This design comes from an exercise in tuning for small area and a short achievable clock period on the open sky130 flow, not from production work.
RTL that was checked went through simulation tests only; none was proved equivalent to the original.
Not every run is shown, and edits may drop behaviour that the tests do not exercise.
Only the layout flow was run in run 10; the RTL was not checked for function there.

## flow/design.v in outline (module list and top-level ports)
// module Chevychev_highpass: 1384 lines
// module iir_fa: 4 lines
// module iir_xor: 3 lines
// module iir_ha: 4 lines
module Chevychev_highpass (
    data_in, data_out, clk, rst
);
  // ...
==> flow/flow/run.sh <==
#!/bin/bash
# The standard layout (standard.sh), with three changes to how it is made:
#  - port buffers are buf_4 instead of the default (a slow delay buffer),
#  - timing repair aims for 7.5 ns of setup slack (the design runs well below
#    the 16 ns clock, so the default repair would never act),
#  - clock tree: clkbuf_8 buffers, sinks clustered by 20 within 60 um, no
#    dummy loads.
# The full make output goes to standard_sh.log; ORFS keeps per-step logs in orfs/logs.
set -euo pipefail
bash standard.sh \
  "BUFFER_PORTS_ARGS=-buffer_cell sky130_fd_sc_hd__buf_4" \
  SETUP_SLACK_MARGIN=7.5 \
  "CTS_ARGS=-sink_clustering_enable -repair_clock_nets -dont_use_dummy_load -sink_clustering_size 20 -sink_clustering_max_diameter 60 -buf_list sky130_fd_sc_hd__clkbuf_8" \
  finish > standard_sh.log 2>&1
==> flow/standard.sh <==
#!/bin/bash
# synth_recipe.tcl (not shown) runs the flow's synth.tcl, then flattens the netlist and writes it again
# the make line also repeats each setting of config.mk as NAME=value (left out here)
make -C /OpenROAD-flow-scripts/flow DESIGN_CONFIG=/design/flow/config.mk WORK_HOME=/design/flow/orfs CLKGATE_MAP_FILE= SYNTH_SCRIPT=/design/flow/synth_recipe.tcl "${@:-finish}"
==> flow/config.mk <==
export PLATFORM = sky130hd
export DESIGN_NAME = Chevychev_highpass
export DESIGN_NICKNAME = Chevychev_highpass
export VERILOG_FILES = /design/flow/design.v
export SDC_FILE = /design/flow/constraint.sdc
export NUM_CORES = 4
export LEC_CHECK = 0
export CAP_MARGIN = 20
export CORE_MARGIN = 2
export CORE_UTILIZATION = 40
export SLEW_MARGIN = 20
export SYNTH_HIERARCHICAL = 1
export SYNTH_MINIMUM_KEEP_SIZE = 0
==> flow/constraint.sdc <==
create_clock -name core_clock -period 16.0 [get_ports {clk}]
set_input_delay 3.2000 -clock core_clock [delete_from_list [all_inputs] [get_ports {clk}]]
set_output_delay 3.2000 -clock core_clock [all_outputs]
set_load 0.01 [all_outputs]
==> run_1/layer_met3.png <==
Scale: 3 px per um.
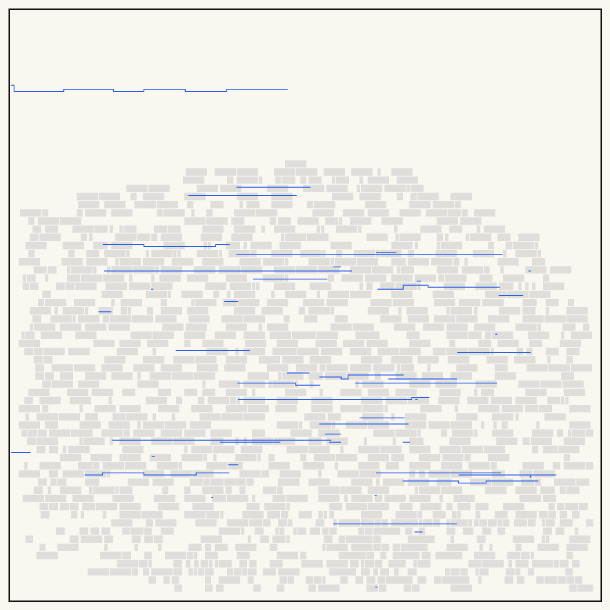
wire length on this layer: 1,080 um
share of all routed wire: 3.7%
longest straight run: 88.3 um
nets with wire on the layer: 25

==> run_1/io_fan.png <==
Scale: 2 px per um.
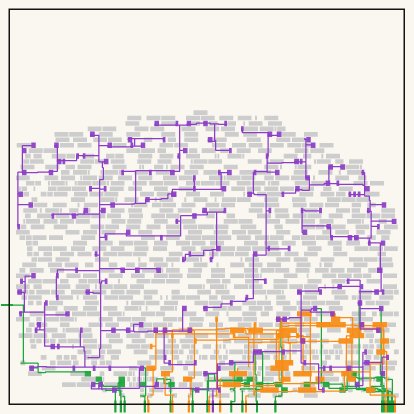
| color | port | bits | direction | end cells | buffers | wire |
|---|---|---|---|---|---|---|
| green | data_out | 18 | output | 18 | 18 | 753 um |
| purple | rst | 1 | input | 177 | 2 | 1,930 um |
| orange | data_in | 8 | input | 45 | 9 | 1,070 um |
number of I/O pins: 28
Port Buffers: 27

==> run_1/congestion.png <==
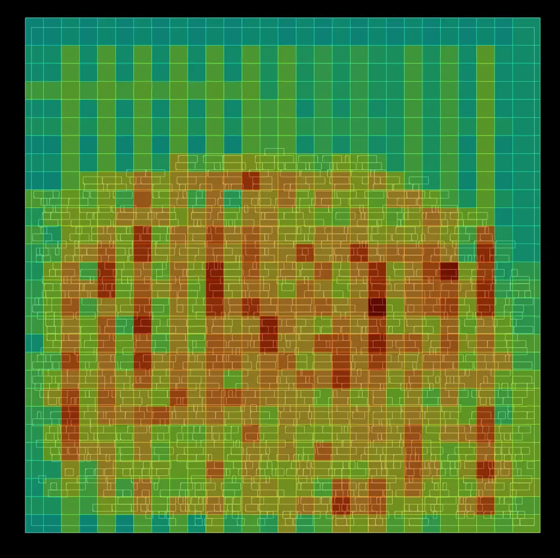
met1 Usage GRT: 24.0%
Tot GR Track Use: 17.4%
met2 global-route usage: 28.1%

==> run_1/wires.png <==
Scale: 2 px per um.
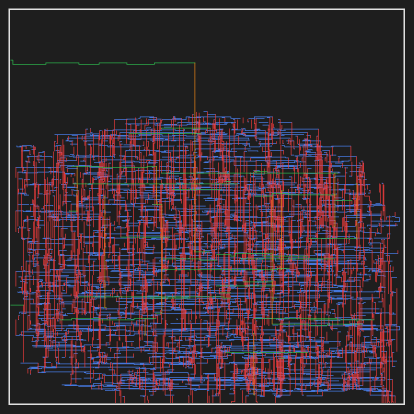
| color | layer | wire length |
|---|---|---|
| red | metal 2 | 14,600 um |
| green | metal 3 | 1,080 um |
| orange | metal 4 | 442 um |
| blue | metal 1 | 13,400 um |
wire per inst: 18.5 um
final WL: 29.6 mm
DR vias: 7,554

==> key figures, run 1 <==
Route
  • WL met1: 13.4 mm
  • Top Metal Used: met4
  • DRC violations left: 0

Global route
  • M3 GR Usage: under 10%
  • Number of global-route vias before repair: around 8.7k
  • Gr ovfl total: 0
  • Largest net degree at the start of global routing: roughly 100
  • Global route hottest layer: met2

Clocking
  • Clock Tree Root: clkbuf_8
  • Post_cts resized: 12
  • Number of buffers created by CTS: 17
  • Clk Latency, worst-skew pair: ~500 ps
  • Clock Path Buffers: 2
  • CTS tree: yes

Synthesis
  • Count leader, synth: fa_1
  • FF+latch count, synth: 177
  • Mapped cell area: between 0.01 and 0.015 sq mm
  • Number of distinct library cells after synthesis: 34
  • Post-synth top area share: roughly half
  • Adder-cell share of the synthesized area: 59.2%

Layout
  • Area Overhead vs Synth: 7.73%
  • Clkbuf count: 17
  • Multi-input combinational area share: 68.7%
  • Flip-flop and latch area: 0.00354 sq mm
  • Share of cells above drive strength 1: under 10%
  • Post-Route Utilization: between 40% and 50%

Timing
  • Final hold slack: approximately 500 ps
  • Final hold violation count: 0
  • Achievable Freq: 0.118 GHz
  • Clock skew: 35.6 ps
  • RSZ-0062 raised after global routing: true
  • Fin Setup TNS: 0 ps

Placed design
  • Setup slack at placement: 7350 ps
  • Detailed placer's ending HPWL: 24.4 mm

Floorplanning
  • Tap cell count: between 400 and 500

Status
  • Status: no timing/DRC/antenna violations

Setup path
  • WP depth: 11
  • CP startpoint kind: input port
  • Slowest stage cell on the critical path: o211ai_1
  • Worst setup EP type: primary output
==> run_1/io_placement.png <==
Scale: 2 px per um. Pins as bars across the die edge, other pins in gray.
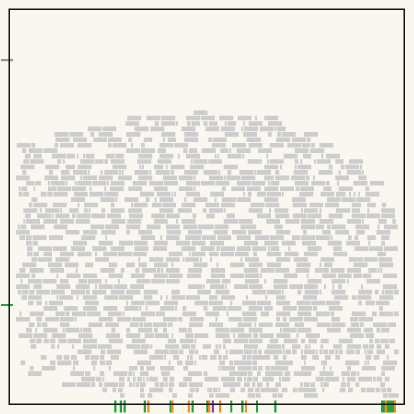

--- run 2 (diff from run 1) ---
--- a/flow/design.v
+++ b/flow/design.v
@@ -1343,44 +1343,46 @@
     iir_xor us_1233 (.a(RS[17]), .b(p_1215), .s(s_1233));
     assign data_out = {s_1233,s_1232,s_1231,s_1230,s_1229,s_1228,s_1227,s_1226,s_1225,s_1224,s_1223,s_1222,s_1221,s_1220,s_1219,s_1218,s_1217,s_1131};
+    wire rstn;
+    iir_inv u_rstn (.a(rst), .y(rstn));
+    wire [7:0] DXN = {~(data_in[7] & rstn), ~(data_in[6] & rstn), ~(data_in[5] & rstn), ~(data_in[4] & rstn), ~(data_in[3] & rstn), ~(data_in[2] & rstn), ~(data_in[1] & rstn), ~(data_in[0] & rstn)};
+    wire [17:0] DYN = {~(data_out[17] & rstn), ~(data_out[16] & rstn), ~(data_out[15] & rstn), ~(data_out[14] & rstn), ~(data_out[13] & rstn), ~(data_out[12] & rstn), ~(data_out[11] & rstn), ~(data_out[10] & rstn), ~(data_out[9] & rstn), ~(data_out[8] & rstn), ~(data_out[7] & rstn), ~(data_out[6] & rstn), ~(data_out[5] & rstn), ~(data_out[4] & rstn), ~(data_out[3] & rstn), ~(data_out[2] & rstn), ~(data_out[1] & rstn), ~(data_out[0] & rstn)};
+    wire [17:0] DRS = {~(VS[17] | rst), ~(VS[16] | rst), ~(VS[15] | rst), ~(VS[14] | rst), ~(VS[13] | rst), ~(VS[12] | rst), ~(VS[11] | rst), ~(VS[10] | rst), ~(VS[9] | rst), ~(VS[8] | rst), ~(VS[7] | rst), ~(VS[6] | rst), ~(VS[5] | rst), ~(VS[4] | rst), ~(VS[3] | rst), ~(VS[2] | rst), ~(VS[1] | rst), ~(VS[0] | rst)};
+    wire [17:0] DR3 = {~(V3[17] & rstn), ~(V3[16] | rst), ~(V3[15] | rst), ~(V3[14] & rstn), ~(V3[13] & rstn), ~(V3[12] & rstn), ~(V3[11] & rstn), ~(V3[10] & rstn), ~(V3[9] | rst), ~(V3[8] | rst), ~(V3[7] & rstn), ~(V3[6] | rst), ~(V3[5] & rstn), ~(V3[4] | rst), ~(V3[3] | rst), ~(V3[2] & rstn), ~(V3[1] | rst), ~(V3[0] | rst)};
+    wire [0:0] DR3c = {~(V3c[0] | rst)};
+    wire [17:0] DR4 = {~(V4[17] | rst), ~(V4[16] & rstn), ~(V4[15] & rstn), ~(V4[14] | rst), ~(V4[13] | rst), ~(V4[12] | rst), ~(V4[11] | rst), ~(V4[10] & rstn), ~(V4[9] | rst), ~(V4[8] & rstn), ~(V4[7] | rst), ~(V4[6] & rstn), ~(V4[5] & rstn), ~(V4[4] | rst), ~(V4[3] & rstn), ~(V4[2] & rstn), ~(V4[1] | rst), ~(V4[0] & rstn)};
+    wire [0:0] DR4c = {~(V4c[0] | rst)};
+    wire [17:0] DR5 = {~(V5[17] | rst), ~(V5[16] & rstn), ~(V5[15] | rst), ~(V5[14] & rstn), ~(V5[13] & rstn), ~(V5[12] & rstn), ~(V5[11] & rstn), ~(V5[10] & rstn), ~(V5[9] | rst), ~(V5[8] | rst), ~(V5[7] & rstn), ~(V5[6] & rstn), ~(V5[5] | rst), ~(V5[4] & rstn), ~(V5[3] & rstn), ~(V5[2] | rst), ~(V5[1] & rstn), ~(V5[0] | rst)};
+    wire [0:0] DR5c = {~(V5c[0] | rst)};
+    wire [17:0] DR6 = {~(V6[17] & rstn), ~(V6[16] | rst), ~(V6[15] & rstn), ~(V6[14] | rst), ~(V6[13] | rst), ~(V6[12] | rst), ~(V6[11] | rst), ~(V6[10] & rstn), ~(V6[9] | rst), ~(V6[8] & rstn), ~(V6[7] & rstn), ~(V6[6] | rst), ~(V6[5] | rst), ~(V6[4] | rst), ~(V6[3] | rst), ~(V6[2] | rst), ~(V6[1] & rstn), ~(V6[0] | rst)};
+    wire [0:0] DR6c = {~(V6c[0] | rst)};
+    wire [17:0] DR7 = {~(V7[17] | rst), ~(V7[16] | rst), ~(V7[15] | rst), ~(V7[14] & rstn), ~(V7[13] | rst), ~(V7[12] & rstn), ~(V7[11] & rstn), ~(V7[10] & rstn), ~(V7[9] | rst), ~(V7[8] | rst), ~(V7[7] & rstn), ~(V7[6] & rstn), ~(V7[5] | rst), ~(V7[4] | rst), ~(V7[3] & rstn), ~(V7[2] & rstn), ~(V7[1] & rstn), ~(V7[0] | rst)};
+    wire [0:0] DR7c = {~(V7c[0] | rst)};
+    wire [17:0] DR8 = {~(V8[17] & rstn), ~(V8[16] & rstn), ~(V8[15] & rstn), ~(V8[14] | rst), ~(V8[13] | rst), ~(V8[12] & rstn), ~(V8[11] & rstn), ~(V8[10] & rstn), ~(V8[9] | rst), ~(V8[8] & rstn), ~(V8[7] & rstn), ~(V8[6] | rst), ~(V8[5] | rst), ~(V8[4] & rstn), ~(V8[3] | rst), ~(V8[2] & rstn), ~(V8[1] & rstn), ~(V8[0] | rst)};
+    wire [0:0] DR8c = {~(V8c[0] | rst)};
+    wire [17:0] DR9 = {~(V9[17] & rstn), ~(V9[16] & rstn), ~(V9[15] & rstn), ~(V9[14] & rstn), ~(V9[13] | rst), ~(V9[12] & rstn), ~(V9[11] & rstn), ~(V9[10] | rst), ~(V9[9] & rstn), ~(V9[8] & rstn), ~(V9[7] & rstn), ~(V9[6] | rst), ~(V9[5] | rst), ~(V9[4] & rstn), ~(V9[3] & rstn), ~(V9[2] & rstn), ~(V9[1] & rstn), ~(V9[0] | rst)};
+    wire [0:0] DR9c = {~(V9c[0] | rst)};
     always @(posedge clk) begin
-        if (rst) begin
-            XN <= 8'hff;
-            YN <= 18'h3ffff;
-            RS <= 18'd0;
-            R3 <= 18'd162980;
-            R3c <= 1'd0;
-            R4 <= 18'd99693;
-            R4c <= 1'd0;
-            R5 <= 18'd97498;
-            R5c <= 1'd0;
-            R6 <= 18'd165250;
-            R6c <= 1'd0;
-            R7 <= 18'd23758;
-            R7c <= 1'd0;
-            R8 <= 18'd236950;
-            R8c <= 1'd0;
-            R9 <= 18'd252830;
-            R9c <= 1'd0;
-        end else begin
-            XN <= ~data_in;
-            YN <= ~data_out;
-            RS <= ~VS;
-            R3 <= ~V3;
-            R3c <= ~V3c;
-            R4 <= ~V4;
-            R4c <= ~V4c;
-            R5 <= ~V5;
-            R5c <= ~V5c;
-            R6 <= ~V6;
-            R6c <= ~V6c;
-            R7 <= ~V7;
-            R7c <= ~V7c;
-            R8 <= ~V8;
-            R8c <= ~V8c;
-            R9 <= ~V9;
-            R9c <= ~V9c;
-        end
+        XN <= DXN;
+        YN <= DYN;
+        RS <= DRS;
+        R3 <= DR3;
+        R4 <= DR4;
+        R5 <= DR5;
+        R6 <= DR6;
+        R7 <= DR7;
+        R8 <= DR8;
+        R9 <= DR9;
+        R3c <= DR3c;
+        R4c <= DR4c;
+        R5c <= DR5c;
+        R6c <= DR6c;
+        R7c <= DR7c;
+        R8c <= DR8c;
+        R9c <= DR9c;
     end
 endmodule
+module iir_inv (input a, output y);
+    assign y = ~a;
+endmodule
 module iir_fa (input a, input b, input c, output s, output co);
     assign s  = a ^ b ^ c;
==> run_2/io_placement.png <==
Scale: 2 px per um. Pins as bars across the die edge, other pins in gray.
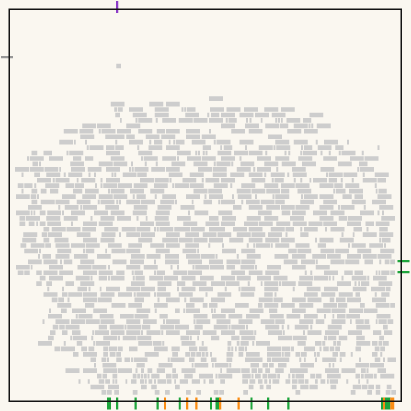
| color | port | pins | direction | edge |
|---|---|---|---|---|
| green | data_out | 18 | output | 16 south, 2 east |
| orange | data_in | 8 | input | south |
| purple | rst | 1 | input | north |
DIE HEIGHT: 195 um
die span in x: 195 um

==> run_2/layer_met3.png <==
Scale: 3 px per um.
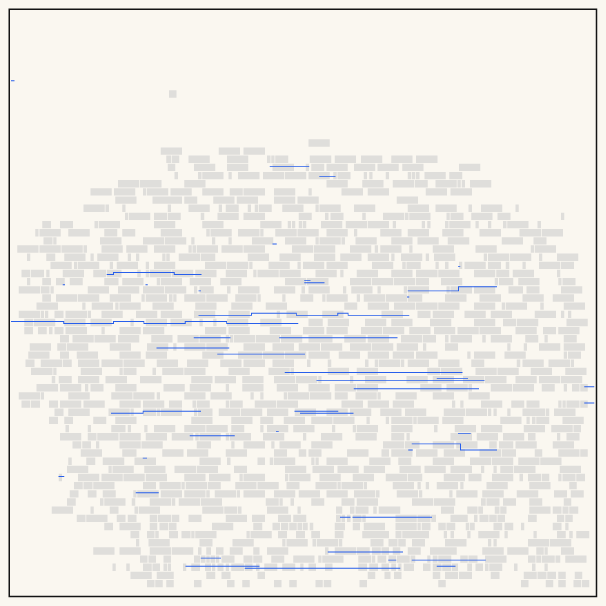
nets with wire on the layer: 31
share of all routed wire: 2.8%
main direction: horizontal

==> run_2/wires.png <==
Scale: 2 px per um.
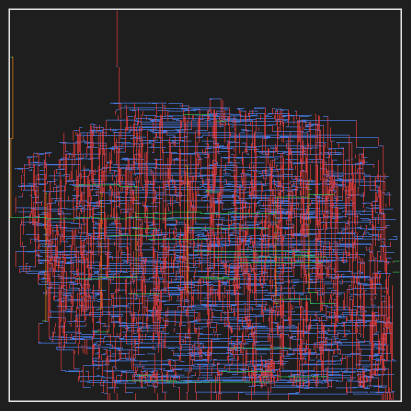
| color | layer | wire length |
|---|---|---|
| green | metal 3 | 832 um |
| blue | metal 1 | 13,500 um |
| red | metal 2 | 14,900 um |
| orange | metal 4 | 418 um |
DR vias: 7,570
Tot GR Track Use: 17.6%
final WL: 29.7 mm
wire per inst: 18.6 um

==> run_2/io_fan.png <==
Scale: 2 px per um.
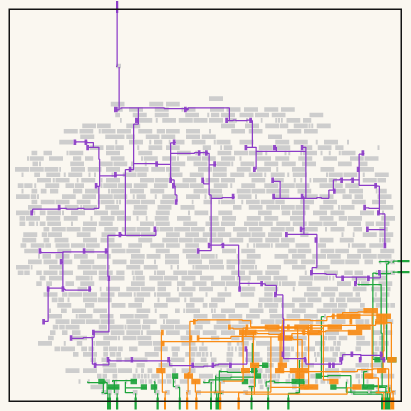
| color | port | bits | direction | end cells | buffers | wire |
|---|---|---|---|---|---|---|
| purple | rst | 1 | input | 84 | 2 | 1,240 um |
| orange | data_in | 8 | input | 45 | 8 | 1,070 um |
| green | data_out | 18 | output | 18 | 18 | 642 um |

==> run 2 against run 1 <==
Effect of this change:
- count of clock-buffer cells in the layout is the same
- clock skew shrank 3.3 ps
- highest routed layer unchanged
- critical path depth shrank 2
- area after synthesis shrank 1.6%
- utilization shrank 0.55 points
==> key figures, run 2 <==
Layout
  • Clock-cell share of area: under 10%
  • Multi-input combinational area share: 68.0% (-0.76 points)
  • Clkbuf count: 17 (unchanged)
  • Flip-flop and latch area: 0.00354 sq mm (about the same)
  • Area Overhead vs Synth: 7.30%
  • Share of cells above drive strength 1: 6.89% (-0.30 points)

Placed design
  • Setup slack at placement: 7410 ps (+62.1 ps)
  • Detailed placer's ending HPWL: 24.6 mm (+1.0%)
  • Port Buffers: 27 (unchanged)

Clocking
  • CTS tree: yes
  • Clock Path Buffers: 2 (unchanged)
  • Post_cts resized: 4 (-8)
  • Clock Tree Root: clkbuf_8
  • Number of buffers created by CTS: 17 (unchanged)

Floorplanning
  • Number of I/O pins: 28 (unchanged)
  • Tap cell count: 468 (unchanged)
  • Initial Utilization: between 40 and 50%

Timing
  • Final hold violation count: 0 (unchanged)
  • RSZ-0062 raised after global routing: true
  • Final hold slack: 493 ps (-4.86 ps)
  • Fin Setup TNS: 0 ps (unchanged)
  • Clock skew: 32.3 ps (-3.35 ps)

Synthesis
  • Mux share of post-synthesis cell area: 0%
  • Post-synth top area share: 50.7% (+0.80 points)
  • Number of distinct library cells after synthesis: 32 (-5.9%)
  • Mapped cell area: 0.0146 sq mm (-1.6%)

Global route
  • Global route hottest layer: met2
  • Met1 Usage GRT: 24.6% (+0.63 points)
  • Met2 global-route usage: 29.1% (+1.1 points)
  • M3 GR Usage: 2.56% (-0.95 points)
  • Gr ovfl total: 0 (unchanged)
  • Number of global-route vias before repair: 8,879 (+2.2%)

Setup path
  • CP startpoint kind: input port
  • Worst setup EP type: primary output
  • WP depth: 9 (-2)
  • Slowest stage cell on the critical path: nor3_2

Route
  • Top Metal Used: met4
  • WL met1: 13.5 mm (+0.73%)

Status
  • Status: no timing/DRC/antenna violations
==> run_2/congestion.png <==
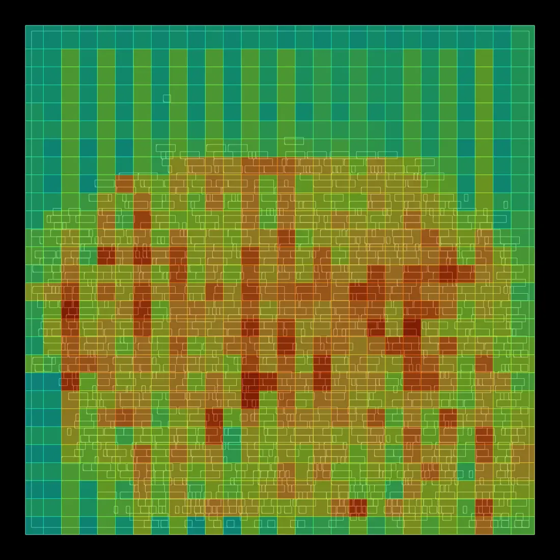

--- run 3 (diff from run 2) ---
--- a/flow/design.v
+++ b/flow/design.v
@@ -1206,141 +1206,243 @@
     wire [17:0] V9 = {s_1114,s_1112,s_1110,s_1108,s_1104,s_1100,s_1096,s_1092,s_1088,s_1084,s_1078,s_1072,s_1068,s_1064,s_1060,s_1056,s_1054,YN[0]};
     wire [0:0] V9c = {c_1085};
-    wire s_1115, c_1116;
-    iir_ha us_1115 (.a(RS[7]), .b(data_in[0]), .s(s_1115), .co(c_1116));
-    wire s_1117, c_1118;
-    iir_ha us_1117 (.a(RS[8]), .b(data_in[1]), .s(s_1117), .co(c_1118));
-    wire s_1119, c_1120;
-    iir_ha us_1119 (.a(RS[9]), .b(data_in[2]), .s(s_1119), .co(c_1120));
-    wire s_1121, c_1122;
-    iir_ha us_1121 (.a(RS[10]), .b(data_in[3]), .s(s_1121), .co(c_1122));
-    wire s_1123, c_1124;
-    iir_ha us_1123 (.a(RS[11]), .b(data_in[4]), .s(s_1123), .co(c_1124));
-    wire s_1125, c_1126;
-    iir_ha us_1125 (.a(RS[12]), .b(data_in[5]), .s(s_1125), .co(c_1126));
-    wire s_1127, c_1128;
-    iir_ha us_1127 (.a(RS[13]), .b(data_in[6]), .s(s_1127), .co(c_1128));
-    wire s_1129, c_1130;
-    iir_ha us_1129 (.a(RS[14]), .b(data_in[7]), .s(s_1129), .co(c_1130));
-    wire s_1131, c_1132;
-    iir_ha us_1131 (.a(RS[0]), .b(data_in[0]), .s(s_1131), .co(c_1132));
-    wire s_1133, c_1134;
-    iir_ha us_1133 (.a(RS[1]), .b(data_in[1]), .s(s_1133), .co(c_1134));
-    wire s_1135, c_1136;
-    iir_ha us_1135 (.a(RS[2]), .b(data_in[2]), .s(s_1135), .co(c_1136));
-    wire s_1137, c_1138;
-    iir_ha us_1137 (.a(RS[3]), .b(data_in[3]), .s(s_1137), .co(c_1138));
-    wire s_1139, c_1140;
-    iir_ha us_1139 (.a(RS[4]), .b(data_in[4]), .s(s_1139), .co(c_1140));
-    wire s_1141, c_1142;
-    iir_ha us_1141 (.a(RS[5]), .b(data_in[5]), .s(s_1141), .co(c_1142));
-    wire s_1143, c_1144;
-    iir_ha us_1143 (.a(RS[6]), .b(data_in[6]), .s(s_1143), .co(c_1144));
-    wire s_1145, c_1146;
-    iir_ha us_1145 (.a(s_1115), .b(data_in[7]), .s(s_1145), .co(c_1146));
-    wire s_1147, c_1148;
-    iir_ha us_1147 (.a(c_1116), .b(s_1117), .s(s_1147), .co(c_1148));
-    wire s_1149, c_1150;
-    iir_ha us_1149 (.a(c_1118), .b(s_1119), .s(s_1149), .co(c_1150));
-    wire s_1151, c_1152;
-    iir_ha us_1151 (.a(c_1120), .b(s_1121), .s(s_1151), .co(c_1152));
-    wire s_1153, c_1154;
-    iir_ha us_1153 (.a(c_1122), .b(s_1123), .s(s_1153), .co(c_1154));
-    wire s_1155, c_1156;
-    iir_ha us_1155 (.a(c_1124), .b(s_1125), .s(s_1155), .co(c_1156));
-    wire s_1157, c_1158;
-    iir_ha us_1157 (.a(c_1126), .b(s_1127), .s(s_1157), .co(c_1158));
-    wire s_1159, c_1160;
-    iir_ha us_1159 (.a(c_1128), .b(s_1129), .s(s_1159), .co(c_1160));
-    wire s_1161, c_1162;
-    iir_ha us_1161 (.a(c_1130), .b(RS[15]), .s(s_1161), .co(c_1162));
-    wire p_1163 = c_1134 | (s_1133 & c_1132);
-    wire p_1164 = s_1133 & s_1131;
-    wire p_1165 = c_1138 | (s_1137 & c_1136);
-    wire p_1166 = s_1137 & s_1135;
-    wire p_1167 = c_1142 | (s_1141 & c_1140);
-    wire p_1168 = s_1141 & s_1139;
-    wire p_1169 = c_1146 | (s_1145 & c_1144);
-    wire p_1170 = s_1145 & s_1143;
-    wire p_1171 = c_1150 | (s_1149 & c_1148);
-    wire p_1172 = s_1149 & s_1147;
-    wire p_1173 = c_1154 | (s_1153 & c_1152);
-    wire p_1174 = s_1153 & s_1151;
-    wire p_1175 = c_1158 | (s_1157 & c_1156);
-    wire p_1176 = s_1157 & s_1155;
-    wire p_1177 = c_1162 | (s_1161 & c_1160);
-    wire p_1178 = s_1161 & s_1159;
-    wire p_1179 = p_1165 | (p_1166 & p_1163);
-    wire p_1180 = p_1166 & p_1164;
-    wire p_1181 = p_1169 | (p_1170 & p_1167);
-    wire p_1182 = p_1170 & p_1168;
-    wire p_1183 = p_1173 | (p_1174 & p_1171);
-    wire p_1184 = p_1174 & p_1172;
-    wire p_1185 = p_1177 | (p_1178 & p_1175);
-    wire p_1186 = p_1178 & p_1176;
-    wire p_1187 = p_1181 | (p_1182 & p_1179);
-    wire p_1188 = p_1182 & p_1180;
-    wire p_1189 = p_1185 | (p_1186 & p_1183);
-    wire p_1190 = p_1186 & p_1184;
-    wire p_1191 = p_1189 | (p_1190 & p_1187);
-    wire p_1192 = p_1190 & p_1188;
-    wire p_1193 = p_1183 | (p_1184 & p_1187);
-    wire p_1194 = p_1184 & p_1188;
-    wire p_1195 = p_1167 | (p_1168 & p_1179);
-    wire p_1196 = p_1168 & p_1180;
-    wire p_1197 = p_1171 | (p_1172 & p_1187);
-    wire p_1198 = p_1172 & p_1188;
-    wire p_1199 = p_1175 | (p_1176 & p_1193);
-    wire p_1200 = p_1176 & p_1194;
-    wire p_1201 = c_1136 | (s_1135 & p_1163);
-    wire p_1202 = s_1135 & p_1164;
-    wire p_1203 = c_1140 | (s_1139 & p_1179);
-    wire p_1204 = s_1139 & p_1180;
-    wire p_1205 = c_1144 | (s_1143 & p_1195);
-    wire p_1206 = s_1143 & p_1196;
-    wire p_1207 = c_1148 | (s_1147 & p_1187);
-    wire p_1208 = s_1147 & p_1188;
-    wire p_1209 = c_1152 | (s_1151 & p_1197);
-    wire p_1210 = s_1151 & p_1198;
-    wire p_1211 = c_1156 | (s_1155 & p_1193);
-    wire p_1212 = s_1155 & p_1194;
-    wire p_1213 = c_1160 | (s_1159 & p_1199);
-    wire p_1214 = s_1159 & p_1200;
-    wire p_1215 = RS[16] & p_1191;
-    wire p_1216 = RS[16] & p_1192;
-    wire s_1217;
-    iir_xor us_1217 (.a(s_1133), .b(c_1132), .s(s_1217));
-    wire s_1218;
-    iir_xor us_1218 (.a(s_1135), .b(p_1163), .s(s_1218));
-    wire s_1219;
-    iir_xor us_1219 (.a(s_1137), .b(p_1201), .s(s_1219));
-    wire s_1220;
-    iir_xor us_1220 (.a(s_1139), .b(p_1179), .s(s_1220));
-    wire s_1221;
-    iir_xor us_1221 (.a(s_1141), .b(p_1203), .s(s_1221));
-    wire s_1222;
-    iir_xor us_1222 (.a(s_1143), .b(p_1195), .s(s_1222));
-    wire s_1223;
-    iir_xor us_1223 (.a(s_1145), .b(p_1205), .s(s_1223));
-    wire s_1224;
-    iir_xor us_1224 (.a(s_1147), .b(p_1187), .s(s_1224));
-    wire s_1225;
-    iir_xor us_1225 (.a(s_1149), .b(p_1207), .s(s_1225));
-    wire s_1226;
-    iir_xor us_1226 (.a(s_1151), .b(p_1197), .s(s_1226));
-    wire s_1227;
-    iir_xor us_1227 (.a(s_1153), .b(p_1209), .s(s_1227));
-    wire s_1228;
-    iir_xor us_1228 (.a(s_1155), .b(p_1193), .s(s_1228));
+    wire s_1115;
+    iir_xor us_1115 (.a(RS[7]), .b(data_in[0]), .s(s_1115));
+    wire c_1116 = RS[7] & data_in[0];
+    wire s_1117;
+    iir_xor us_1117 (.a(RS[8]), .b(data_in[1]), .s(s_1117));
+    wire c_1118 = RS[8] & data_in[1];
+    wire s_1119;
+    iir_xor us_1119 (.a(RS[9]), .b(data_in[2]), .s(s_1119));
+    wire c_1120 = RS[9] & data_in[2];
+    wire s_1121;
+    iir_xor us_1121 (.a(RS[10]), .b(data_in[3]), .s(s_1121));
+    wire c_1122 = RS[10] & data_in[3];
+    wire s_1123;
+    iir_xor us_1123 (.a(RS[11]), .b(data_in[4]), .s(s_1123));
+    wire c_1124 = RS[11] & data_in[4];
+    wire s_1125;
+    iir_xor us_1125 (.a(RS[12]), .b(data_in[5]), .s(s_1125));
+    wire c_1126 = RS[12] & data_in[5];
+    wire s_1127;
+    iir_xor us_1127 (.a(RS[13]), .b(data_in[6]), .s(s_1127));
+    wire c_1128 = RS[13] & data_in[6];
+    wire s_1129;
+    iir_xor us_1129 (.a(RS[14]), .b(data_in[7]), .s(s_1129));
+    wire c_1130 = RS[14] & data_in[7];
+    wire s_1131;
+    iir_xor us_1131 (.a(RS[0]), .b(data_in[0]), .s(s_1131));
+    wire c_1132 = RS[0] & data_in[0];
+    wire s_1133;
+    iir_xor us_1133 (.a(RS[1]), .b(data_in[1]), .s(s_1133));
+    wire c_1134 = RS[1] & data_in[1];
+    wire s_1135;
+    iir_xor us_1135 (.a(RS[2]), .b(data_in[2]), .s(s_1135));
+    wire c_1136 = RS[2] & data_in[2];
+    wire s_1137;
+    iir_xor us_1137 (.a(RS[3]), .b(data_in[3]), .s(s_1137));
+    wire c_1138 = RS[3] & data_in[3];
+    wire s_1139;
+    iir_xor us_1139 (.a(RS[4]), .b(data_in[4]), .s(s_1139));
+    wire c_1140 = RS[4] & data_in[4];
+    wire s_1141;
+    iir_xor us_1141 (.a(RS[5]), .b(data_in[5]), .s(s_1141));
+    wire c_1142 = RS[5] & data_in[5];
+    wire s_1143;
+    iir_xor us_1143 (.a(RS[6]), .b(data_in[6]), .s(s_1143));
+    wire c_1144 = RS[6] & data_in[6];
+    wire s_1145;
+    iir_xor us_1145 (.a(s_1115), .b(data_in[7]), .s(s_1145));
+    wire c_1146 = s_1115 & data_in[7];
+    wire s_1147;
+    iir_xor us_1147 (.a(c_1116), .b(s_1117), .s(s_1147));
+    wire c_1148 = c_1116 & s_1117;
+    wire s_1149;
+    iir_xor us_1149 (.a(c_1118), .b(s_1119), .s(s_1149));
+    wire c_1150 = c_1118 & s_1119;
+    wire s_1151;
+    iir_xor us_1151 (.a(c_1120), .b(s_1121), .s(s_1151));
+    wire c_1152 = c_1120 & s_1121;
+    wire s_1153;
+    iir_xor us_1153 (.a(c_1122), .b(s_1123), .s(s_1153));
+    wire c_1154 = c_1122 & s_1123;
+    wire s_1155;
+    iir_xor us_1155 (.a(c_1124), .b(s_1125), .s(s_1155));
+    wire c_1156 = c_1124 & s_1125;
+    wire s_1157;
+    iir_xor us_1157 (.a(c_1126), .b(s_1127), .s(s_1157));
+    wire c_1158 = c_1126 & s_1127;
+    wire s_1159;
+    iir_xor us_1159 (.a(c_1128), .b(s_1129), .s(s_1159));
+    wire c_1160 = c_1128 & s_1129;
+    wire s_1161;
+    iir_xor us_1161 (.a(c_1130), .b(RS[15]), .s(s_1161));
+    wire c_1162 = c_1130 & RS[15];
+    wire p_1163;
+    iir_ao up_1163 (.a(c_1134), .b(s_1133), .c(c_1132), .y(p_1163));
+    wire p_1164;
+    iir_and up_1164 (.a(s_1133), .b(s_1131), .y(p_1164));
+    wire p_1165;
+    iir_ao up_1165 (.a(c_1138), .b(s_1137), .c(c_1136), .y(p_1165));
+    wire p_1166;
+    iir_and up_1166 (.a(s_1137), .b(s_1135), .y(p_1166));
+    wire p_1167;
+    iir_ao up_1167 (.a(c_1142), .b(s_1141), .c(c_1140), .y(p_1167));
+    wire p_1168;
+    iir_and up_1168 (.a(s_1141), .b(s_1139), .y(p_1168));
+    wire p_1169;
+    iir_ao up_1169 (.a(c_1146), .b(s_1145), .c(c_1144), .y(p_1169));
+    wire p_1170;
+    iir_and up_1170 (.a(s_1145), .b(s_1143), .y(p_1170));
+    wire p_1171;
+    iir_ao up_1171 (.a(c_1150), .b(s_1149), .c(c_1148), .y(p_1171));
+    wire p_1172;
+    iir_and up_1172 (.a(s_1149), .b(s_1147), .y(p_1172));
+    wire p_1173;
+    iir_ao up_1173 (.a(c_1154), .b(s_1153), .c(c_1152), .y(p_1173));
+    wire p_1174;
+    iir_and up_1174 (.a(s_1153), .b(s_1151), .y(p_1174));
+    wire p_1175;
+    iir_ao up_1175 (.a(c_1158), .b(s_1157), .c(c_1156), .y(p_1175));
+    wire p_1176;
+    iir_and up_1176 (.a(s_1157), .b(s_1155), .y(p_1176));
+    wire p_1177;
+    iir_ao up_1177 (.a(c_1162), .b(s_1161), .c(c_1160), .y(p_1177));
+    wire p_1178;
+    iir_and up_1178 (.a(s_1161), .b(s_1159), .y(p_1178));
+    wire p_1179;
+    iir_ao up_1179 (.a(c_1136), .b(s_1135), .c(p_1163), .y(p_1179));
+    wire p_1180;
+    iir_and up_1180 (.a(s_1135), .b(p_1164), .y(p_1180));
+    wire p_1181;
+    iir_ao up_1181 (.a(p_1165), .b(p_1166), .c(p_1163), .y(p_1181));
+    wire p_1182;
+    iir_and up_1182 (.a(p_1166), .b(p_1164), .y(p_1182));
+    wire p_1183;
+    iir_ao up_1183 (.a(c_1144), .b(s_1143), .c(p_1167), .y(p_1183));
+    wire p_1184;
+    iir_and up_1184 (.a(s_1143), .b(p_1168), .y(p_1184));
+    wire p_1185;
+    iir_ao up_1185 (.a(p_1169), .b(p_1170), .c(p_1167), .y(p_1185));
+    wire p_1186;
+    iir_and up_1186 (.a(p_1170), .b(p_1168), .y(p_1186));
+    wire p_1187;
+    iir_ao up_1187 (.a(c_1152), .b(s_1151), .c(p_1171), .y(p_1187));
+    wire p_1188;
+    iir_and up_1188 (.a(s_1151), .b(p_1172), .y(p_1188));
+    wire p_1189;
+    iir_ao up_1189 (.a(p_1173), .b(p_1174), .c(p_1171), .y(p_1189));
+    wire p_1190;
+    iir_and up_1190 (.a(p_1174), .b(p_1172), .y(p_1190));
+    wire p_1191;
+    iir_ao up_1191 (.a(c_1160), .b(s_1159), .c(p_1175), .y(p_1191));
+    wire p_1192;
+    iir_and up_1192 (.a(s_1159), .b(p_1176), .y(p_1192));
+    wire p_1193;
+    iir_ao up_1193 (.a(p_1177), .b(p_1178), .c(p_1175), .y(p_1193));
+    wire p_1194;
+    iir_and up_1194 (.a(p_1178), .b(p_1176), .y(p_1194));
+    wire p_1195;
+    iir_ao up_1195 (.a(c_1140), .b(s_1139), .c(p_1181), .y(p_1195));
+    wire p_1196;
+    iir_and up_1196 (.a(s_1139), .b(p_1182), .y(p_1196));
+    wire p_1197;
+    iir_ao up_1197 (.a(p_1167), .b(p_1168), .c(p_1181), .y(p_1197));
+    wire p_1198;
+    iir_and up_1198 (.a(p_1168), .b(p_1182), .y(p_1198));
+    wire p_1199;
+    iir_ao up_1199 (.a(p_1183), .b(p_1184), .c(p_1181), .y(p_1199));
+    wire p_1200;
+    iir_and up_1200 (.a(p_1184), .b(p_1182), .y(p_1200));
+    wire p_1201;
+    iir_ao up_1201 (.a(p_1185), .b(p_1186), .c(p_1181), .y(p_1201));
+    wire p_1202;
+    iir_and up_1202 (.a(p_1186), .b(p_1182), .y(p_1202));
+    wire p_1203;
+    iir_ao up_1203 (.a(c_1156), .b(s_1155), .c(p_1189), .y(p_1203));
+    wire p_1204;
+    iir_and up_1204 (.a(s_1155), .b(p_1190), .y(p_1204));
+    wire p_1205;
+    iir_ao up_1205 (.a(p_1175), .b(p_1176), .c(p_1189), .y(p_1205));
+    wire p_1206;
+    iir_and up_1206 (.a(p_1176), .b(p_1190), .y(p_1206));
+    wire p_1207;
+    iir_ao up_1207 (.a(p_1191), .b(p_1192), .c(p_1189), .y(p_1207));
+    wire p_1208;
+    iir_and up_1208 (.a(p_1192), .b(p_1190), .y(p_1208));
+    wire p_1209;
+    iir_ao up_1209 (.a(p_1193), .b(p_1194), .c(p_1189), .y(p_1209));
+    wire p_1210;
+    iir_and up_1210 (.a(p_1194), .b(p_1190), .y(p_1210));
+    wire p_1211;
+    iir_ao up_1211 (.a(c_1148), .b(s_1147), .c(p_1201), .y(p_1211));
+    wire p_1212;
+    iir_and up_1212 (.a(s_1147), .b(p_1202), .y(p_1212));
+    wire p_1213;
+    iir_ao up_1213 (.a(p_1171), .b(p_1172), .c(p_1201), .y(p_1213));
+    wire p_1214;
+    iir_and up_1214 (.a(p_1172), .b(p_1202), .y(p_1214));
+    wire p_1215;
+    iir_ao up_1215 (.a(p_1187), .b(p_1188), .c(p_1201), .y(p_1215));
+    wire p_1216;
+    iir_and up_1216 (.a(p_1188), .b(p_1202), .y(p_1216));
+    wire p_1217;
+    iir_ao up_1217 (.a(p_1189), .b(p_1190), .c(p_1201), .y(p_1217));
+    wire p_1218;
+    iir_and up_1218 (.a(p_1190), .b(p_1202), .y(p_1218));
+    wire p_1219;
+    iir_ao up_1219 (.a(p_1203), .b(p_1204), .c(p_1201), .y(p_1219));
+    wire p_1220;
+    iir_and up_1220 (.a(p_1204), .b(p_1202), .y(p_1220));
+    wire p_1221;
+    iir_ao up_1221 (.a(p_1205), .b(p_1206), .c(p_1201), .y(p_1221));
+    wire p_1222;
+    iir_and up_1222 (.a(p_1206), .b(p_1202), .y(p_1222));
+    wire p_1223;
+    iir_ao up_1223 (.a(p_1207), .b(p_1208), .c(p_1201), .y(p_1223));
+    wire p_1224;
+    iir_and up_1224 (.a(p_1208), .b(p_1202), .y(p_1224));
+    wire p_1225;
+    iir_ao up_1225 (.a(p_1209), .b(p_1210), .c(p_1201), .y(p_1225));
+    wire p_1226;
+    iir_and up_1226 (.a(p_1210), .b(p_1202), .y(p_1226));
+    wire p_1227;
+    iir_and up_1227 (.a(RS[16]), .b(p_1225), .y(p_1227));
+    wire p_1228;
+    iir_and up_1228 (.a(RS[16]), .b(p_1226), .y(p_1228));
     wire s_1229;
-    iir_xor us_1229 (.a(s_1157), .b(p_1211), .s(s_1229));
+    iir_xor us_1229 (.a(s_1133), .b(c_1132), .s(s_1229));
     wire s_1230;
-    iir_xor us_1230 (.a(s_1159), .b(p_1199), .s(s_1230));
+    iir_xor us_1230 (.a(s_1135), .b(p_1163), .s(s_1230));
     wire s_1231;
-    iir_xor us_1231 (.a(s_1161), .b(p_1213), .s(s_1231));
+    iir_xor us_1231 (.a(s_1137), .b(p_1179), .s(s_1231));
     wire s_1232;
-    iir_xor us_1232 (.a(RS[16]), .b(p_1191), .s(s_1232));
+    iir_xor us_1232 (.a(s_1139), .b(p_1181), .s(s_1232));
     wire s_1233;
-    iir_xor us_1233 (.a(RS[17]), .b(p_1215), .s(s_1233));
-    assign data_out = {s_1233,s_1232,s_1231,s_1230,s_1229,s_1228,s_1227,s_1226,s_1225,s_1224,s_1223,s_1222,s_1221,s_1220,s_1219,s_1218,s_1217,s_1131};
+    iir_xor us_1233 (.a(s_1141), .b(p_1195), .s(s_1233));
+    wire s_1234;
+    iir_xor us_1234 (.a(s_1143), .b(p_1197), .s(s_1234));
+    wire s_1235;
+    iir_xor us_1235 (.a(s_1145), .b(p_1199), .s(s_1235));
+    wire s_1236;
+    iir_xor us_1236 (.a(s_1147), .b(p_1201), .s(s_1236));
+    wire s_1237;
+    iir_xor us_1237 (.a(s_1149), .b(p_1211), .s(s_1237));
+    wire s_1238;
+    iir_xor us_1238 (.a(s_1151), .b(p_1213), .s(s_1238));
+    wire s_1239;
+    iir_xor us_1239 (.a(s_1153), .b(p_1215), .s(s_1239));
+    wire s_1240;
+    iir_xor us_1240 (.a(s_1155), .b(p_1217), .s(s_1240));
+    wire s_1241;
+    iir_xor us_1241 (.a(s_1157), .b(p_1219), .s(s_1241));
+    wire s_1242;
+    iir_xor us_1242 (.a(s_1159), .b(p_1221), .s(s_1242));
+    wire s_1243;
+    iir_xor us_1243 (.a(s_1161), .b(p_1223), .s(s_1243));
+    wire s_1244;
+    iir_xor us_1244 (.a(RS[16]), .b(p_1225), .s(s_1244));
+    wire s_1245;
+    iir_xor us_1245 (.a(RS[17]), .b(p_1227), .s(s_1245));
+    assign data_out = {s_1245,s_1244,s_1243,s_1242,s_1241,s_1240,s_1239,s_1238,s_1237,s_1236,s_1235,s_1234,s_1233,s_1232,s_1231,s_1230,s_1229,s_1131};
     wire rstn;
     iir_inv u_rstn (.a(rst), .y(rstn));
@@ -1389,4 +1491,10 @@
     assign co = (a & b) | (a & c) | (b & c);
 endmodule
+module iir_ao (input a, input b, input c, output y);
+    assign y = a | (b & c);
+endmodule
+module iir_and (input a, input b, output y);
+    assign y = a & b;
+endmodule
 module iir_xor (input a, input b, output s);
     assign s = a ^ b;
==> flow/flow/run.sh (replaced) <==
#!/bin/bash
# The standard layout (standard.sh), with three changes to how it is made:
#  - port buffers are buf_4 instead of the default (a slow delay buffer),
#  - timing repair aims for 7.7 ns of setup slack (the design runs well below
#    the 16 ns clock, so the default repair would never act),
#  - clock tree: clkbuf_8 buffers, sinks clustered by 20 within 60 um, no
#    dummy loads.
# The full make output goes to standard_sh.log; ORFS keeps per-step logs in orfs/logs.
set -euo pipefail
bash standard.sh \
  "BUFFER_PORTS_ARGS=-buffer_cell sky130_fd_sc_hd__buf_4" \
  SETUP_SLACK_MARGIN=7.7 \
  "CTS_ARGS=-sink_clustering_enable -repair_clock_nets -dont_use_dummy_load -sink_clustering_size 20 -sink_clustering_max_diameter 60 -buf_list sky130_fd_sc_hd__clkbuf_8" \
  finish > standard_sh.log 2>&1
==> run_3/congestion.png <==
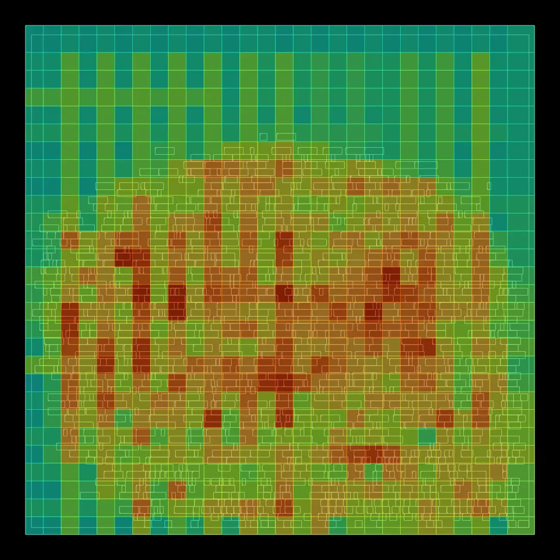
global route hottest layer: met2
wire per inst: 18.9 um
met2 global-route usage: 29.4%

==> run_3/io_placement.png <==
Scale: 2 px per um. Pins as bars across the die edge, other pins in gray.
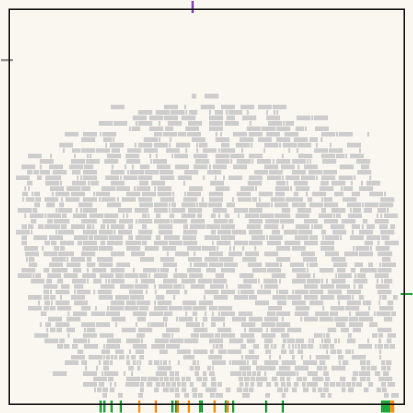
| color | port | pins | direction | edge |
|---|---|---|---|---|
| orange | data_in | 8 | input | south |
| purple | rst | 1 | input | north |
| green | data_out | 18 | output | 17 south, 1 east |
die span in x: 197 um
DIE HEIGHT: 197 um

==> run 3 against run 2 <==
Effect of this change:
- routed wire length increased by 6.9%
- worst setup slack improved by 190 ps
- maximum frequency increased by 2.3%
- die area increased by 1.5%
- first-iteration DRC count decreased by 6.4%
- critical path depth increased by 1
- critical path type unchanged
- largest cell class unchanged
==> key figures, run 3 <==
Timing
  • Fin Setup TNS: 0 ps (unchanged)
  • Final hold slack: 494 ps (+1.57 ps)
  • Final hold violation count: 0 (unchanged)
  • RSZ-0062 raised after global routing: true
  • Clock skew: 30.3 ps (-2.00 ps)

Floorplanning
  • Number of I/O pins: 28 (unchanged)
  • Tap cell count: 468 (unchanged)
  • Initial Utilization: 40.6% (+0.32 points)

Setup path
  • WP depth: 10 (+1)
  • CP startpoint kind: input port
  • Worst setup EP type: primary output
  • Slowest stage cell on the critical path: a21o_4
  • Worst-path fanout max: 9

Global route
  • Tot GR Track Use: 18.0% (+0.42 points)
  • M3 GR Usage: 2.87% (+0.32 points)
  • Gr ovfl total: 0 (unchanged)

Clocking
  • Post_cts resized: 5 (+1)
  • CTS tree: yes
  • Clock Tree Root: clkbuf_8
  • Number of buffers created by CTS: 17 (unchanged)
  • Clock Path Buffers: 2 (unchanged)

Placed design
  • Port Buffers: 27 (unchanged)
  • Detailed placer's ending HPWL: 25.6 mm (+3.9%)
  • Setup slack at placement: 7560 ps (+150 ps)

Route
  • Final WL: 31.8 mm (+6.9%)
  • DR vias: 7,987 (+5.5%)
  • Top Metal Used: met4
  • WL met1: 14.4 mm (+6.6%)

Synthesis
  • Post-synth top area share: 50.0% (-0.76 points)
  • Mapped cell area: 0.0149 sq mm (+1.5%)
  • Number of distinct library cells after synthesis: 32 (unchanged)
  • Adder-cell share of the synthesized area: between 50% and 60%
  • Mux share of post-synthesis cell area: 0% (unchanged)

Layout
  • Area Overhead vs Synth: 9.84%
  • Share of cells above drive strength 1: 12.1% (+5.2 points)
  • Clock-cell share of area: 1.43% (-0.056 points)
  • Clkbuf count: 17 (unchanged)
  • Flip-flop and latch area: 0.00355 sq mm (+0.11%)

Status
  • Status: no timing/DRC/antenna violations
==> run_3/wires.png <==
Scale: 2 px per um.
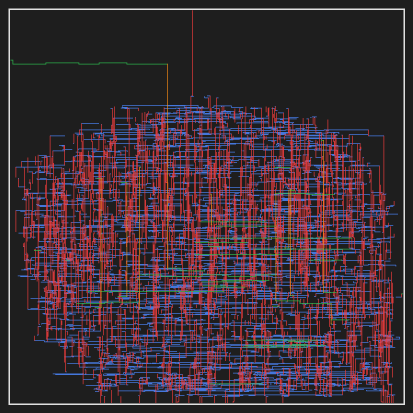
| color | layer | wire length |
|---|---|---|
| red | metal 2 | 15,900 um |
| blue | metal 1 | 14,400 um |
| green | metal 3 | 885 um |
| orange | metal 4 | 531 um |

==> run_3/layer_met3.png <==
Scale: 3 px per um.
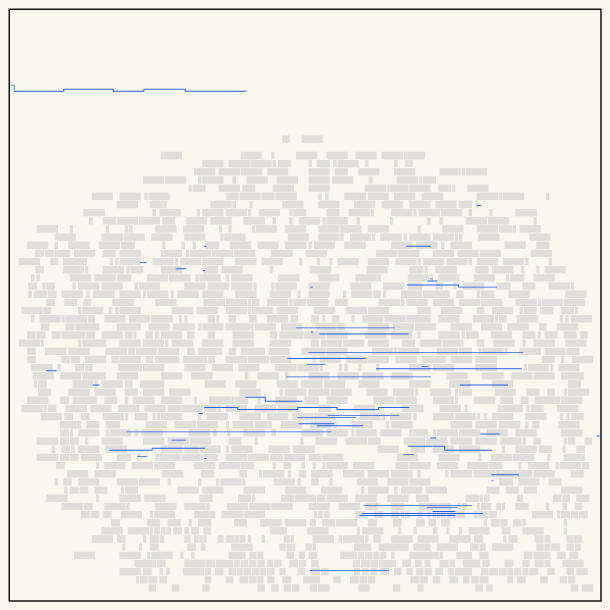
share of all routed wire: 2.8%
nets with wire on the layer: 32
main direction: horizontal
wire length on this layer: 885 um
longest straight run: 71.3 um

==> run_3/io_fan.png <==
Scale: 2 px per um.
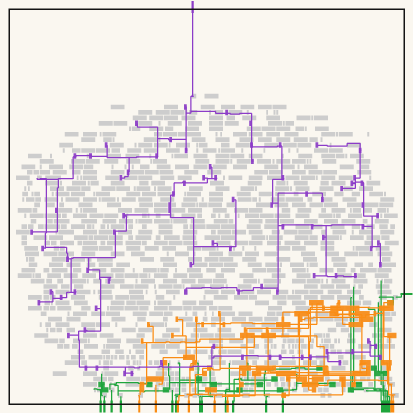

--- run 4 (diff from run 3) ---
==> flow/flow/run.sh (replaced) <==
#!/bin/bash
# The standard layout (standard.sh), with three changes to how it is made:
#  - port buffers are buf_4 instead of the default (a slow delay buffer),
#  - timing repair aims for 7.85 ns of setup slack (the design runs well below
#    the 16 ns clock, so the default repair would never act),
#  - clock tree: clkbuf_8 buffers, sinks clustered by 20 within 60 um, no
#    dummy loads.
# The full make output goes to standard_sh.log; ORFS keeps per-step logs in orfs/logs.
set -euo pipefail
bash standard.sh \
  "BUFFER_PORTS_ARGS=-buffer_cell sky130_fd_sc_hd__buf_4" \
  SETUP_SLACK_MARGIN=7.85 \
  "CTS_ARGS=-sink_clustering_enable -repair_clock_nets -dont_use_dummy_load -sink_clustering_size 20 -sink_clustering_max_diameter 60 -buf_list sky130_fd_sc_hd__clkbuf_8" \
  finish > standard_sh.log 2>&1
==> run_4/io_fan.png <==
Scale: 2 px per um.
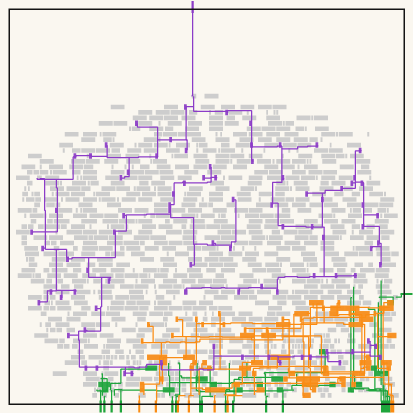
| color | port | bits | direction | end cells | buffers | wire |
|---|---|---|---|---|---|---|
| green | data_out | 18 | output | 18 | 18 | 824 um |
| purple | rst | 1 | input | 84 | 2 | 1,290 um |
| orange | data_in | 8 | input | 69 | 10 | 1,360 um |

==> run_4/congestion.png <==
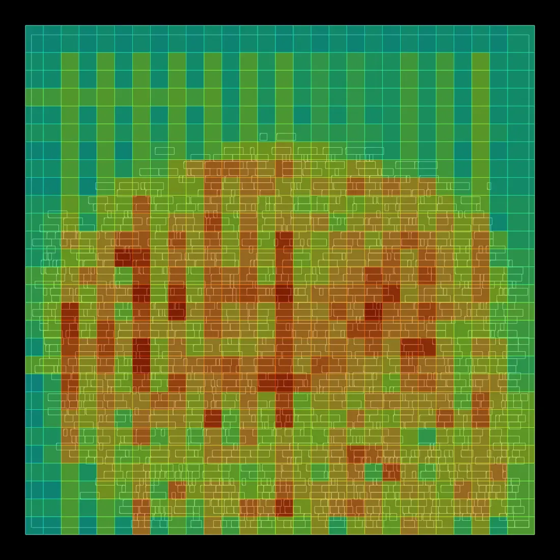
M3 GR Usage: 3.05%
Post-Route Utilization: 44.7%
wire per inst: 19.0 um

==> run_4/wires.png <==
Scale: 2 px per um.
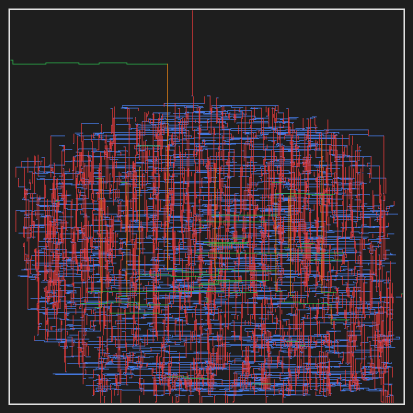
| color | layer | wire length |
|---|---|---|
| red | metal 2 | 16,000 um |
| blue | metal 1 | 14,300 um |
| green | metal 3 | 785 um |
| orange | metal 4 | 564 um |

==> run_4/layer_met3.png <==
Scale: 3 px per um.
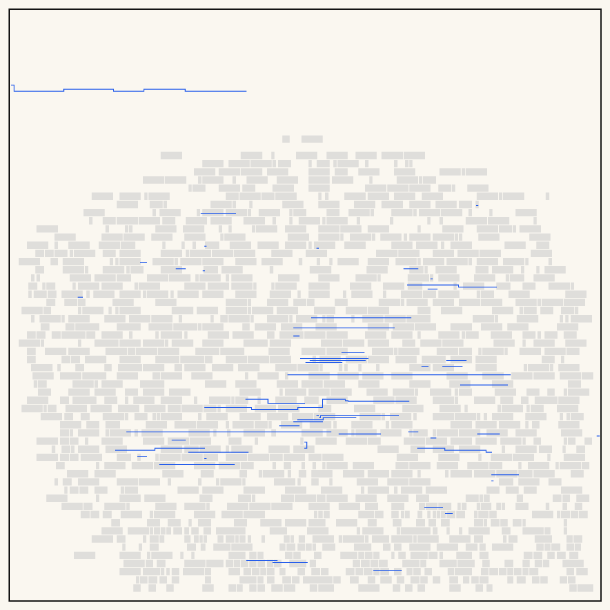
wire length on this layer: 785 um
share of all routed wire: 2.5%
longest straight run: 74.1 um

==> run 4 against run 3 <==
Effect of this change:
- synthesized cell count unchanged
- clock skew rose by 1.6 ps
- flip-flop and latch count is the same
- critical path type unchanged
==> key figures, run 4 <==
Status
  • Status: no timing/DRC/antenna violations

Floorplanning
  • Die span in x: 197 um (unchanged)
  • DIE HEIGHT: 197 um (unchanged)
  • Number of I/O pins: 28 (unchanged)
  • Tap cell count: 468 (unchanged)

Synthesis
  • Mapped cell area: 0.0149 sq mm (unchanged)
  • Post-synth top area share: 50.0% (unchanged)
  • Adder-cell share of the synthesized area: 57.2% (unchanged)

Global route
  • Gr ovfl total: 0 (unchanged)
  • Met2 global-route usage: 30.0% (+0.68 points)

Timing
  • Fin Setup TNS: 0 ps (unchanged)
  • Final hold slack: 491 ps (-2.91 ps)
  • Clock skew: 31.9 ps (+1.63 ps)
  • Final hold violation count: 0 (unchanged)

Route
  • WL met1: 14.3 mm (-0.74%)
  • Top Metal Used: met4
  • Final WL: 31.7 mm (-0.23%)

Clocking
  • Clock Path Buffers: 2 (unchanged)
  • CTS tree: yes
  • Clock Tree Root: clkbuf_8
  • Post_cts resized: 39 (+34)

Layout
  • Share of cells above drive strength 1: 12.2% (+0.090 points)
  • Flip-flop and latch area: 0.00354 sq mm (-0.11%)
  • Clkbuf count: 17 (unchanged)
  • Clock-cell share of area: 1.43% (-0.0036 points)
  • Area Overhead vs Synth: 10.1%

Placed design
  • Setup slack at placement: 7560 ps (unchanged)
  • Port Buffers: 27 (unchanged)

Setup path
  • Worst setup EP type: primary output
  • CP startpoint kind: input port
  • Slowest stage cell on the critical path: a21o_4
  • WP depth: 10 (unchanged)
==> run_4/io_placement.png <==
Scale: 2 px per um. Pins as bars across the die edge, other pins in gray.
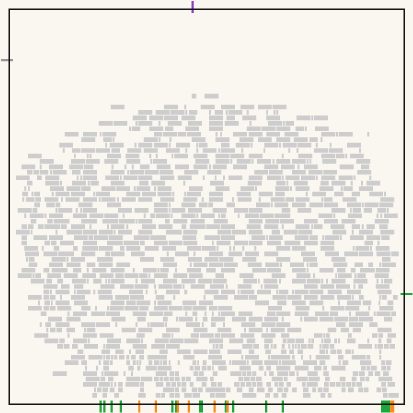

--- run 5 (diff from run 4) ---
==> flow/flow/run.sh (replaced) <==
#!/bin/bash
# The standard layout (standard.sh), with three changes to how it is made:
#  - port buffers are buf_4 instead of the default (a slow delay buffer),
#  - timing repair aims for 7.6 ns of setup slack (the design runs well below
#    the 16 ns clock, so the default repair would never act),
#  - clock tree: clkbuf_8 buffers, sinks clustered by 20 within 60 um, no
#    dummy loads.
# The full make output goes to standard_sh.log; ORFS keeps per-step logs in orfs/logs.
set -euo pipefail
bash standard.sh \
  "BUFFER_PORTS_ARGS=-buffer_cell sky130_fd_sc_hd__buf_4" \
  SETUP_SLACK_MARGIN=7.6 \
  "CTS_ARGS=-sink_clustering_enable -repair_clock_nets -dont_use_dummy_load -sink_clustering_size 20 -sink_clustering_max_diameter 60 -buf_list sky130_fd_sc_hd__clkbuf_8" \
  finish > standard_sh.log 2>&1
==> run_5/io_placement.png <==
Scale: 2 px per um. Pins as bars across the die edge, other pins in gray.
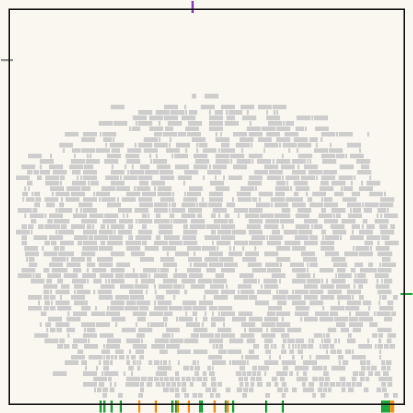
| color | port | pins | direction | edge |
|---|---|---|---|---|
| green | data_out | 18 | output | 17 south, 1 east |
| purple | rst | 1 | input | north |
| orange | data_in | 8 | input | south |
all pins by edge: 25 south, 1 west, 1 east, 1 north

==> run_5/wires.png <==
Scale: 2 px per um.
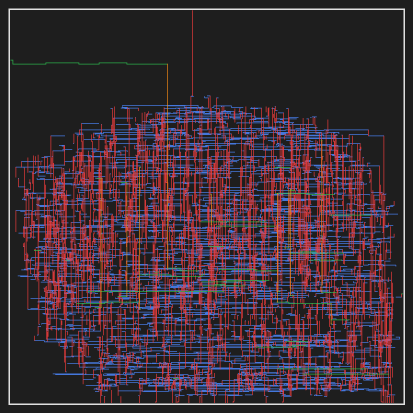
| color | layer | wire length |
|---|---|---|
| orange | metal 4 | 532 um |
| green | metal 3 | 709 um |
| blue | metal 1 | 14,400 um |
| red | metal 2 | 15,800 um |

==> run 5 against run 4 <==
Effect of this change:
- still clean
- register-to-register slack lost 190 ps
- count of clock-buffer cells in the layout stayed put
- global-route usage shrank 0.37 points
- sequential share of layout area increased by 0.27 points
- worst setup slack worse by 140 ps
- clock skew is 1.6 ps lower
- maximum frequency decreased by 1.7%
- via count down 0.31%
- non-clock buffer count increased by 5
- worst hold slack improved by 3.1 ps
- critical endpoint unchanged
- largest cell class unchanged
==> key figures, run 5 <==
Setup path
  • Slowest stage cell on the critical path: xor2_1
  • WP depth: 10 (unchanged)
  • Worst setup EP type: primary output
  • CP startpoint kind: input port

Timing
  • Final hold slack: 494 ps (+3.08 ps)
  • Clock skew: 30.3 ps (-1.56 ps)
  • Fin Setup TNS: 0 ps (unchanged)
  • Final hold violation count: 0 (unchanged)

Synthesis
  • Post-synth top area share: 50.0% (unchanged)
  • Mapped cell area: 0.0149 sq mm (unchanged)
  • Synth Area in XOR/XNOR: approximately 5.7%
  • Adder-cell share of the synthesized area: 57.2% (unchanged)
  • Compound-Gate Fraction of Synth Area: about 3%

Layout
  • Share of cells above drive strength 1: 10.5% (-1.6 points)
  • Clkbuf count: 17 (unchanged)
  • Filler cell count: around 3.4k
  • Post-Route Utilization: 44.2% (-0.51 points)
  • Flip-flop and latch area: 0.00355 sq mm (+0.11%)
  • Largest class: multi-input gates

Global route
  • Gr ovfl total: 0 (unchanged)
  • Met2 global-route usage: 29.4% (-0.68 points)

Route
  • ANT nets after route: 0
  • Top Metal Used: met4
  • Wire per inst: 18.8 um (-1.2%)
  • Final WL: 31.4 mm (-0.87%)
  • WL met1: 14.4 mm (+0.32%)

Clocking
  • Post_cts resized: 4 (-90%)
  • CTS tree: yes
  • Clock Tree Root: clkbuf_8

Floorplanning
  • Number of I/O pins: 28 (unchanged)
  • Die span in x: 197 um (unchanged)

Status
  • Status: no timing/DRC/antenna violations

Placed design
  • Setup slack at placement: 7560 ps (unchanged)
  • Port Buffers: 27 (unchanged)
==> run_5/layer_met3.png <==
Scale: 3 px per um.
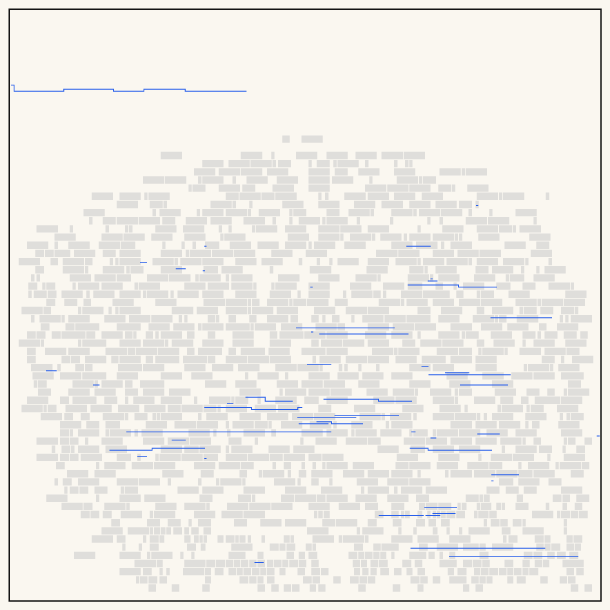
wire length on this layer: 709 um
nets with wire on the layer: 31
main direction: horizontal

==> run_5/congestion.png <==
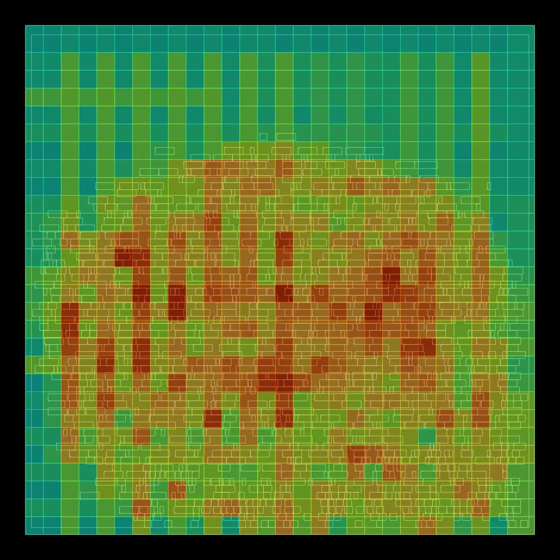
Tot GR Track Use: 18.0%
met1 Usage GRT: 25.2%

==> run_5/io_fan.png <==
Scale: 2 px per um.
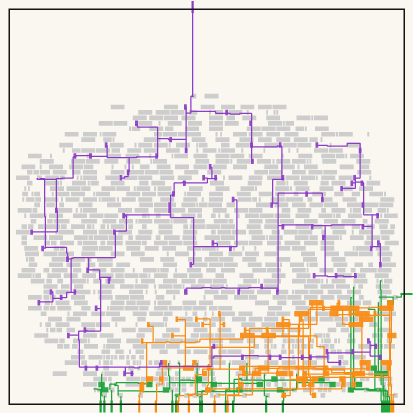

--- run 6 (diff from run 5) ---
==> flow/flow/run.sh (replaced) <==
#!/bin/bash
# The standard layout (standard.sh), with three changes to how it is made:
#  - port buffers are buf_4 instead of the default (a slow delay buffer),
#  - timing repair aims for 7.55 ns of setup slack (the design runs well below
#    the 16 ns clock, so the default repair would never act),
#  - clock tree: clkbuf_8 buffers, sinks clustered by 20 within 60 um, no
#    dummy loads.
# The full make output goes to standard_sh.log; ORFS keeps per-step logs in orfs/logs.
set -euo pipefail
bash standard.sh \
  "BUFFER_PORTS_ARGS=-buffer_cell sky130_fd_sc_hd__buf_4" \
  SETUP_SLACK_MARGIN=7.55 \
  "CTS_ARGS=-sink_clustering_enable -repair_clock_nets -dont_use_dummy_load -sink_clustering_size 20 -sink_clustering_max_diameter 60 -buf_list sky130_fd_sc_hd__clkbuf_8" \
  finish > standard_sh.log 2>&1
==> run_6/io_fan.png <==
Scale: 2 px per um.
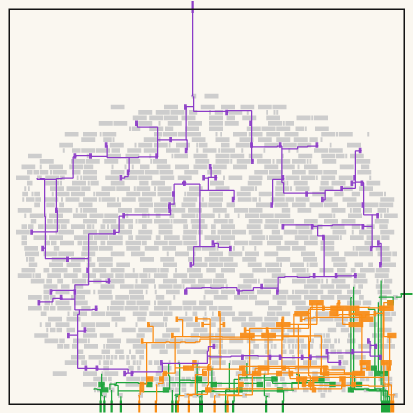
| color | port | bits | direction | end cells | buffers | wire |
|---|---|---|---|---|---|---|
| purple | rst | 1 | input | 84 | 2 | 1,290 um |
| green | data_out | 18 | output | 18 | 18 | 789 um |
| orange | data_in | 8 | input | 69 | 8 | 1,410 um |

==> run_6/congestion.png <==
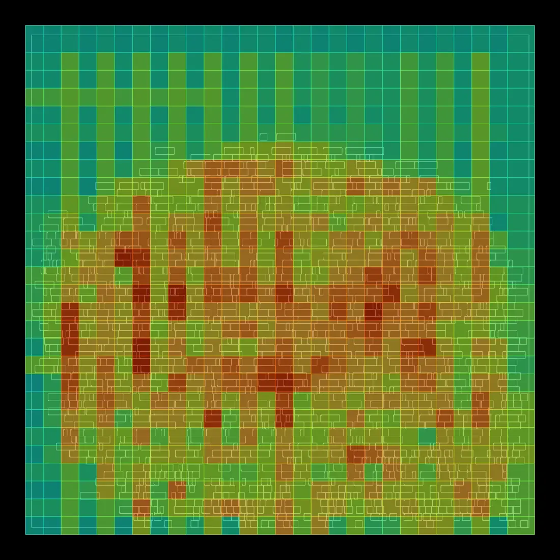
Post-Route Utilization: 43.8%
wire per inst: 18.8 um
M3 GR Usage: 2.87%

==> run_6/wires.png <==
Scale: 2 px per um.
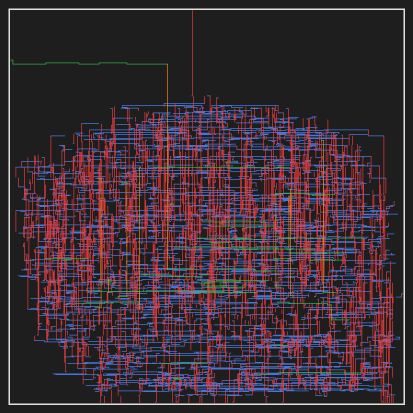
| color | layer | wire length |
|---|---|---|
| green | metal 3 | 971 um |
| red | metal 2 | 15,600 um |
| orange | metal 4 | 513 um |
| blue | metal 1 | 14,200 um |

==> run_6/io_placement.png <==
Scale: 2 px per um. Pins as bars across the die edge, other pins in gray.
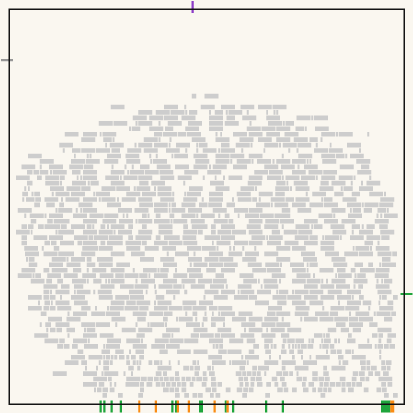
| color | port | pins | direction | edge |
|---|---|---|---|---|
| green | data_out | 18 | output | 17 south, 1 east |
| purple | rst | 1 | input | north |
| orange | data_in | 8 | input | south |

==> run 6 against run 5 <==
Effect of this change:
- still clean on timing, DRC and antenna
- global-route usage is the same
- via count barely moved
- sequential share of layout area increased by 0.17 points
- critical path depth unchanged
- synthesized cell count is the same
- worst setup slack got worse by 33 ps
- clock skew up 0.91 ps
- cell area down 0.87%
- worst hold slack got worse by 3.4 ps
- die area did not move
- final cell count decreased by 0.54%
- critical path type unchanged
==> key figures, run 6 <==
Status
  • Status: no timing/DRC/antenna violations

Layout
  • Sequential cell area share: 22.1%
  • Share of cells above drive strength 1: 9.02% (-1.5 points)
  • Non-clk buf share: slightly above 3%
  • Flip-flop and latch area: 0.00354 sq mm (-0.11%)
  • Largest class: multi-input gates
  • Filler cell count: 3,440 (+0.41%)
  • Clkbuf count: 17 (unchanged)
  • Final instance area: ~0.016 sq mm

Synthesis
  • Post-synth top area share: 50.0% (unchanged)
  • Synth Area in XOR/XNOR: 5.66% (unchanged)
  • Mapped cell area: 0.0149 sq mm (unchanged)
  • Adder-cell share of the synthesized area: 57.2% (unchanged)
  • FF+latch count, synth: approximately 180
  • Post-Syn Instances: approximately 1.1k
  • Syn avg cell area: 13.0 sq um
  • Compound-Gate Fraction of Synth Area: 2.92% (unchanged)

Global route
  • Met2 global-route usage: 29.4% (unchanged)
  • Gr ovfl total: 0 (unchanged)
  • Tot GR Track Use: 18.0% (unchanged)
  • Met1 Usage GRT: 25.2% (unchanged)

Worst hold path
  • HP Class: flip-flop to flip-flop

Route
  • WL met1: 14.2 mm (-1.2%)
  • DR vias: between 7k and 8k
  • ANT nets after route: 0 (unchanged)
  • Final WL: 31.3 mm (-0.48%)

Placed design
  • Detailed placer's ending HPWL: around 26 mm
  • Port Buffers: 27 (unchanged)
  • Setup slack at placement: 7560 ps (unchanged)
  • Area after DPL: 0.0156 sq mm

Setup path
  • Crit-path cells: buf_4, xor2_1, xor2_1, and2_1, and2_1, and2_1, a21o_1, and2_1, xor2_1, buf_4
  • Critical Path AT: between 5000 and 6000 ps
  • Worst setup EP type: primary output
  • WP depth: 10 (unchanged)
  • CP startpoint kind: input port
  • Slowest stage cell on the critical path: xor2_1
  • FF-to-FF setup slack: just under 8000 ps

Timing
  • Fin Setup TNS: 0 ps (unchanged)
  • Clock skew: 31.2 ps (+0.911 ps)
  • Slew at the pin with the worst max-slew slack: 880 ps
  • Final hold slack: 491 ps (-3.39 ps)

Clocking
  • Clk Latency, worst-skew pair: between 400 and 500 ps
  • Number of buffers created by CTS: 17
  • Clock Tree Root: clkbuf_8
  • Clock sinks: 177
  • Post_cts resized: 2 (-2)
  • CTS tree: yes

Floorplanning
  • Die area: 0.0387 sq mm
  • Number of I/O pins: 28 (unchanged)
  • Die span in x: 197 um (unchanged)
==> run_6/layer_met3.png <==
Scale: 3 px per um.
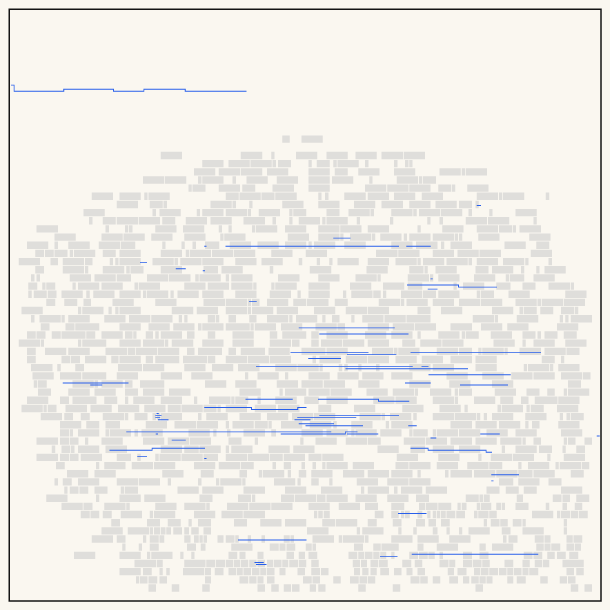

--- run 7 (diff from run 6) ---
==> flow/flow/run.sh (replaced) <==
#!/bin/bash
# The standard layout (standard.sh), with three changes to how it is made:
#  - port buffers are buf_4 instead of the default (a slow delay buffer),
#  - timing repair aims for 7.4 ns of setup slack (the design runs well below
#    the 16 ns clock, so the default repair would never act),
#  - clock tree: clkbuf_8 buffers, sinks clustered by 20 within 60 um, no
#    dummy loads.
# The full make output goes to standard_sh.log; ORFS keeps per-step logs in orfs/logs.
set -euo pipefail
bash standard.sh \
  "BUFFER_PORTS_ARGS=-buffer_cell sky130_fd_sc_hd__buf_4" \
  SETUP_SLACK_MARGIN=7.4 \
  "CTS_ARGS=-sink_clustering_enable -repair_clock_nets -dont_use_dummy_load -sink_clustering_size 20 -sink_clustering_max_diameter 60 -buf_list sky130_fd_sc_hd__clkbuf_8" \
  finish > standard_sh.log 2>&1
==> run_7/layer_met3.png <==
Scale: 3 px per um.
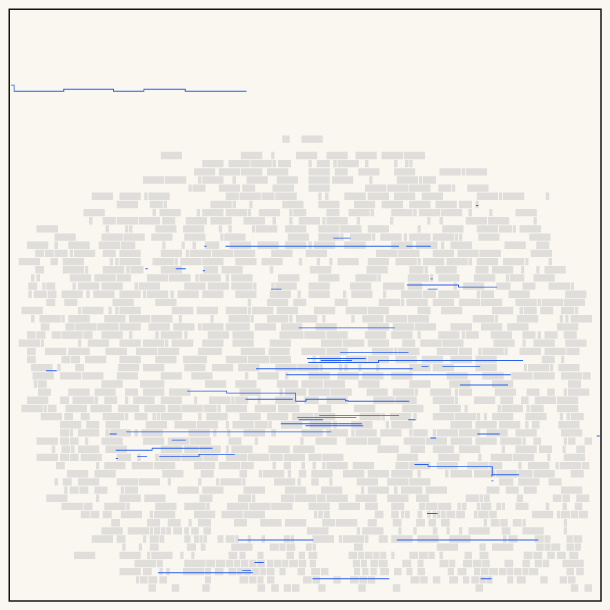
main direction: horizontal
wire length on this layer: 1,030 um
longest straight run: 74.5 um

==> run_7/io_placement.png <==
Scale: 2 px per um. Pins as bars across the die edge, other pins in gray.
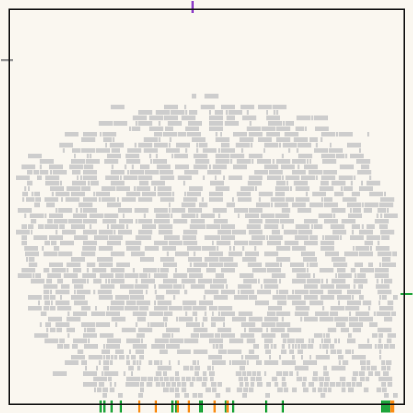
| color | port | pins | direction | edge |
|---|---|---|---|---|
| purple | rst | 1 | input | north |
| green | data_out | 18 | output | 17 south, 1 east |
| orange | data_in | 8 | input | south |

==> run_7/wires.png <==
Scale: 2 px per um.
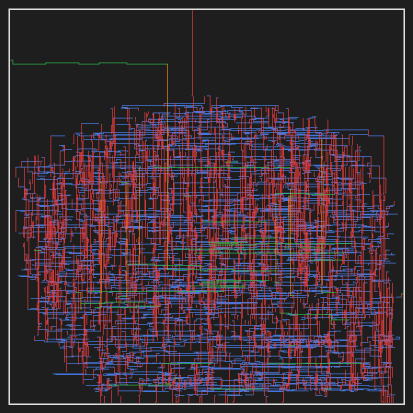
| color | layer | wire length |
|---|---|---|
| orange | metal 4 | 480 um |
| red | metal 2 | 15,300 um |
| green | metal 3 | 1,030 um |
| blue | metal 1 | 14,000 um |
final WL: 30.8 mm
Tot GR Track Use: 18.0%

==> run_7/congestion.png <==
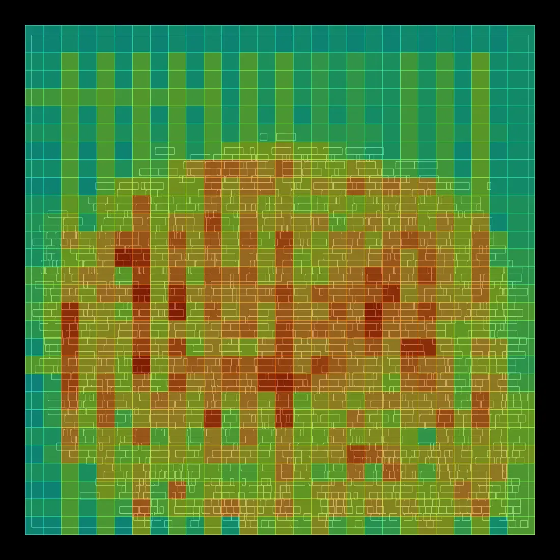
wire per inst: 18.8 um
met2 global-route usage: 29.3%

==> run 7 against run 6 <==
Effect of this change:
- non-clock buffer count shrank 27
- cell area shrank 1.5%
- worst hold slack is essentially flat
- maximum frequency shrank 0.98%
- flip-flop and latch count is the same
- sequential share of layout area grew 0.32 points
==> key figures, run 7 <==
Layout
  • Multi-input gates: 860
  • Clkbuf count: 17 (unchanged)
  • Share of cells above drive strength 1: 5.98% (-3.0 points)
  • Post-Route Utilization: 43.2% (-0.64 points)
  • Non-clk buf share: 1.85% (-1.2 points)
  • Final instance area: 0.0158 sq mm (-1.5%)
  • Largest class: multi-input gates
  • Flip-flop and latch area: 0.00354 sq mm (about the same)
  • Sequential cell area share: 22.4% (+0.32 points)

Route
  • DR vias: 7,818 (-1.7%)
  • ANT nets after route: 0 (unchanged)
  • WL met1: 14.0 mm (-1.5%)

Placed design
  • Setup slack at placement: 7560 ps (unchanged)
  • Area after DPL: 0.0156 sq mm (unchanged)
  • Detailed placer's ending HPWL: 25.6 mm (unchanged)

Setup path
  • Worst setup EP type: primary output
  • Slowest stage cell on the critical path: a21o_1
  • CP startpoint kind: input port
  • Critical Path AT: 5210 ps (+80 ps)

Floorplanning
  • Die area: 0.0387 sq mm (unchanged)
  • Die span in x: 197 um (unchanged)

Synthesis
  • Post-Syn Instances: 1,146 (unchanged)
  • Adder-cell share of the synthesized area: 57.2% (unchanged)
  • FF+latch count, synth: 177 (unchanged)
  • Post-synth top area share: 50.0% (unchanged)
  • Synth Area in XOR/XNOR: 5.66% (unchanged)
  • Compound-Gate Fraction of Synth Area: 2.92% (unchanged)
  • Syn avg cell area: 13.0 sq um (unchanged)
  • Mapped cell area: 0.0149 sq mm (unchanged)

Worst hold path
  • HP Class: flip-flop to flip-flop

Global route
  • Met1 Usage GRT: 25.1% (-0.091 points)
  • Gr ovfl total: 0 (unchanged)
  • M3 GR Usage: 2.99% (+0.12 points)

Clocking
  • CTS tree: yes
  • Clock Tree Root: clkbuf_8
  • Post_cts resized: 0 (-2)
  • Clock sinks: 177 (unchanged)
  • Clk Latency, worst-skew pair: 480 ps (about the same)

Timing
  • Fin Setup TNS: 0 ps (unchanged)
  • Final hold slack: 491 ps (-0.0230 ps)
  • Clock skew: 30.6 ps (-0.630 ps)

Status
  • Status: no timing/DRC/antenna violations
==> run_7/io_fan.png <==
Scale: 2 px per um.
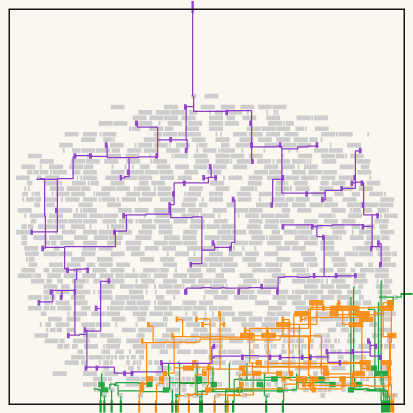

--- run 8 (diff from run 7) ---
==> flow/flow/run.sh (replaced) <==
#!/bin/bash
# The standard layout (standard.sh), with three changes to how it is made:
#  - port buffers are buf_4 instead of the default (a slow delay buffer),
#  - timing repair aims for 7.5 ns of setup slack (the design runs well below
#    the 16 ns clock, so the default repair would never act),
#  - clock tree: clkbuf_8 buffers, sinks clustered by 20 within 60 um, no
#    dummy loads.
# The full make output goes to standard_sh.log; ORFS keeps per-step logs in orfs/logs.
set -euo pipefail
bash standard.sh \
  "BUFFER_PORTS_ARGS=-buffer_cell sky130_fd_sc_hd__buf_4" \
  SETUP_SLACK_MARGIN=7.5 \
  "CTS_ARGS=-sink_clustering_enable -repair_clock_nets -dont_use_dummy_load -sink_clustering_size 20 -sink_clustering_max_diameter 60 -buf_list sky130_fd_sc_hd__clkbuf_8" \
  finish > standard_sh.log 2>&1
==> run_8/io_fan.png <==
Scale: 2 px per um.
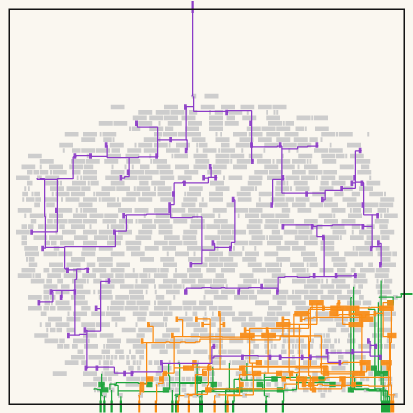
| color | port | bits | direction | end cells | buffers | wire |
|---|---|---|---|---|---|---|
| green | data_out | 18 | output | 18 | 18 | 791 um |
| purple | rst | 1 | input | 84 | 2 | 1,300 um |
| orange | data_in | 8 | input | 69 | 8 | 1,420 um |

==> run_8/layer_met3.png <==
Scale: 3 px per um.
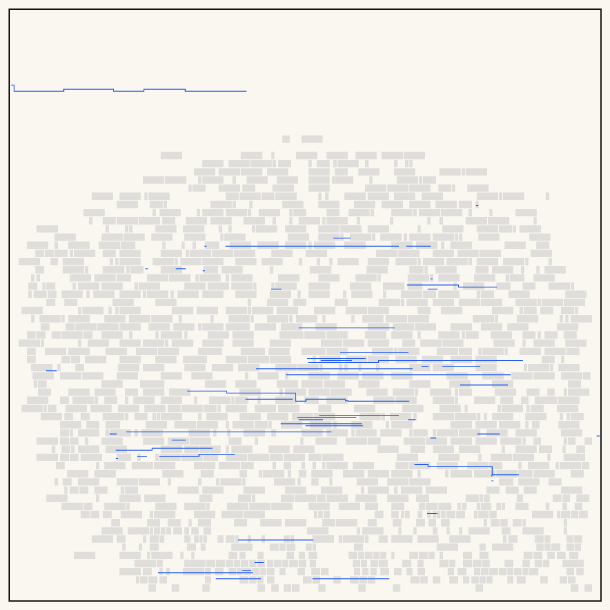
main direction: horizontal
share of all routed wire: 3.2%
nets with wire on the layer: 33
wire length on this layer: 994 um
longest straight run: 74.5 um
final WL: 30.8 mm
DR vias: 7,817
M3 GR Usage: 2.99%

==> run 8 against run 7 <==
Effect of this change:
- synthesized cell count unchanged
- maximum frequency increased by 1.2%
- critical endpoint unchanged
- first-iteration DRC count down 0.33%
- still clean
- worst setup slack improved by 96 ps
==> key figures, run 8 <==
Synthesis
  • Number of distinct library cells after synthesis: 32
  • Yosys Warn Count: 7
  • Post-Syn Instances: 1,146 (unchanged)
  • Adder-cell share of the synthesized area: 57.2% (unchanged)
  • Syn avg cell area: 13.0 sq um (unchanged)
  • Mux share of post-synthesis cell area: 0%
  • FF+latch count, synth: 177 (unchanged)
  • Post-synth top area share: 50.0% (unchanged)
  • Mapped cell area: 0.0149 sq mm (unchanged)

Layout
  • Multi-input gates: 860 (unchanged)
  • Final instance area: 0.0158 sq mm (about the same)
  • Clkbuf count: 17 (unchanged)
  • Sequential cell area share: 22.4% (about the same)
  • Non-clk buf share: 1.85% (about the same)
  • Flip-flop and latch area: 0.00354 sq mm (about the same)
  • Share of cells above drive strength 1: 6.15% (+0.17 points)
  • Post-Route Utilization: 43.2% (about the same)
  • Largest class: multi-input gates

Setup path
  • Worst setup EP type: primary output
  • Slowest stage cell on the critical path: xor2_1
  • Critical Path AT: 5120 ps (-90 ps)
  • Most common cell on crit path: and2_1
  • CP startpoint kind: input port

Run
  • Max Cap Viol: 0

Clocking
  • Clock Tree Root: clkbuf_8
  • Clock sinks: 177 (unchanged)
  • Post-CTS setup buffer count: 0
  • Post_cts resized: 0 (unchanged)
  • CTS tree: yes
  • Clk Latency, worst-skew pair: 480 ps (about the same)

Route
  • DR pass1 iterations: 4
  • WL met1: 14.0 mm (+0.24%)

Global route
  • Tot GR Track Use: 18.0% (unchanged)
  • Met2 global-route usage: 29.3% (unchanged)
  • Gr ovfl total: 0 (unchanged)
  • Largest net degree at the start of global routing: 70

Placed design
  • Detailed placer's ending HPWL: 25.6 mm (unchanged)
  • Setup slack at placement: 7560 ps (unchanged)
  • Placed Cells incl. Taps: roughly 1.6k
  • Area after DPL: 0.0156 sq mm (unchanged)

Timing
  • RSZ-0062 raised after global routing: true
  • Final hold slack: 491 ps (unchanged)
  • Fin Setup TNS: 0 ps (unchanged)
  • Clock skew: 30.6 ps (unchanged)

Worst hold path
  • HP Class: flip-flop to flip-flop

Status
  • Status: no timing/DRC/antenna violations

Floorplanning
  • Die span in x: 197 um (unchanged)
  • Num rows: 70
  • Die area: 0.0387 sq mm (unchanged)
==> run_8/congestion.png <==
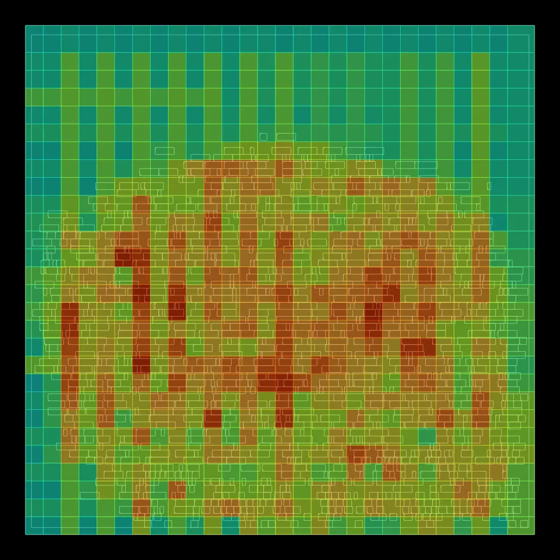
wire per inst: 18.8 um
met1 Usage GRT: 25.1%

==> run_8/io_placement.png <==
Scale: 2 px per um. Pins as bars across the die edge, other pins in gray.
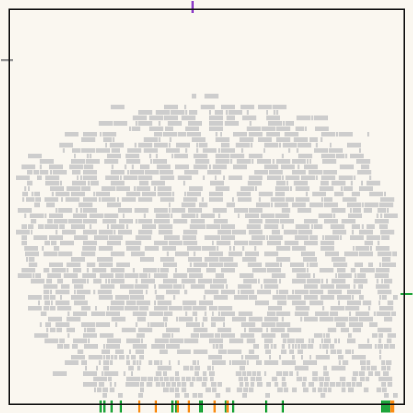
| color | port | pins | direction | edge |
|---|---|---|---|---|
| purple | rst | 1 | input | north |
| green | data_out | 18 | output | 17 south, 1 east |
| orange | data_in | 8 | input | south |

--- run 9 (diff from run 8) ---
--- a/flow/flow/run.sh
+++ b/flow/flow/run.sh
@@ -11,4 +11,4 @@
   "BUFFER_PORTS_ARGS=-buffer_cell sky130_fd_sc_hd__buf_4" \
   SETUP_SLACK_MARGIN=7.5 \
-  "CTS_ARGS=-sink_clustering_enable -repair_clock_nets -dont_use_dummy_load -sink_clustering_size 20 -sink_clustering_max_diameter 60 -buf_list sky130_fd_sc_hd__clkbuf_8" \
+  "CTS_ARGS=-sink_clustering_enable -repair_clock_nets -dont_use_dummy_load -sink_clustering_size 40 -sink_clustering_max_diameter 200 -sink_clustering_levels 1 -buf_list sky130_fd_sc_hd__clkbuf_8" \
   finish > standard_sh.log 2>&1
==> run_9/wires.png <==
Scale: 2 px per um.
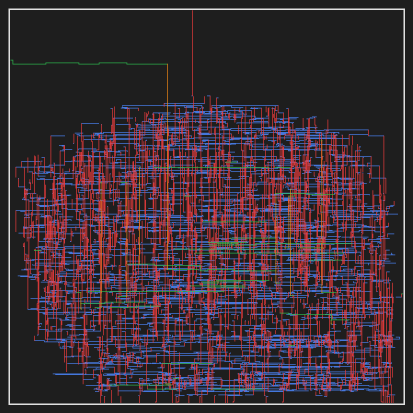
| color | layer | wire length |
|---|---|---|
| blue | metal 1 | 14,000 um |
| red | metal 2 | 15,300 um |
| orange | metal 4 | 480 um |
| green | metal 3 | 994 um |

==> run 9 against run 8 <==
Effect of this change:
- sequential share of layout area unchanged
- first-iteration DRC count unchanged
- cell area unchanged
- global-route usage unchanged
- critical path type unchanged
- critical endpoint unchanged
==> key figures, run 9 <==
Synthesis
  • Mapped cell area: 0.0149 sq mm (unchanged)
  • Number of distinct library cells after synthesis: 32 (unchanged)
  • Post-synth top area share: 50.0% (unchanged)
  • FF+latch count, synth: 177 (unchanged)
  • Post-Syn Instances: 1,146 (unchanged)
  • Mux share of post-synthesis cell area: 0% (unchanged)

Worst hold path
  • HP Class: flip-flop to flip-flop

Floorplanning
  • Die span in x: 197 um (unchanged)
  • Die area: 0.0387 sq mm (unchanged)
  • Num rows: 70 (unchanged)

Layout
  • Clkbuf count: 17 (unchanged)
  • Non-clk buf share: 1.85% (unchanged)
  • Sequential cell area share: 22.4% (unchanged)
  • Flip-flop and latch area: 0.00354 sq mm (unchanged)
  • Largest class: multi-input gates
  • Share of cells above drive strength 1: 6.15% (unchanged)

Clocking
  • Clk Latency, worst-skew pair: 480 ps (about the same)
  • Clock sinks: 177 (unchanged)
  • Post_cts resized: 0 (unchanged)
  • Post-CTS setup buffer count: 0 (unchanged)

Global route
  • Tot GR Track Use: 18.0% (unchanged)
  • Gr ovfl total: 0 (unchanged)

Setup path
  • CP startpoint kind: input port
  • Slowest stage cell on the critical path: xor2_1
  • Critical Path AT: 5120 ps (about the same)
  • Most common cell on crit path: and2_1

Run
  • Max Cap Viol: 0 (unchanged)

Timing
  • RSZ-0062 raised after global routing: true
  • Final hold slack: 491 ps (unchanged)
  • Clock skew: 30.6 ps (unchanged)

Route
  • Wire per inst: 18.8 um (unchanged)
  • DR pass1 iterations: 4 (unchanged)
  • Final WL: 30.8 mm (unchanged)
  • DR vias: 7,817 (unchanged)

Status
  • Status: no timing/DRC/antenna violations
==> run 10: too many edits to list; what changed since run 9 <==
flow/design.v: 1505 -> 1294 lines; modules unchanged: 2
  Chevychev_highpass: edited, 1485 -> 1286 lines
  removed: iir_inv, iir_ao, iir_and, iir_xor
==> flow/flow/run.sh (replaced) <==
#!/bin/bash
# The standard layout (standard.sh), with three changes to how it is made:
#  - port buffers are buf_4 instead of the default (a slow delay buffer),
#  - timing repair aims for 7 ns of setup slack (the design runs well below
#    the 16 ns clock, so the default repair would never act),
#  - clock tree: clkbuf_8 buffers, sinks clustered by 20 within 60 um, no
#    dummy loads.
# The full make output goes to standard_sh.log; ORFS keeps per-step logs in orfs/logs.
set -euo pipefail
bash standard.sh \
  "BUFFER_PORTS_ARGS=-buffer_cell sky130_fd_sc_hd__buf_4" \
  SETUP_SLACK_MARGIN=7.5 \
  "CTS_ARGS=-sink_clustering_enable -repair_clock_nets -dont_use_dummy_load -sink_clustering_size 20 -sink_clustering_max_diameter 60 -buf_list sky130_fd_sc_hd__clkbuf_8" \
  finish > standard_sh.log 2>&1
==> run_10/wires.png <==
Scale: 2 px per um.
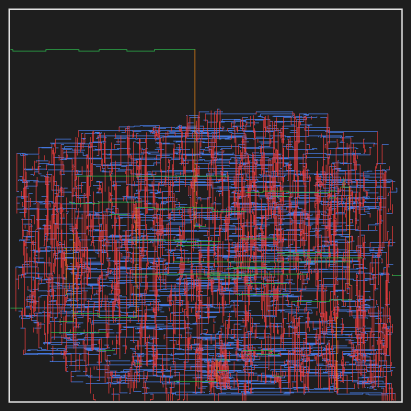
| color | layer | wire length |
|---|---|---|
| orange | metal 4 | 305 um |
| green | metal 3 | 1,010 um |
| blue | metal 1 | 13,500 um |
| red | metal 2 | 15,600 um |
wire per inst: 19.0 um
final WL: 30.4 mm

==> run_10/layer_met3.png <==
Scale: 3 px per um.
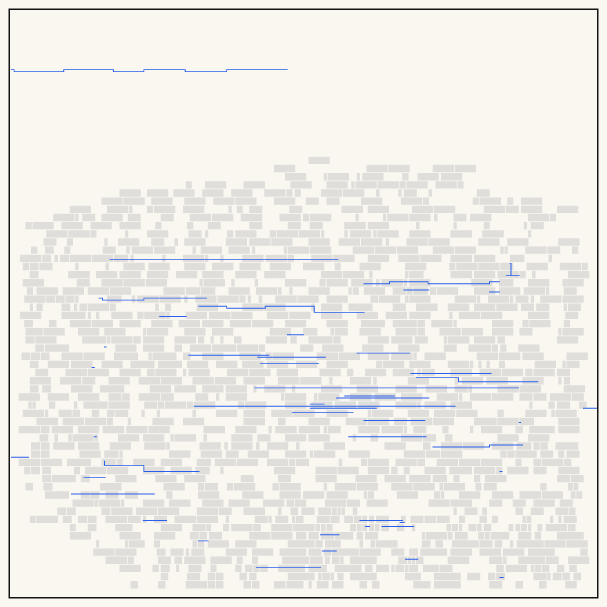
nets with wire on the layer: 35
wire length on this layer: 1,010 um
share of all routed wire: 3.3%
longest straight run: 87.9 um
DR vias: 7,609
M3 GR Usage: 2.78%

==> run_10/io_placement.png <==
Scale: 2 px per um. Pins as bars across the die edge, other pins in gray.
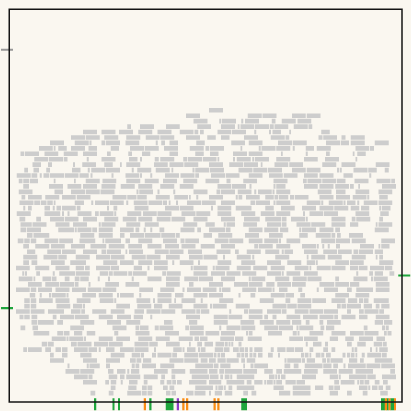
| color | port | pins | direction | edge |
|---|---|---|---|---|
| green | data_out | 18 | output | 16 south, 1 east, 1 west |
| purple | rst | 1 | input | south |
| orange | data_in | 8 | input | south |
all pins by edge: 25 south, 2 west, 1 east

==> run_10/congestion.png <==
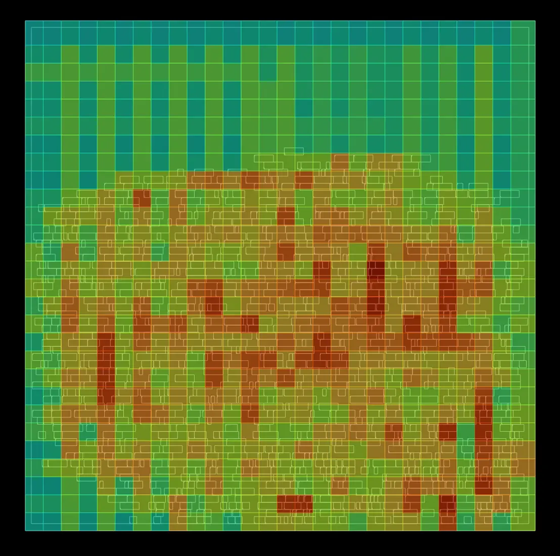
Post-Route Utilization: 44.7%
met2 global-route usage: 29.8%
met1 Usage GRT: 24.8%
Tot GR Track Use: 17.8%

==> run 10 against run 9 <==
Effect of this change:
- first-iteration DRC count decreased by 8.6%
- global-route usage fell by 0.16 points
- worst setup slack worse by 200 ps
- register-to-register slack worse by 90 ps
- critical endpoint is now data_out[11]
==> key figures, run 10 <==
Status
  • Status: no timing/DRC/antenna violations

Synthesis
  • Mux share of post-synthesis cell area: 0% (unchanged)
  • FF+latch count, synth: 170 (-4.0%)
  • Post-synth top area share: 50.6% (+0.57 points)
  • Mapped cell area: 0.0147 sq mm (-1.1%)
  • Number of distinct library cells after synthesis: 29 (-9.4%)
  • Post-Syn Instances: 1,077 (-6.0%)

Setup path
  • Slowest stage cell on the critical path: a31o_4
  • CP startpoint kind: input port
  • Critical Path AT: 5320 ps (+200 ps)

Clocking
  • Post-CTS setup buffer count: 17 (+17)
  • Clk Latency, worst-skew pair: 480 ps (about the same)

Timing
  • Clock skew: 25.8 ps (-4.79 ps)
  • RSZ-0062 raised after global routing: true

Floorplanning
  • Die area: 0.0383 sq mm (-1.1%)
  • Die span in x: 196 um (-0.55%)

Route
  • DR pass1 iterations: 4 (unchanged)

Layout
  • Sequential cell area share: 21.0% (-1.4 points)
  • Share of cells above drive strength 1: 13.4% (+7.2 points)
  • Largest class: multi-input gates
  • Clkbuf count: 17 (unchanged)

Worst hold path
  • HP Class: flip-flop to flip-flop

Run
  • Max Cap Viol: 0 (unchanged)

Global route
  • Gr ovfl total: 0 (unchanged)

[what the ideal ports hide]
Ports are ideal in the flow. The routed layouts listed here were re-timed in OpenROAD.
Step 1 sets driving cells, clkbuf_16 on the clock port and buf_2 on the other inputs (assumed; they add their load-dependent delay and slew).
Step 2 also shifts input and output timing later by t, the mid clock arrival at the registers, as if the neighbouring blocks saw the same clock.
a / b / c = no drivers / after step 1 / after step 2; a / b = the first two.
run | t (ns) | setup WS [ns] | worst hold slack (ns) | worst setup path at the end
run 1 | 0.533 | 7.525 / 7.481 / 7.481 | 0.498 / 0.498 / 0.498 | input to output
run 2 | 0.499 | 7.569 / 7.547 / 7.547 | 0.493 / 0.493 / 0.493 | input to output
run 3 | 0.512 | 7.760 / 7.729 / 7.729 | 0.494 / 0.494 / 0.494 | input to output
run 4 | 0.510 | 7.845 / 7.795 / 7.795 | 0.491 / 0.491 / 0.491 | input to output
run 5 | 0.511 | 7.702 / 7.679 / 7.679 | 0.494 / 0.494 / 0.494 | input to output
run 6 | 0.510 | 7.669 / 7.640 / 7.640 | 0.491 / 0.491 / 0.491 | input to output
run 7 | 0.512 | 7.587 / 7.564 / 7.564 | 0.491 / 0.491 / 0.491 | input to output
run 8 | 0.512 | 7.683 / 7.660 / 7.660 | 0.491 / 0.491 / 0.491 | input to output
run 9 | 0.512 | 7.683 / 7.660 / 7.660 | 0.491 / 0.491 / 0.491 | input to output
run 10 | 0.512 | 7.480 / 7.429 / 7.429 | 0.507 / 0.507 / 0.507 | input to output
After both steps every run listed still meets setup and hold. The setup slack of run 10, which loses most, moves by -0.051 ns with the drivers and by -0.051 ns with both steps.
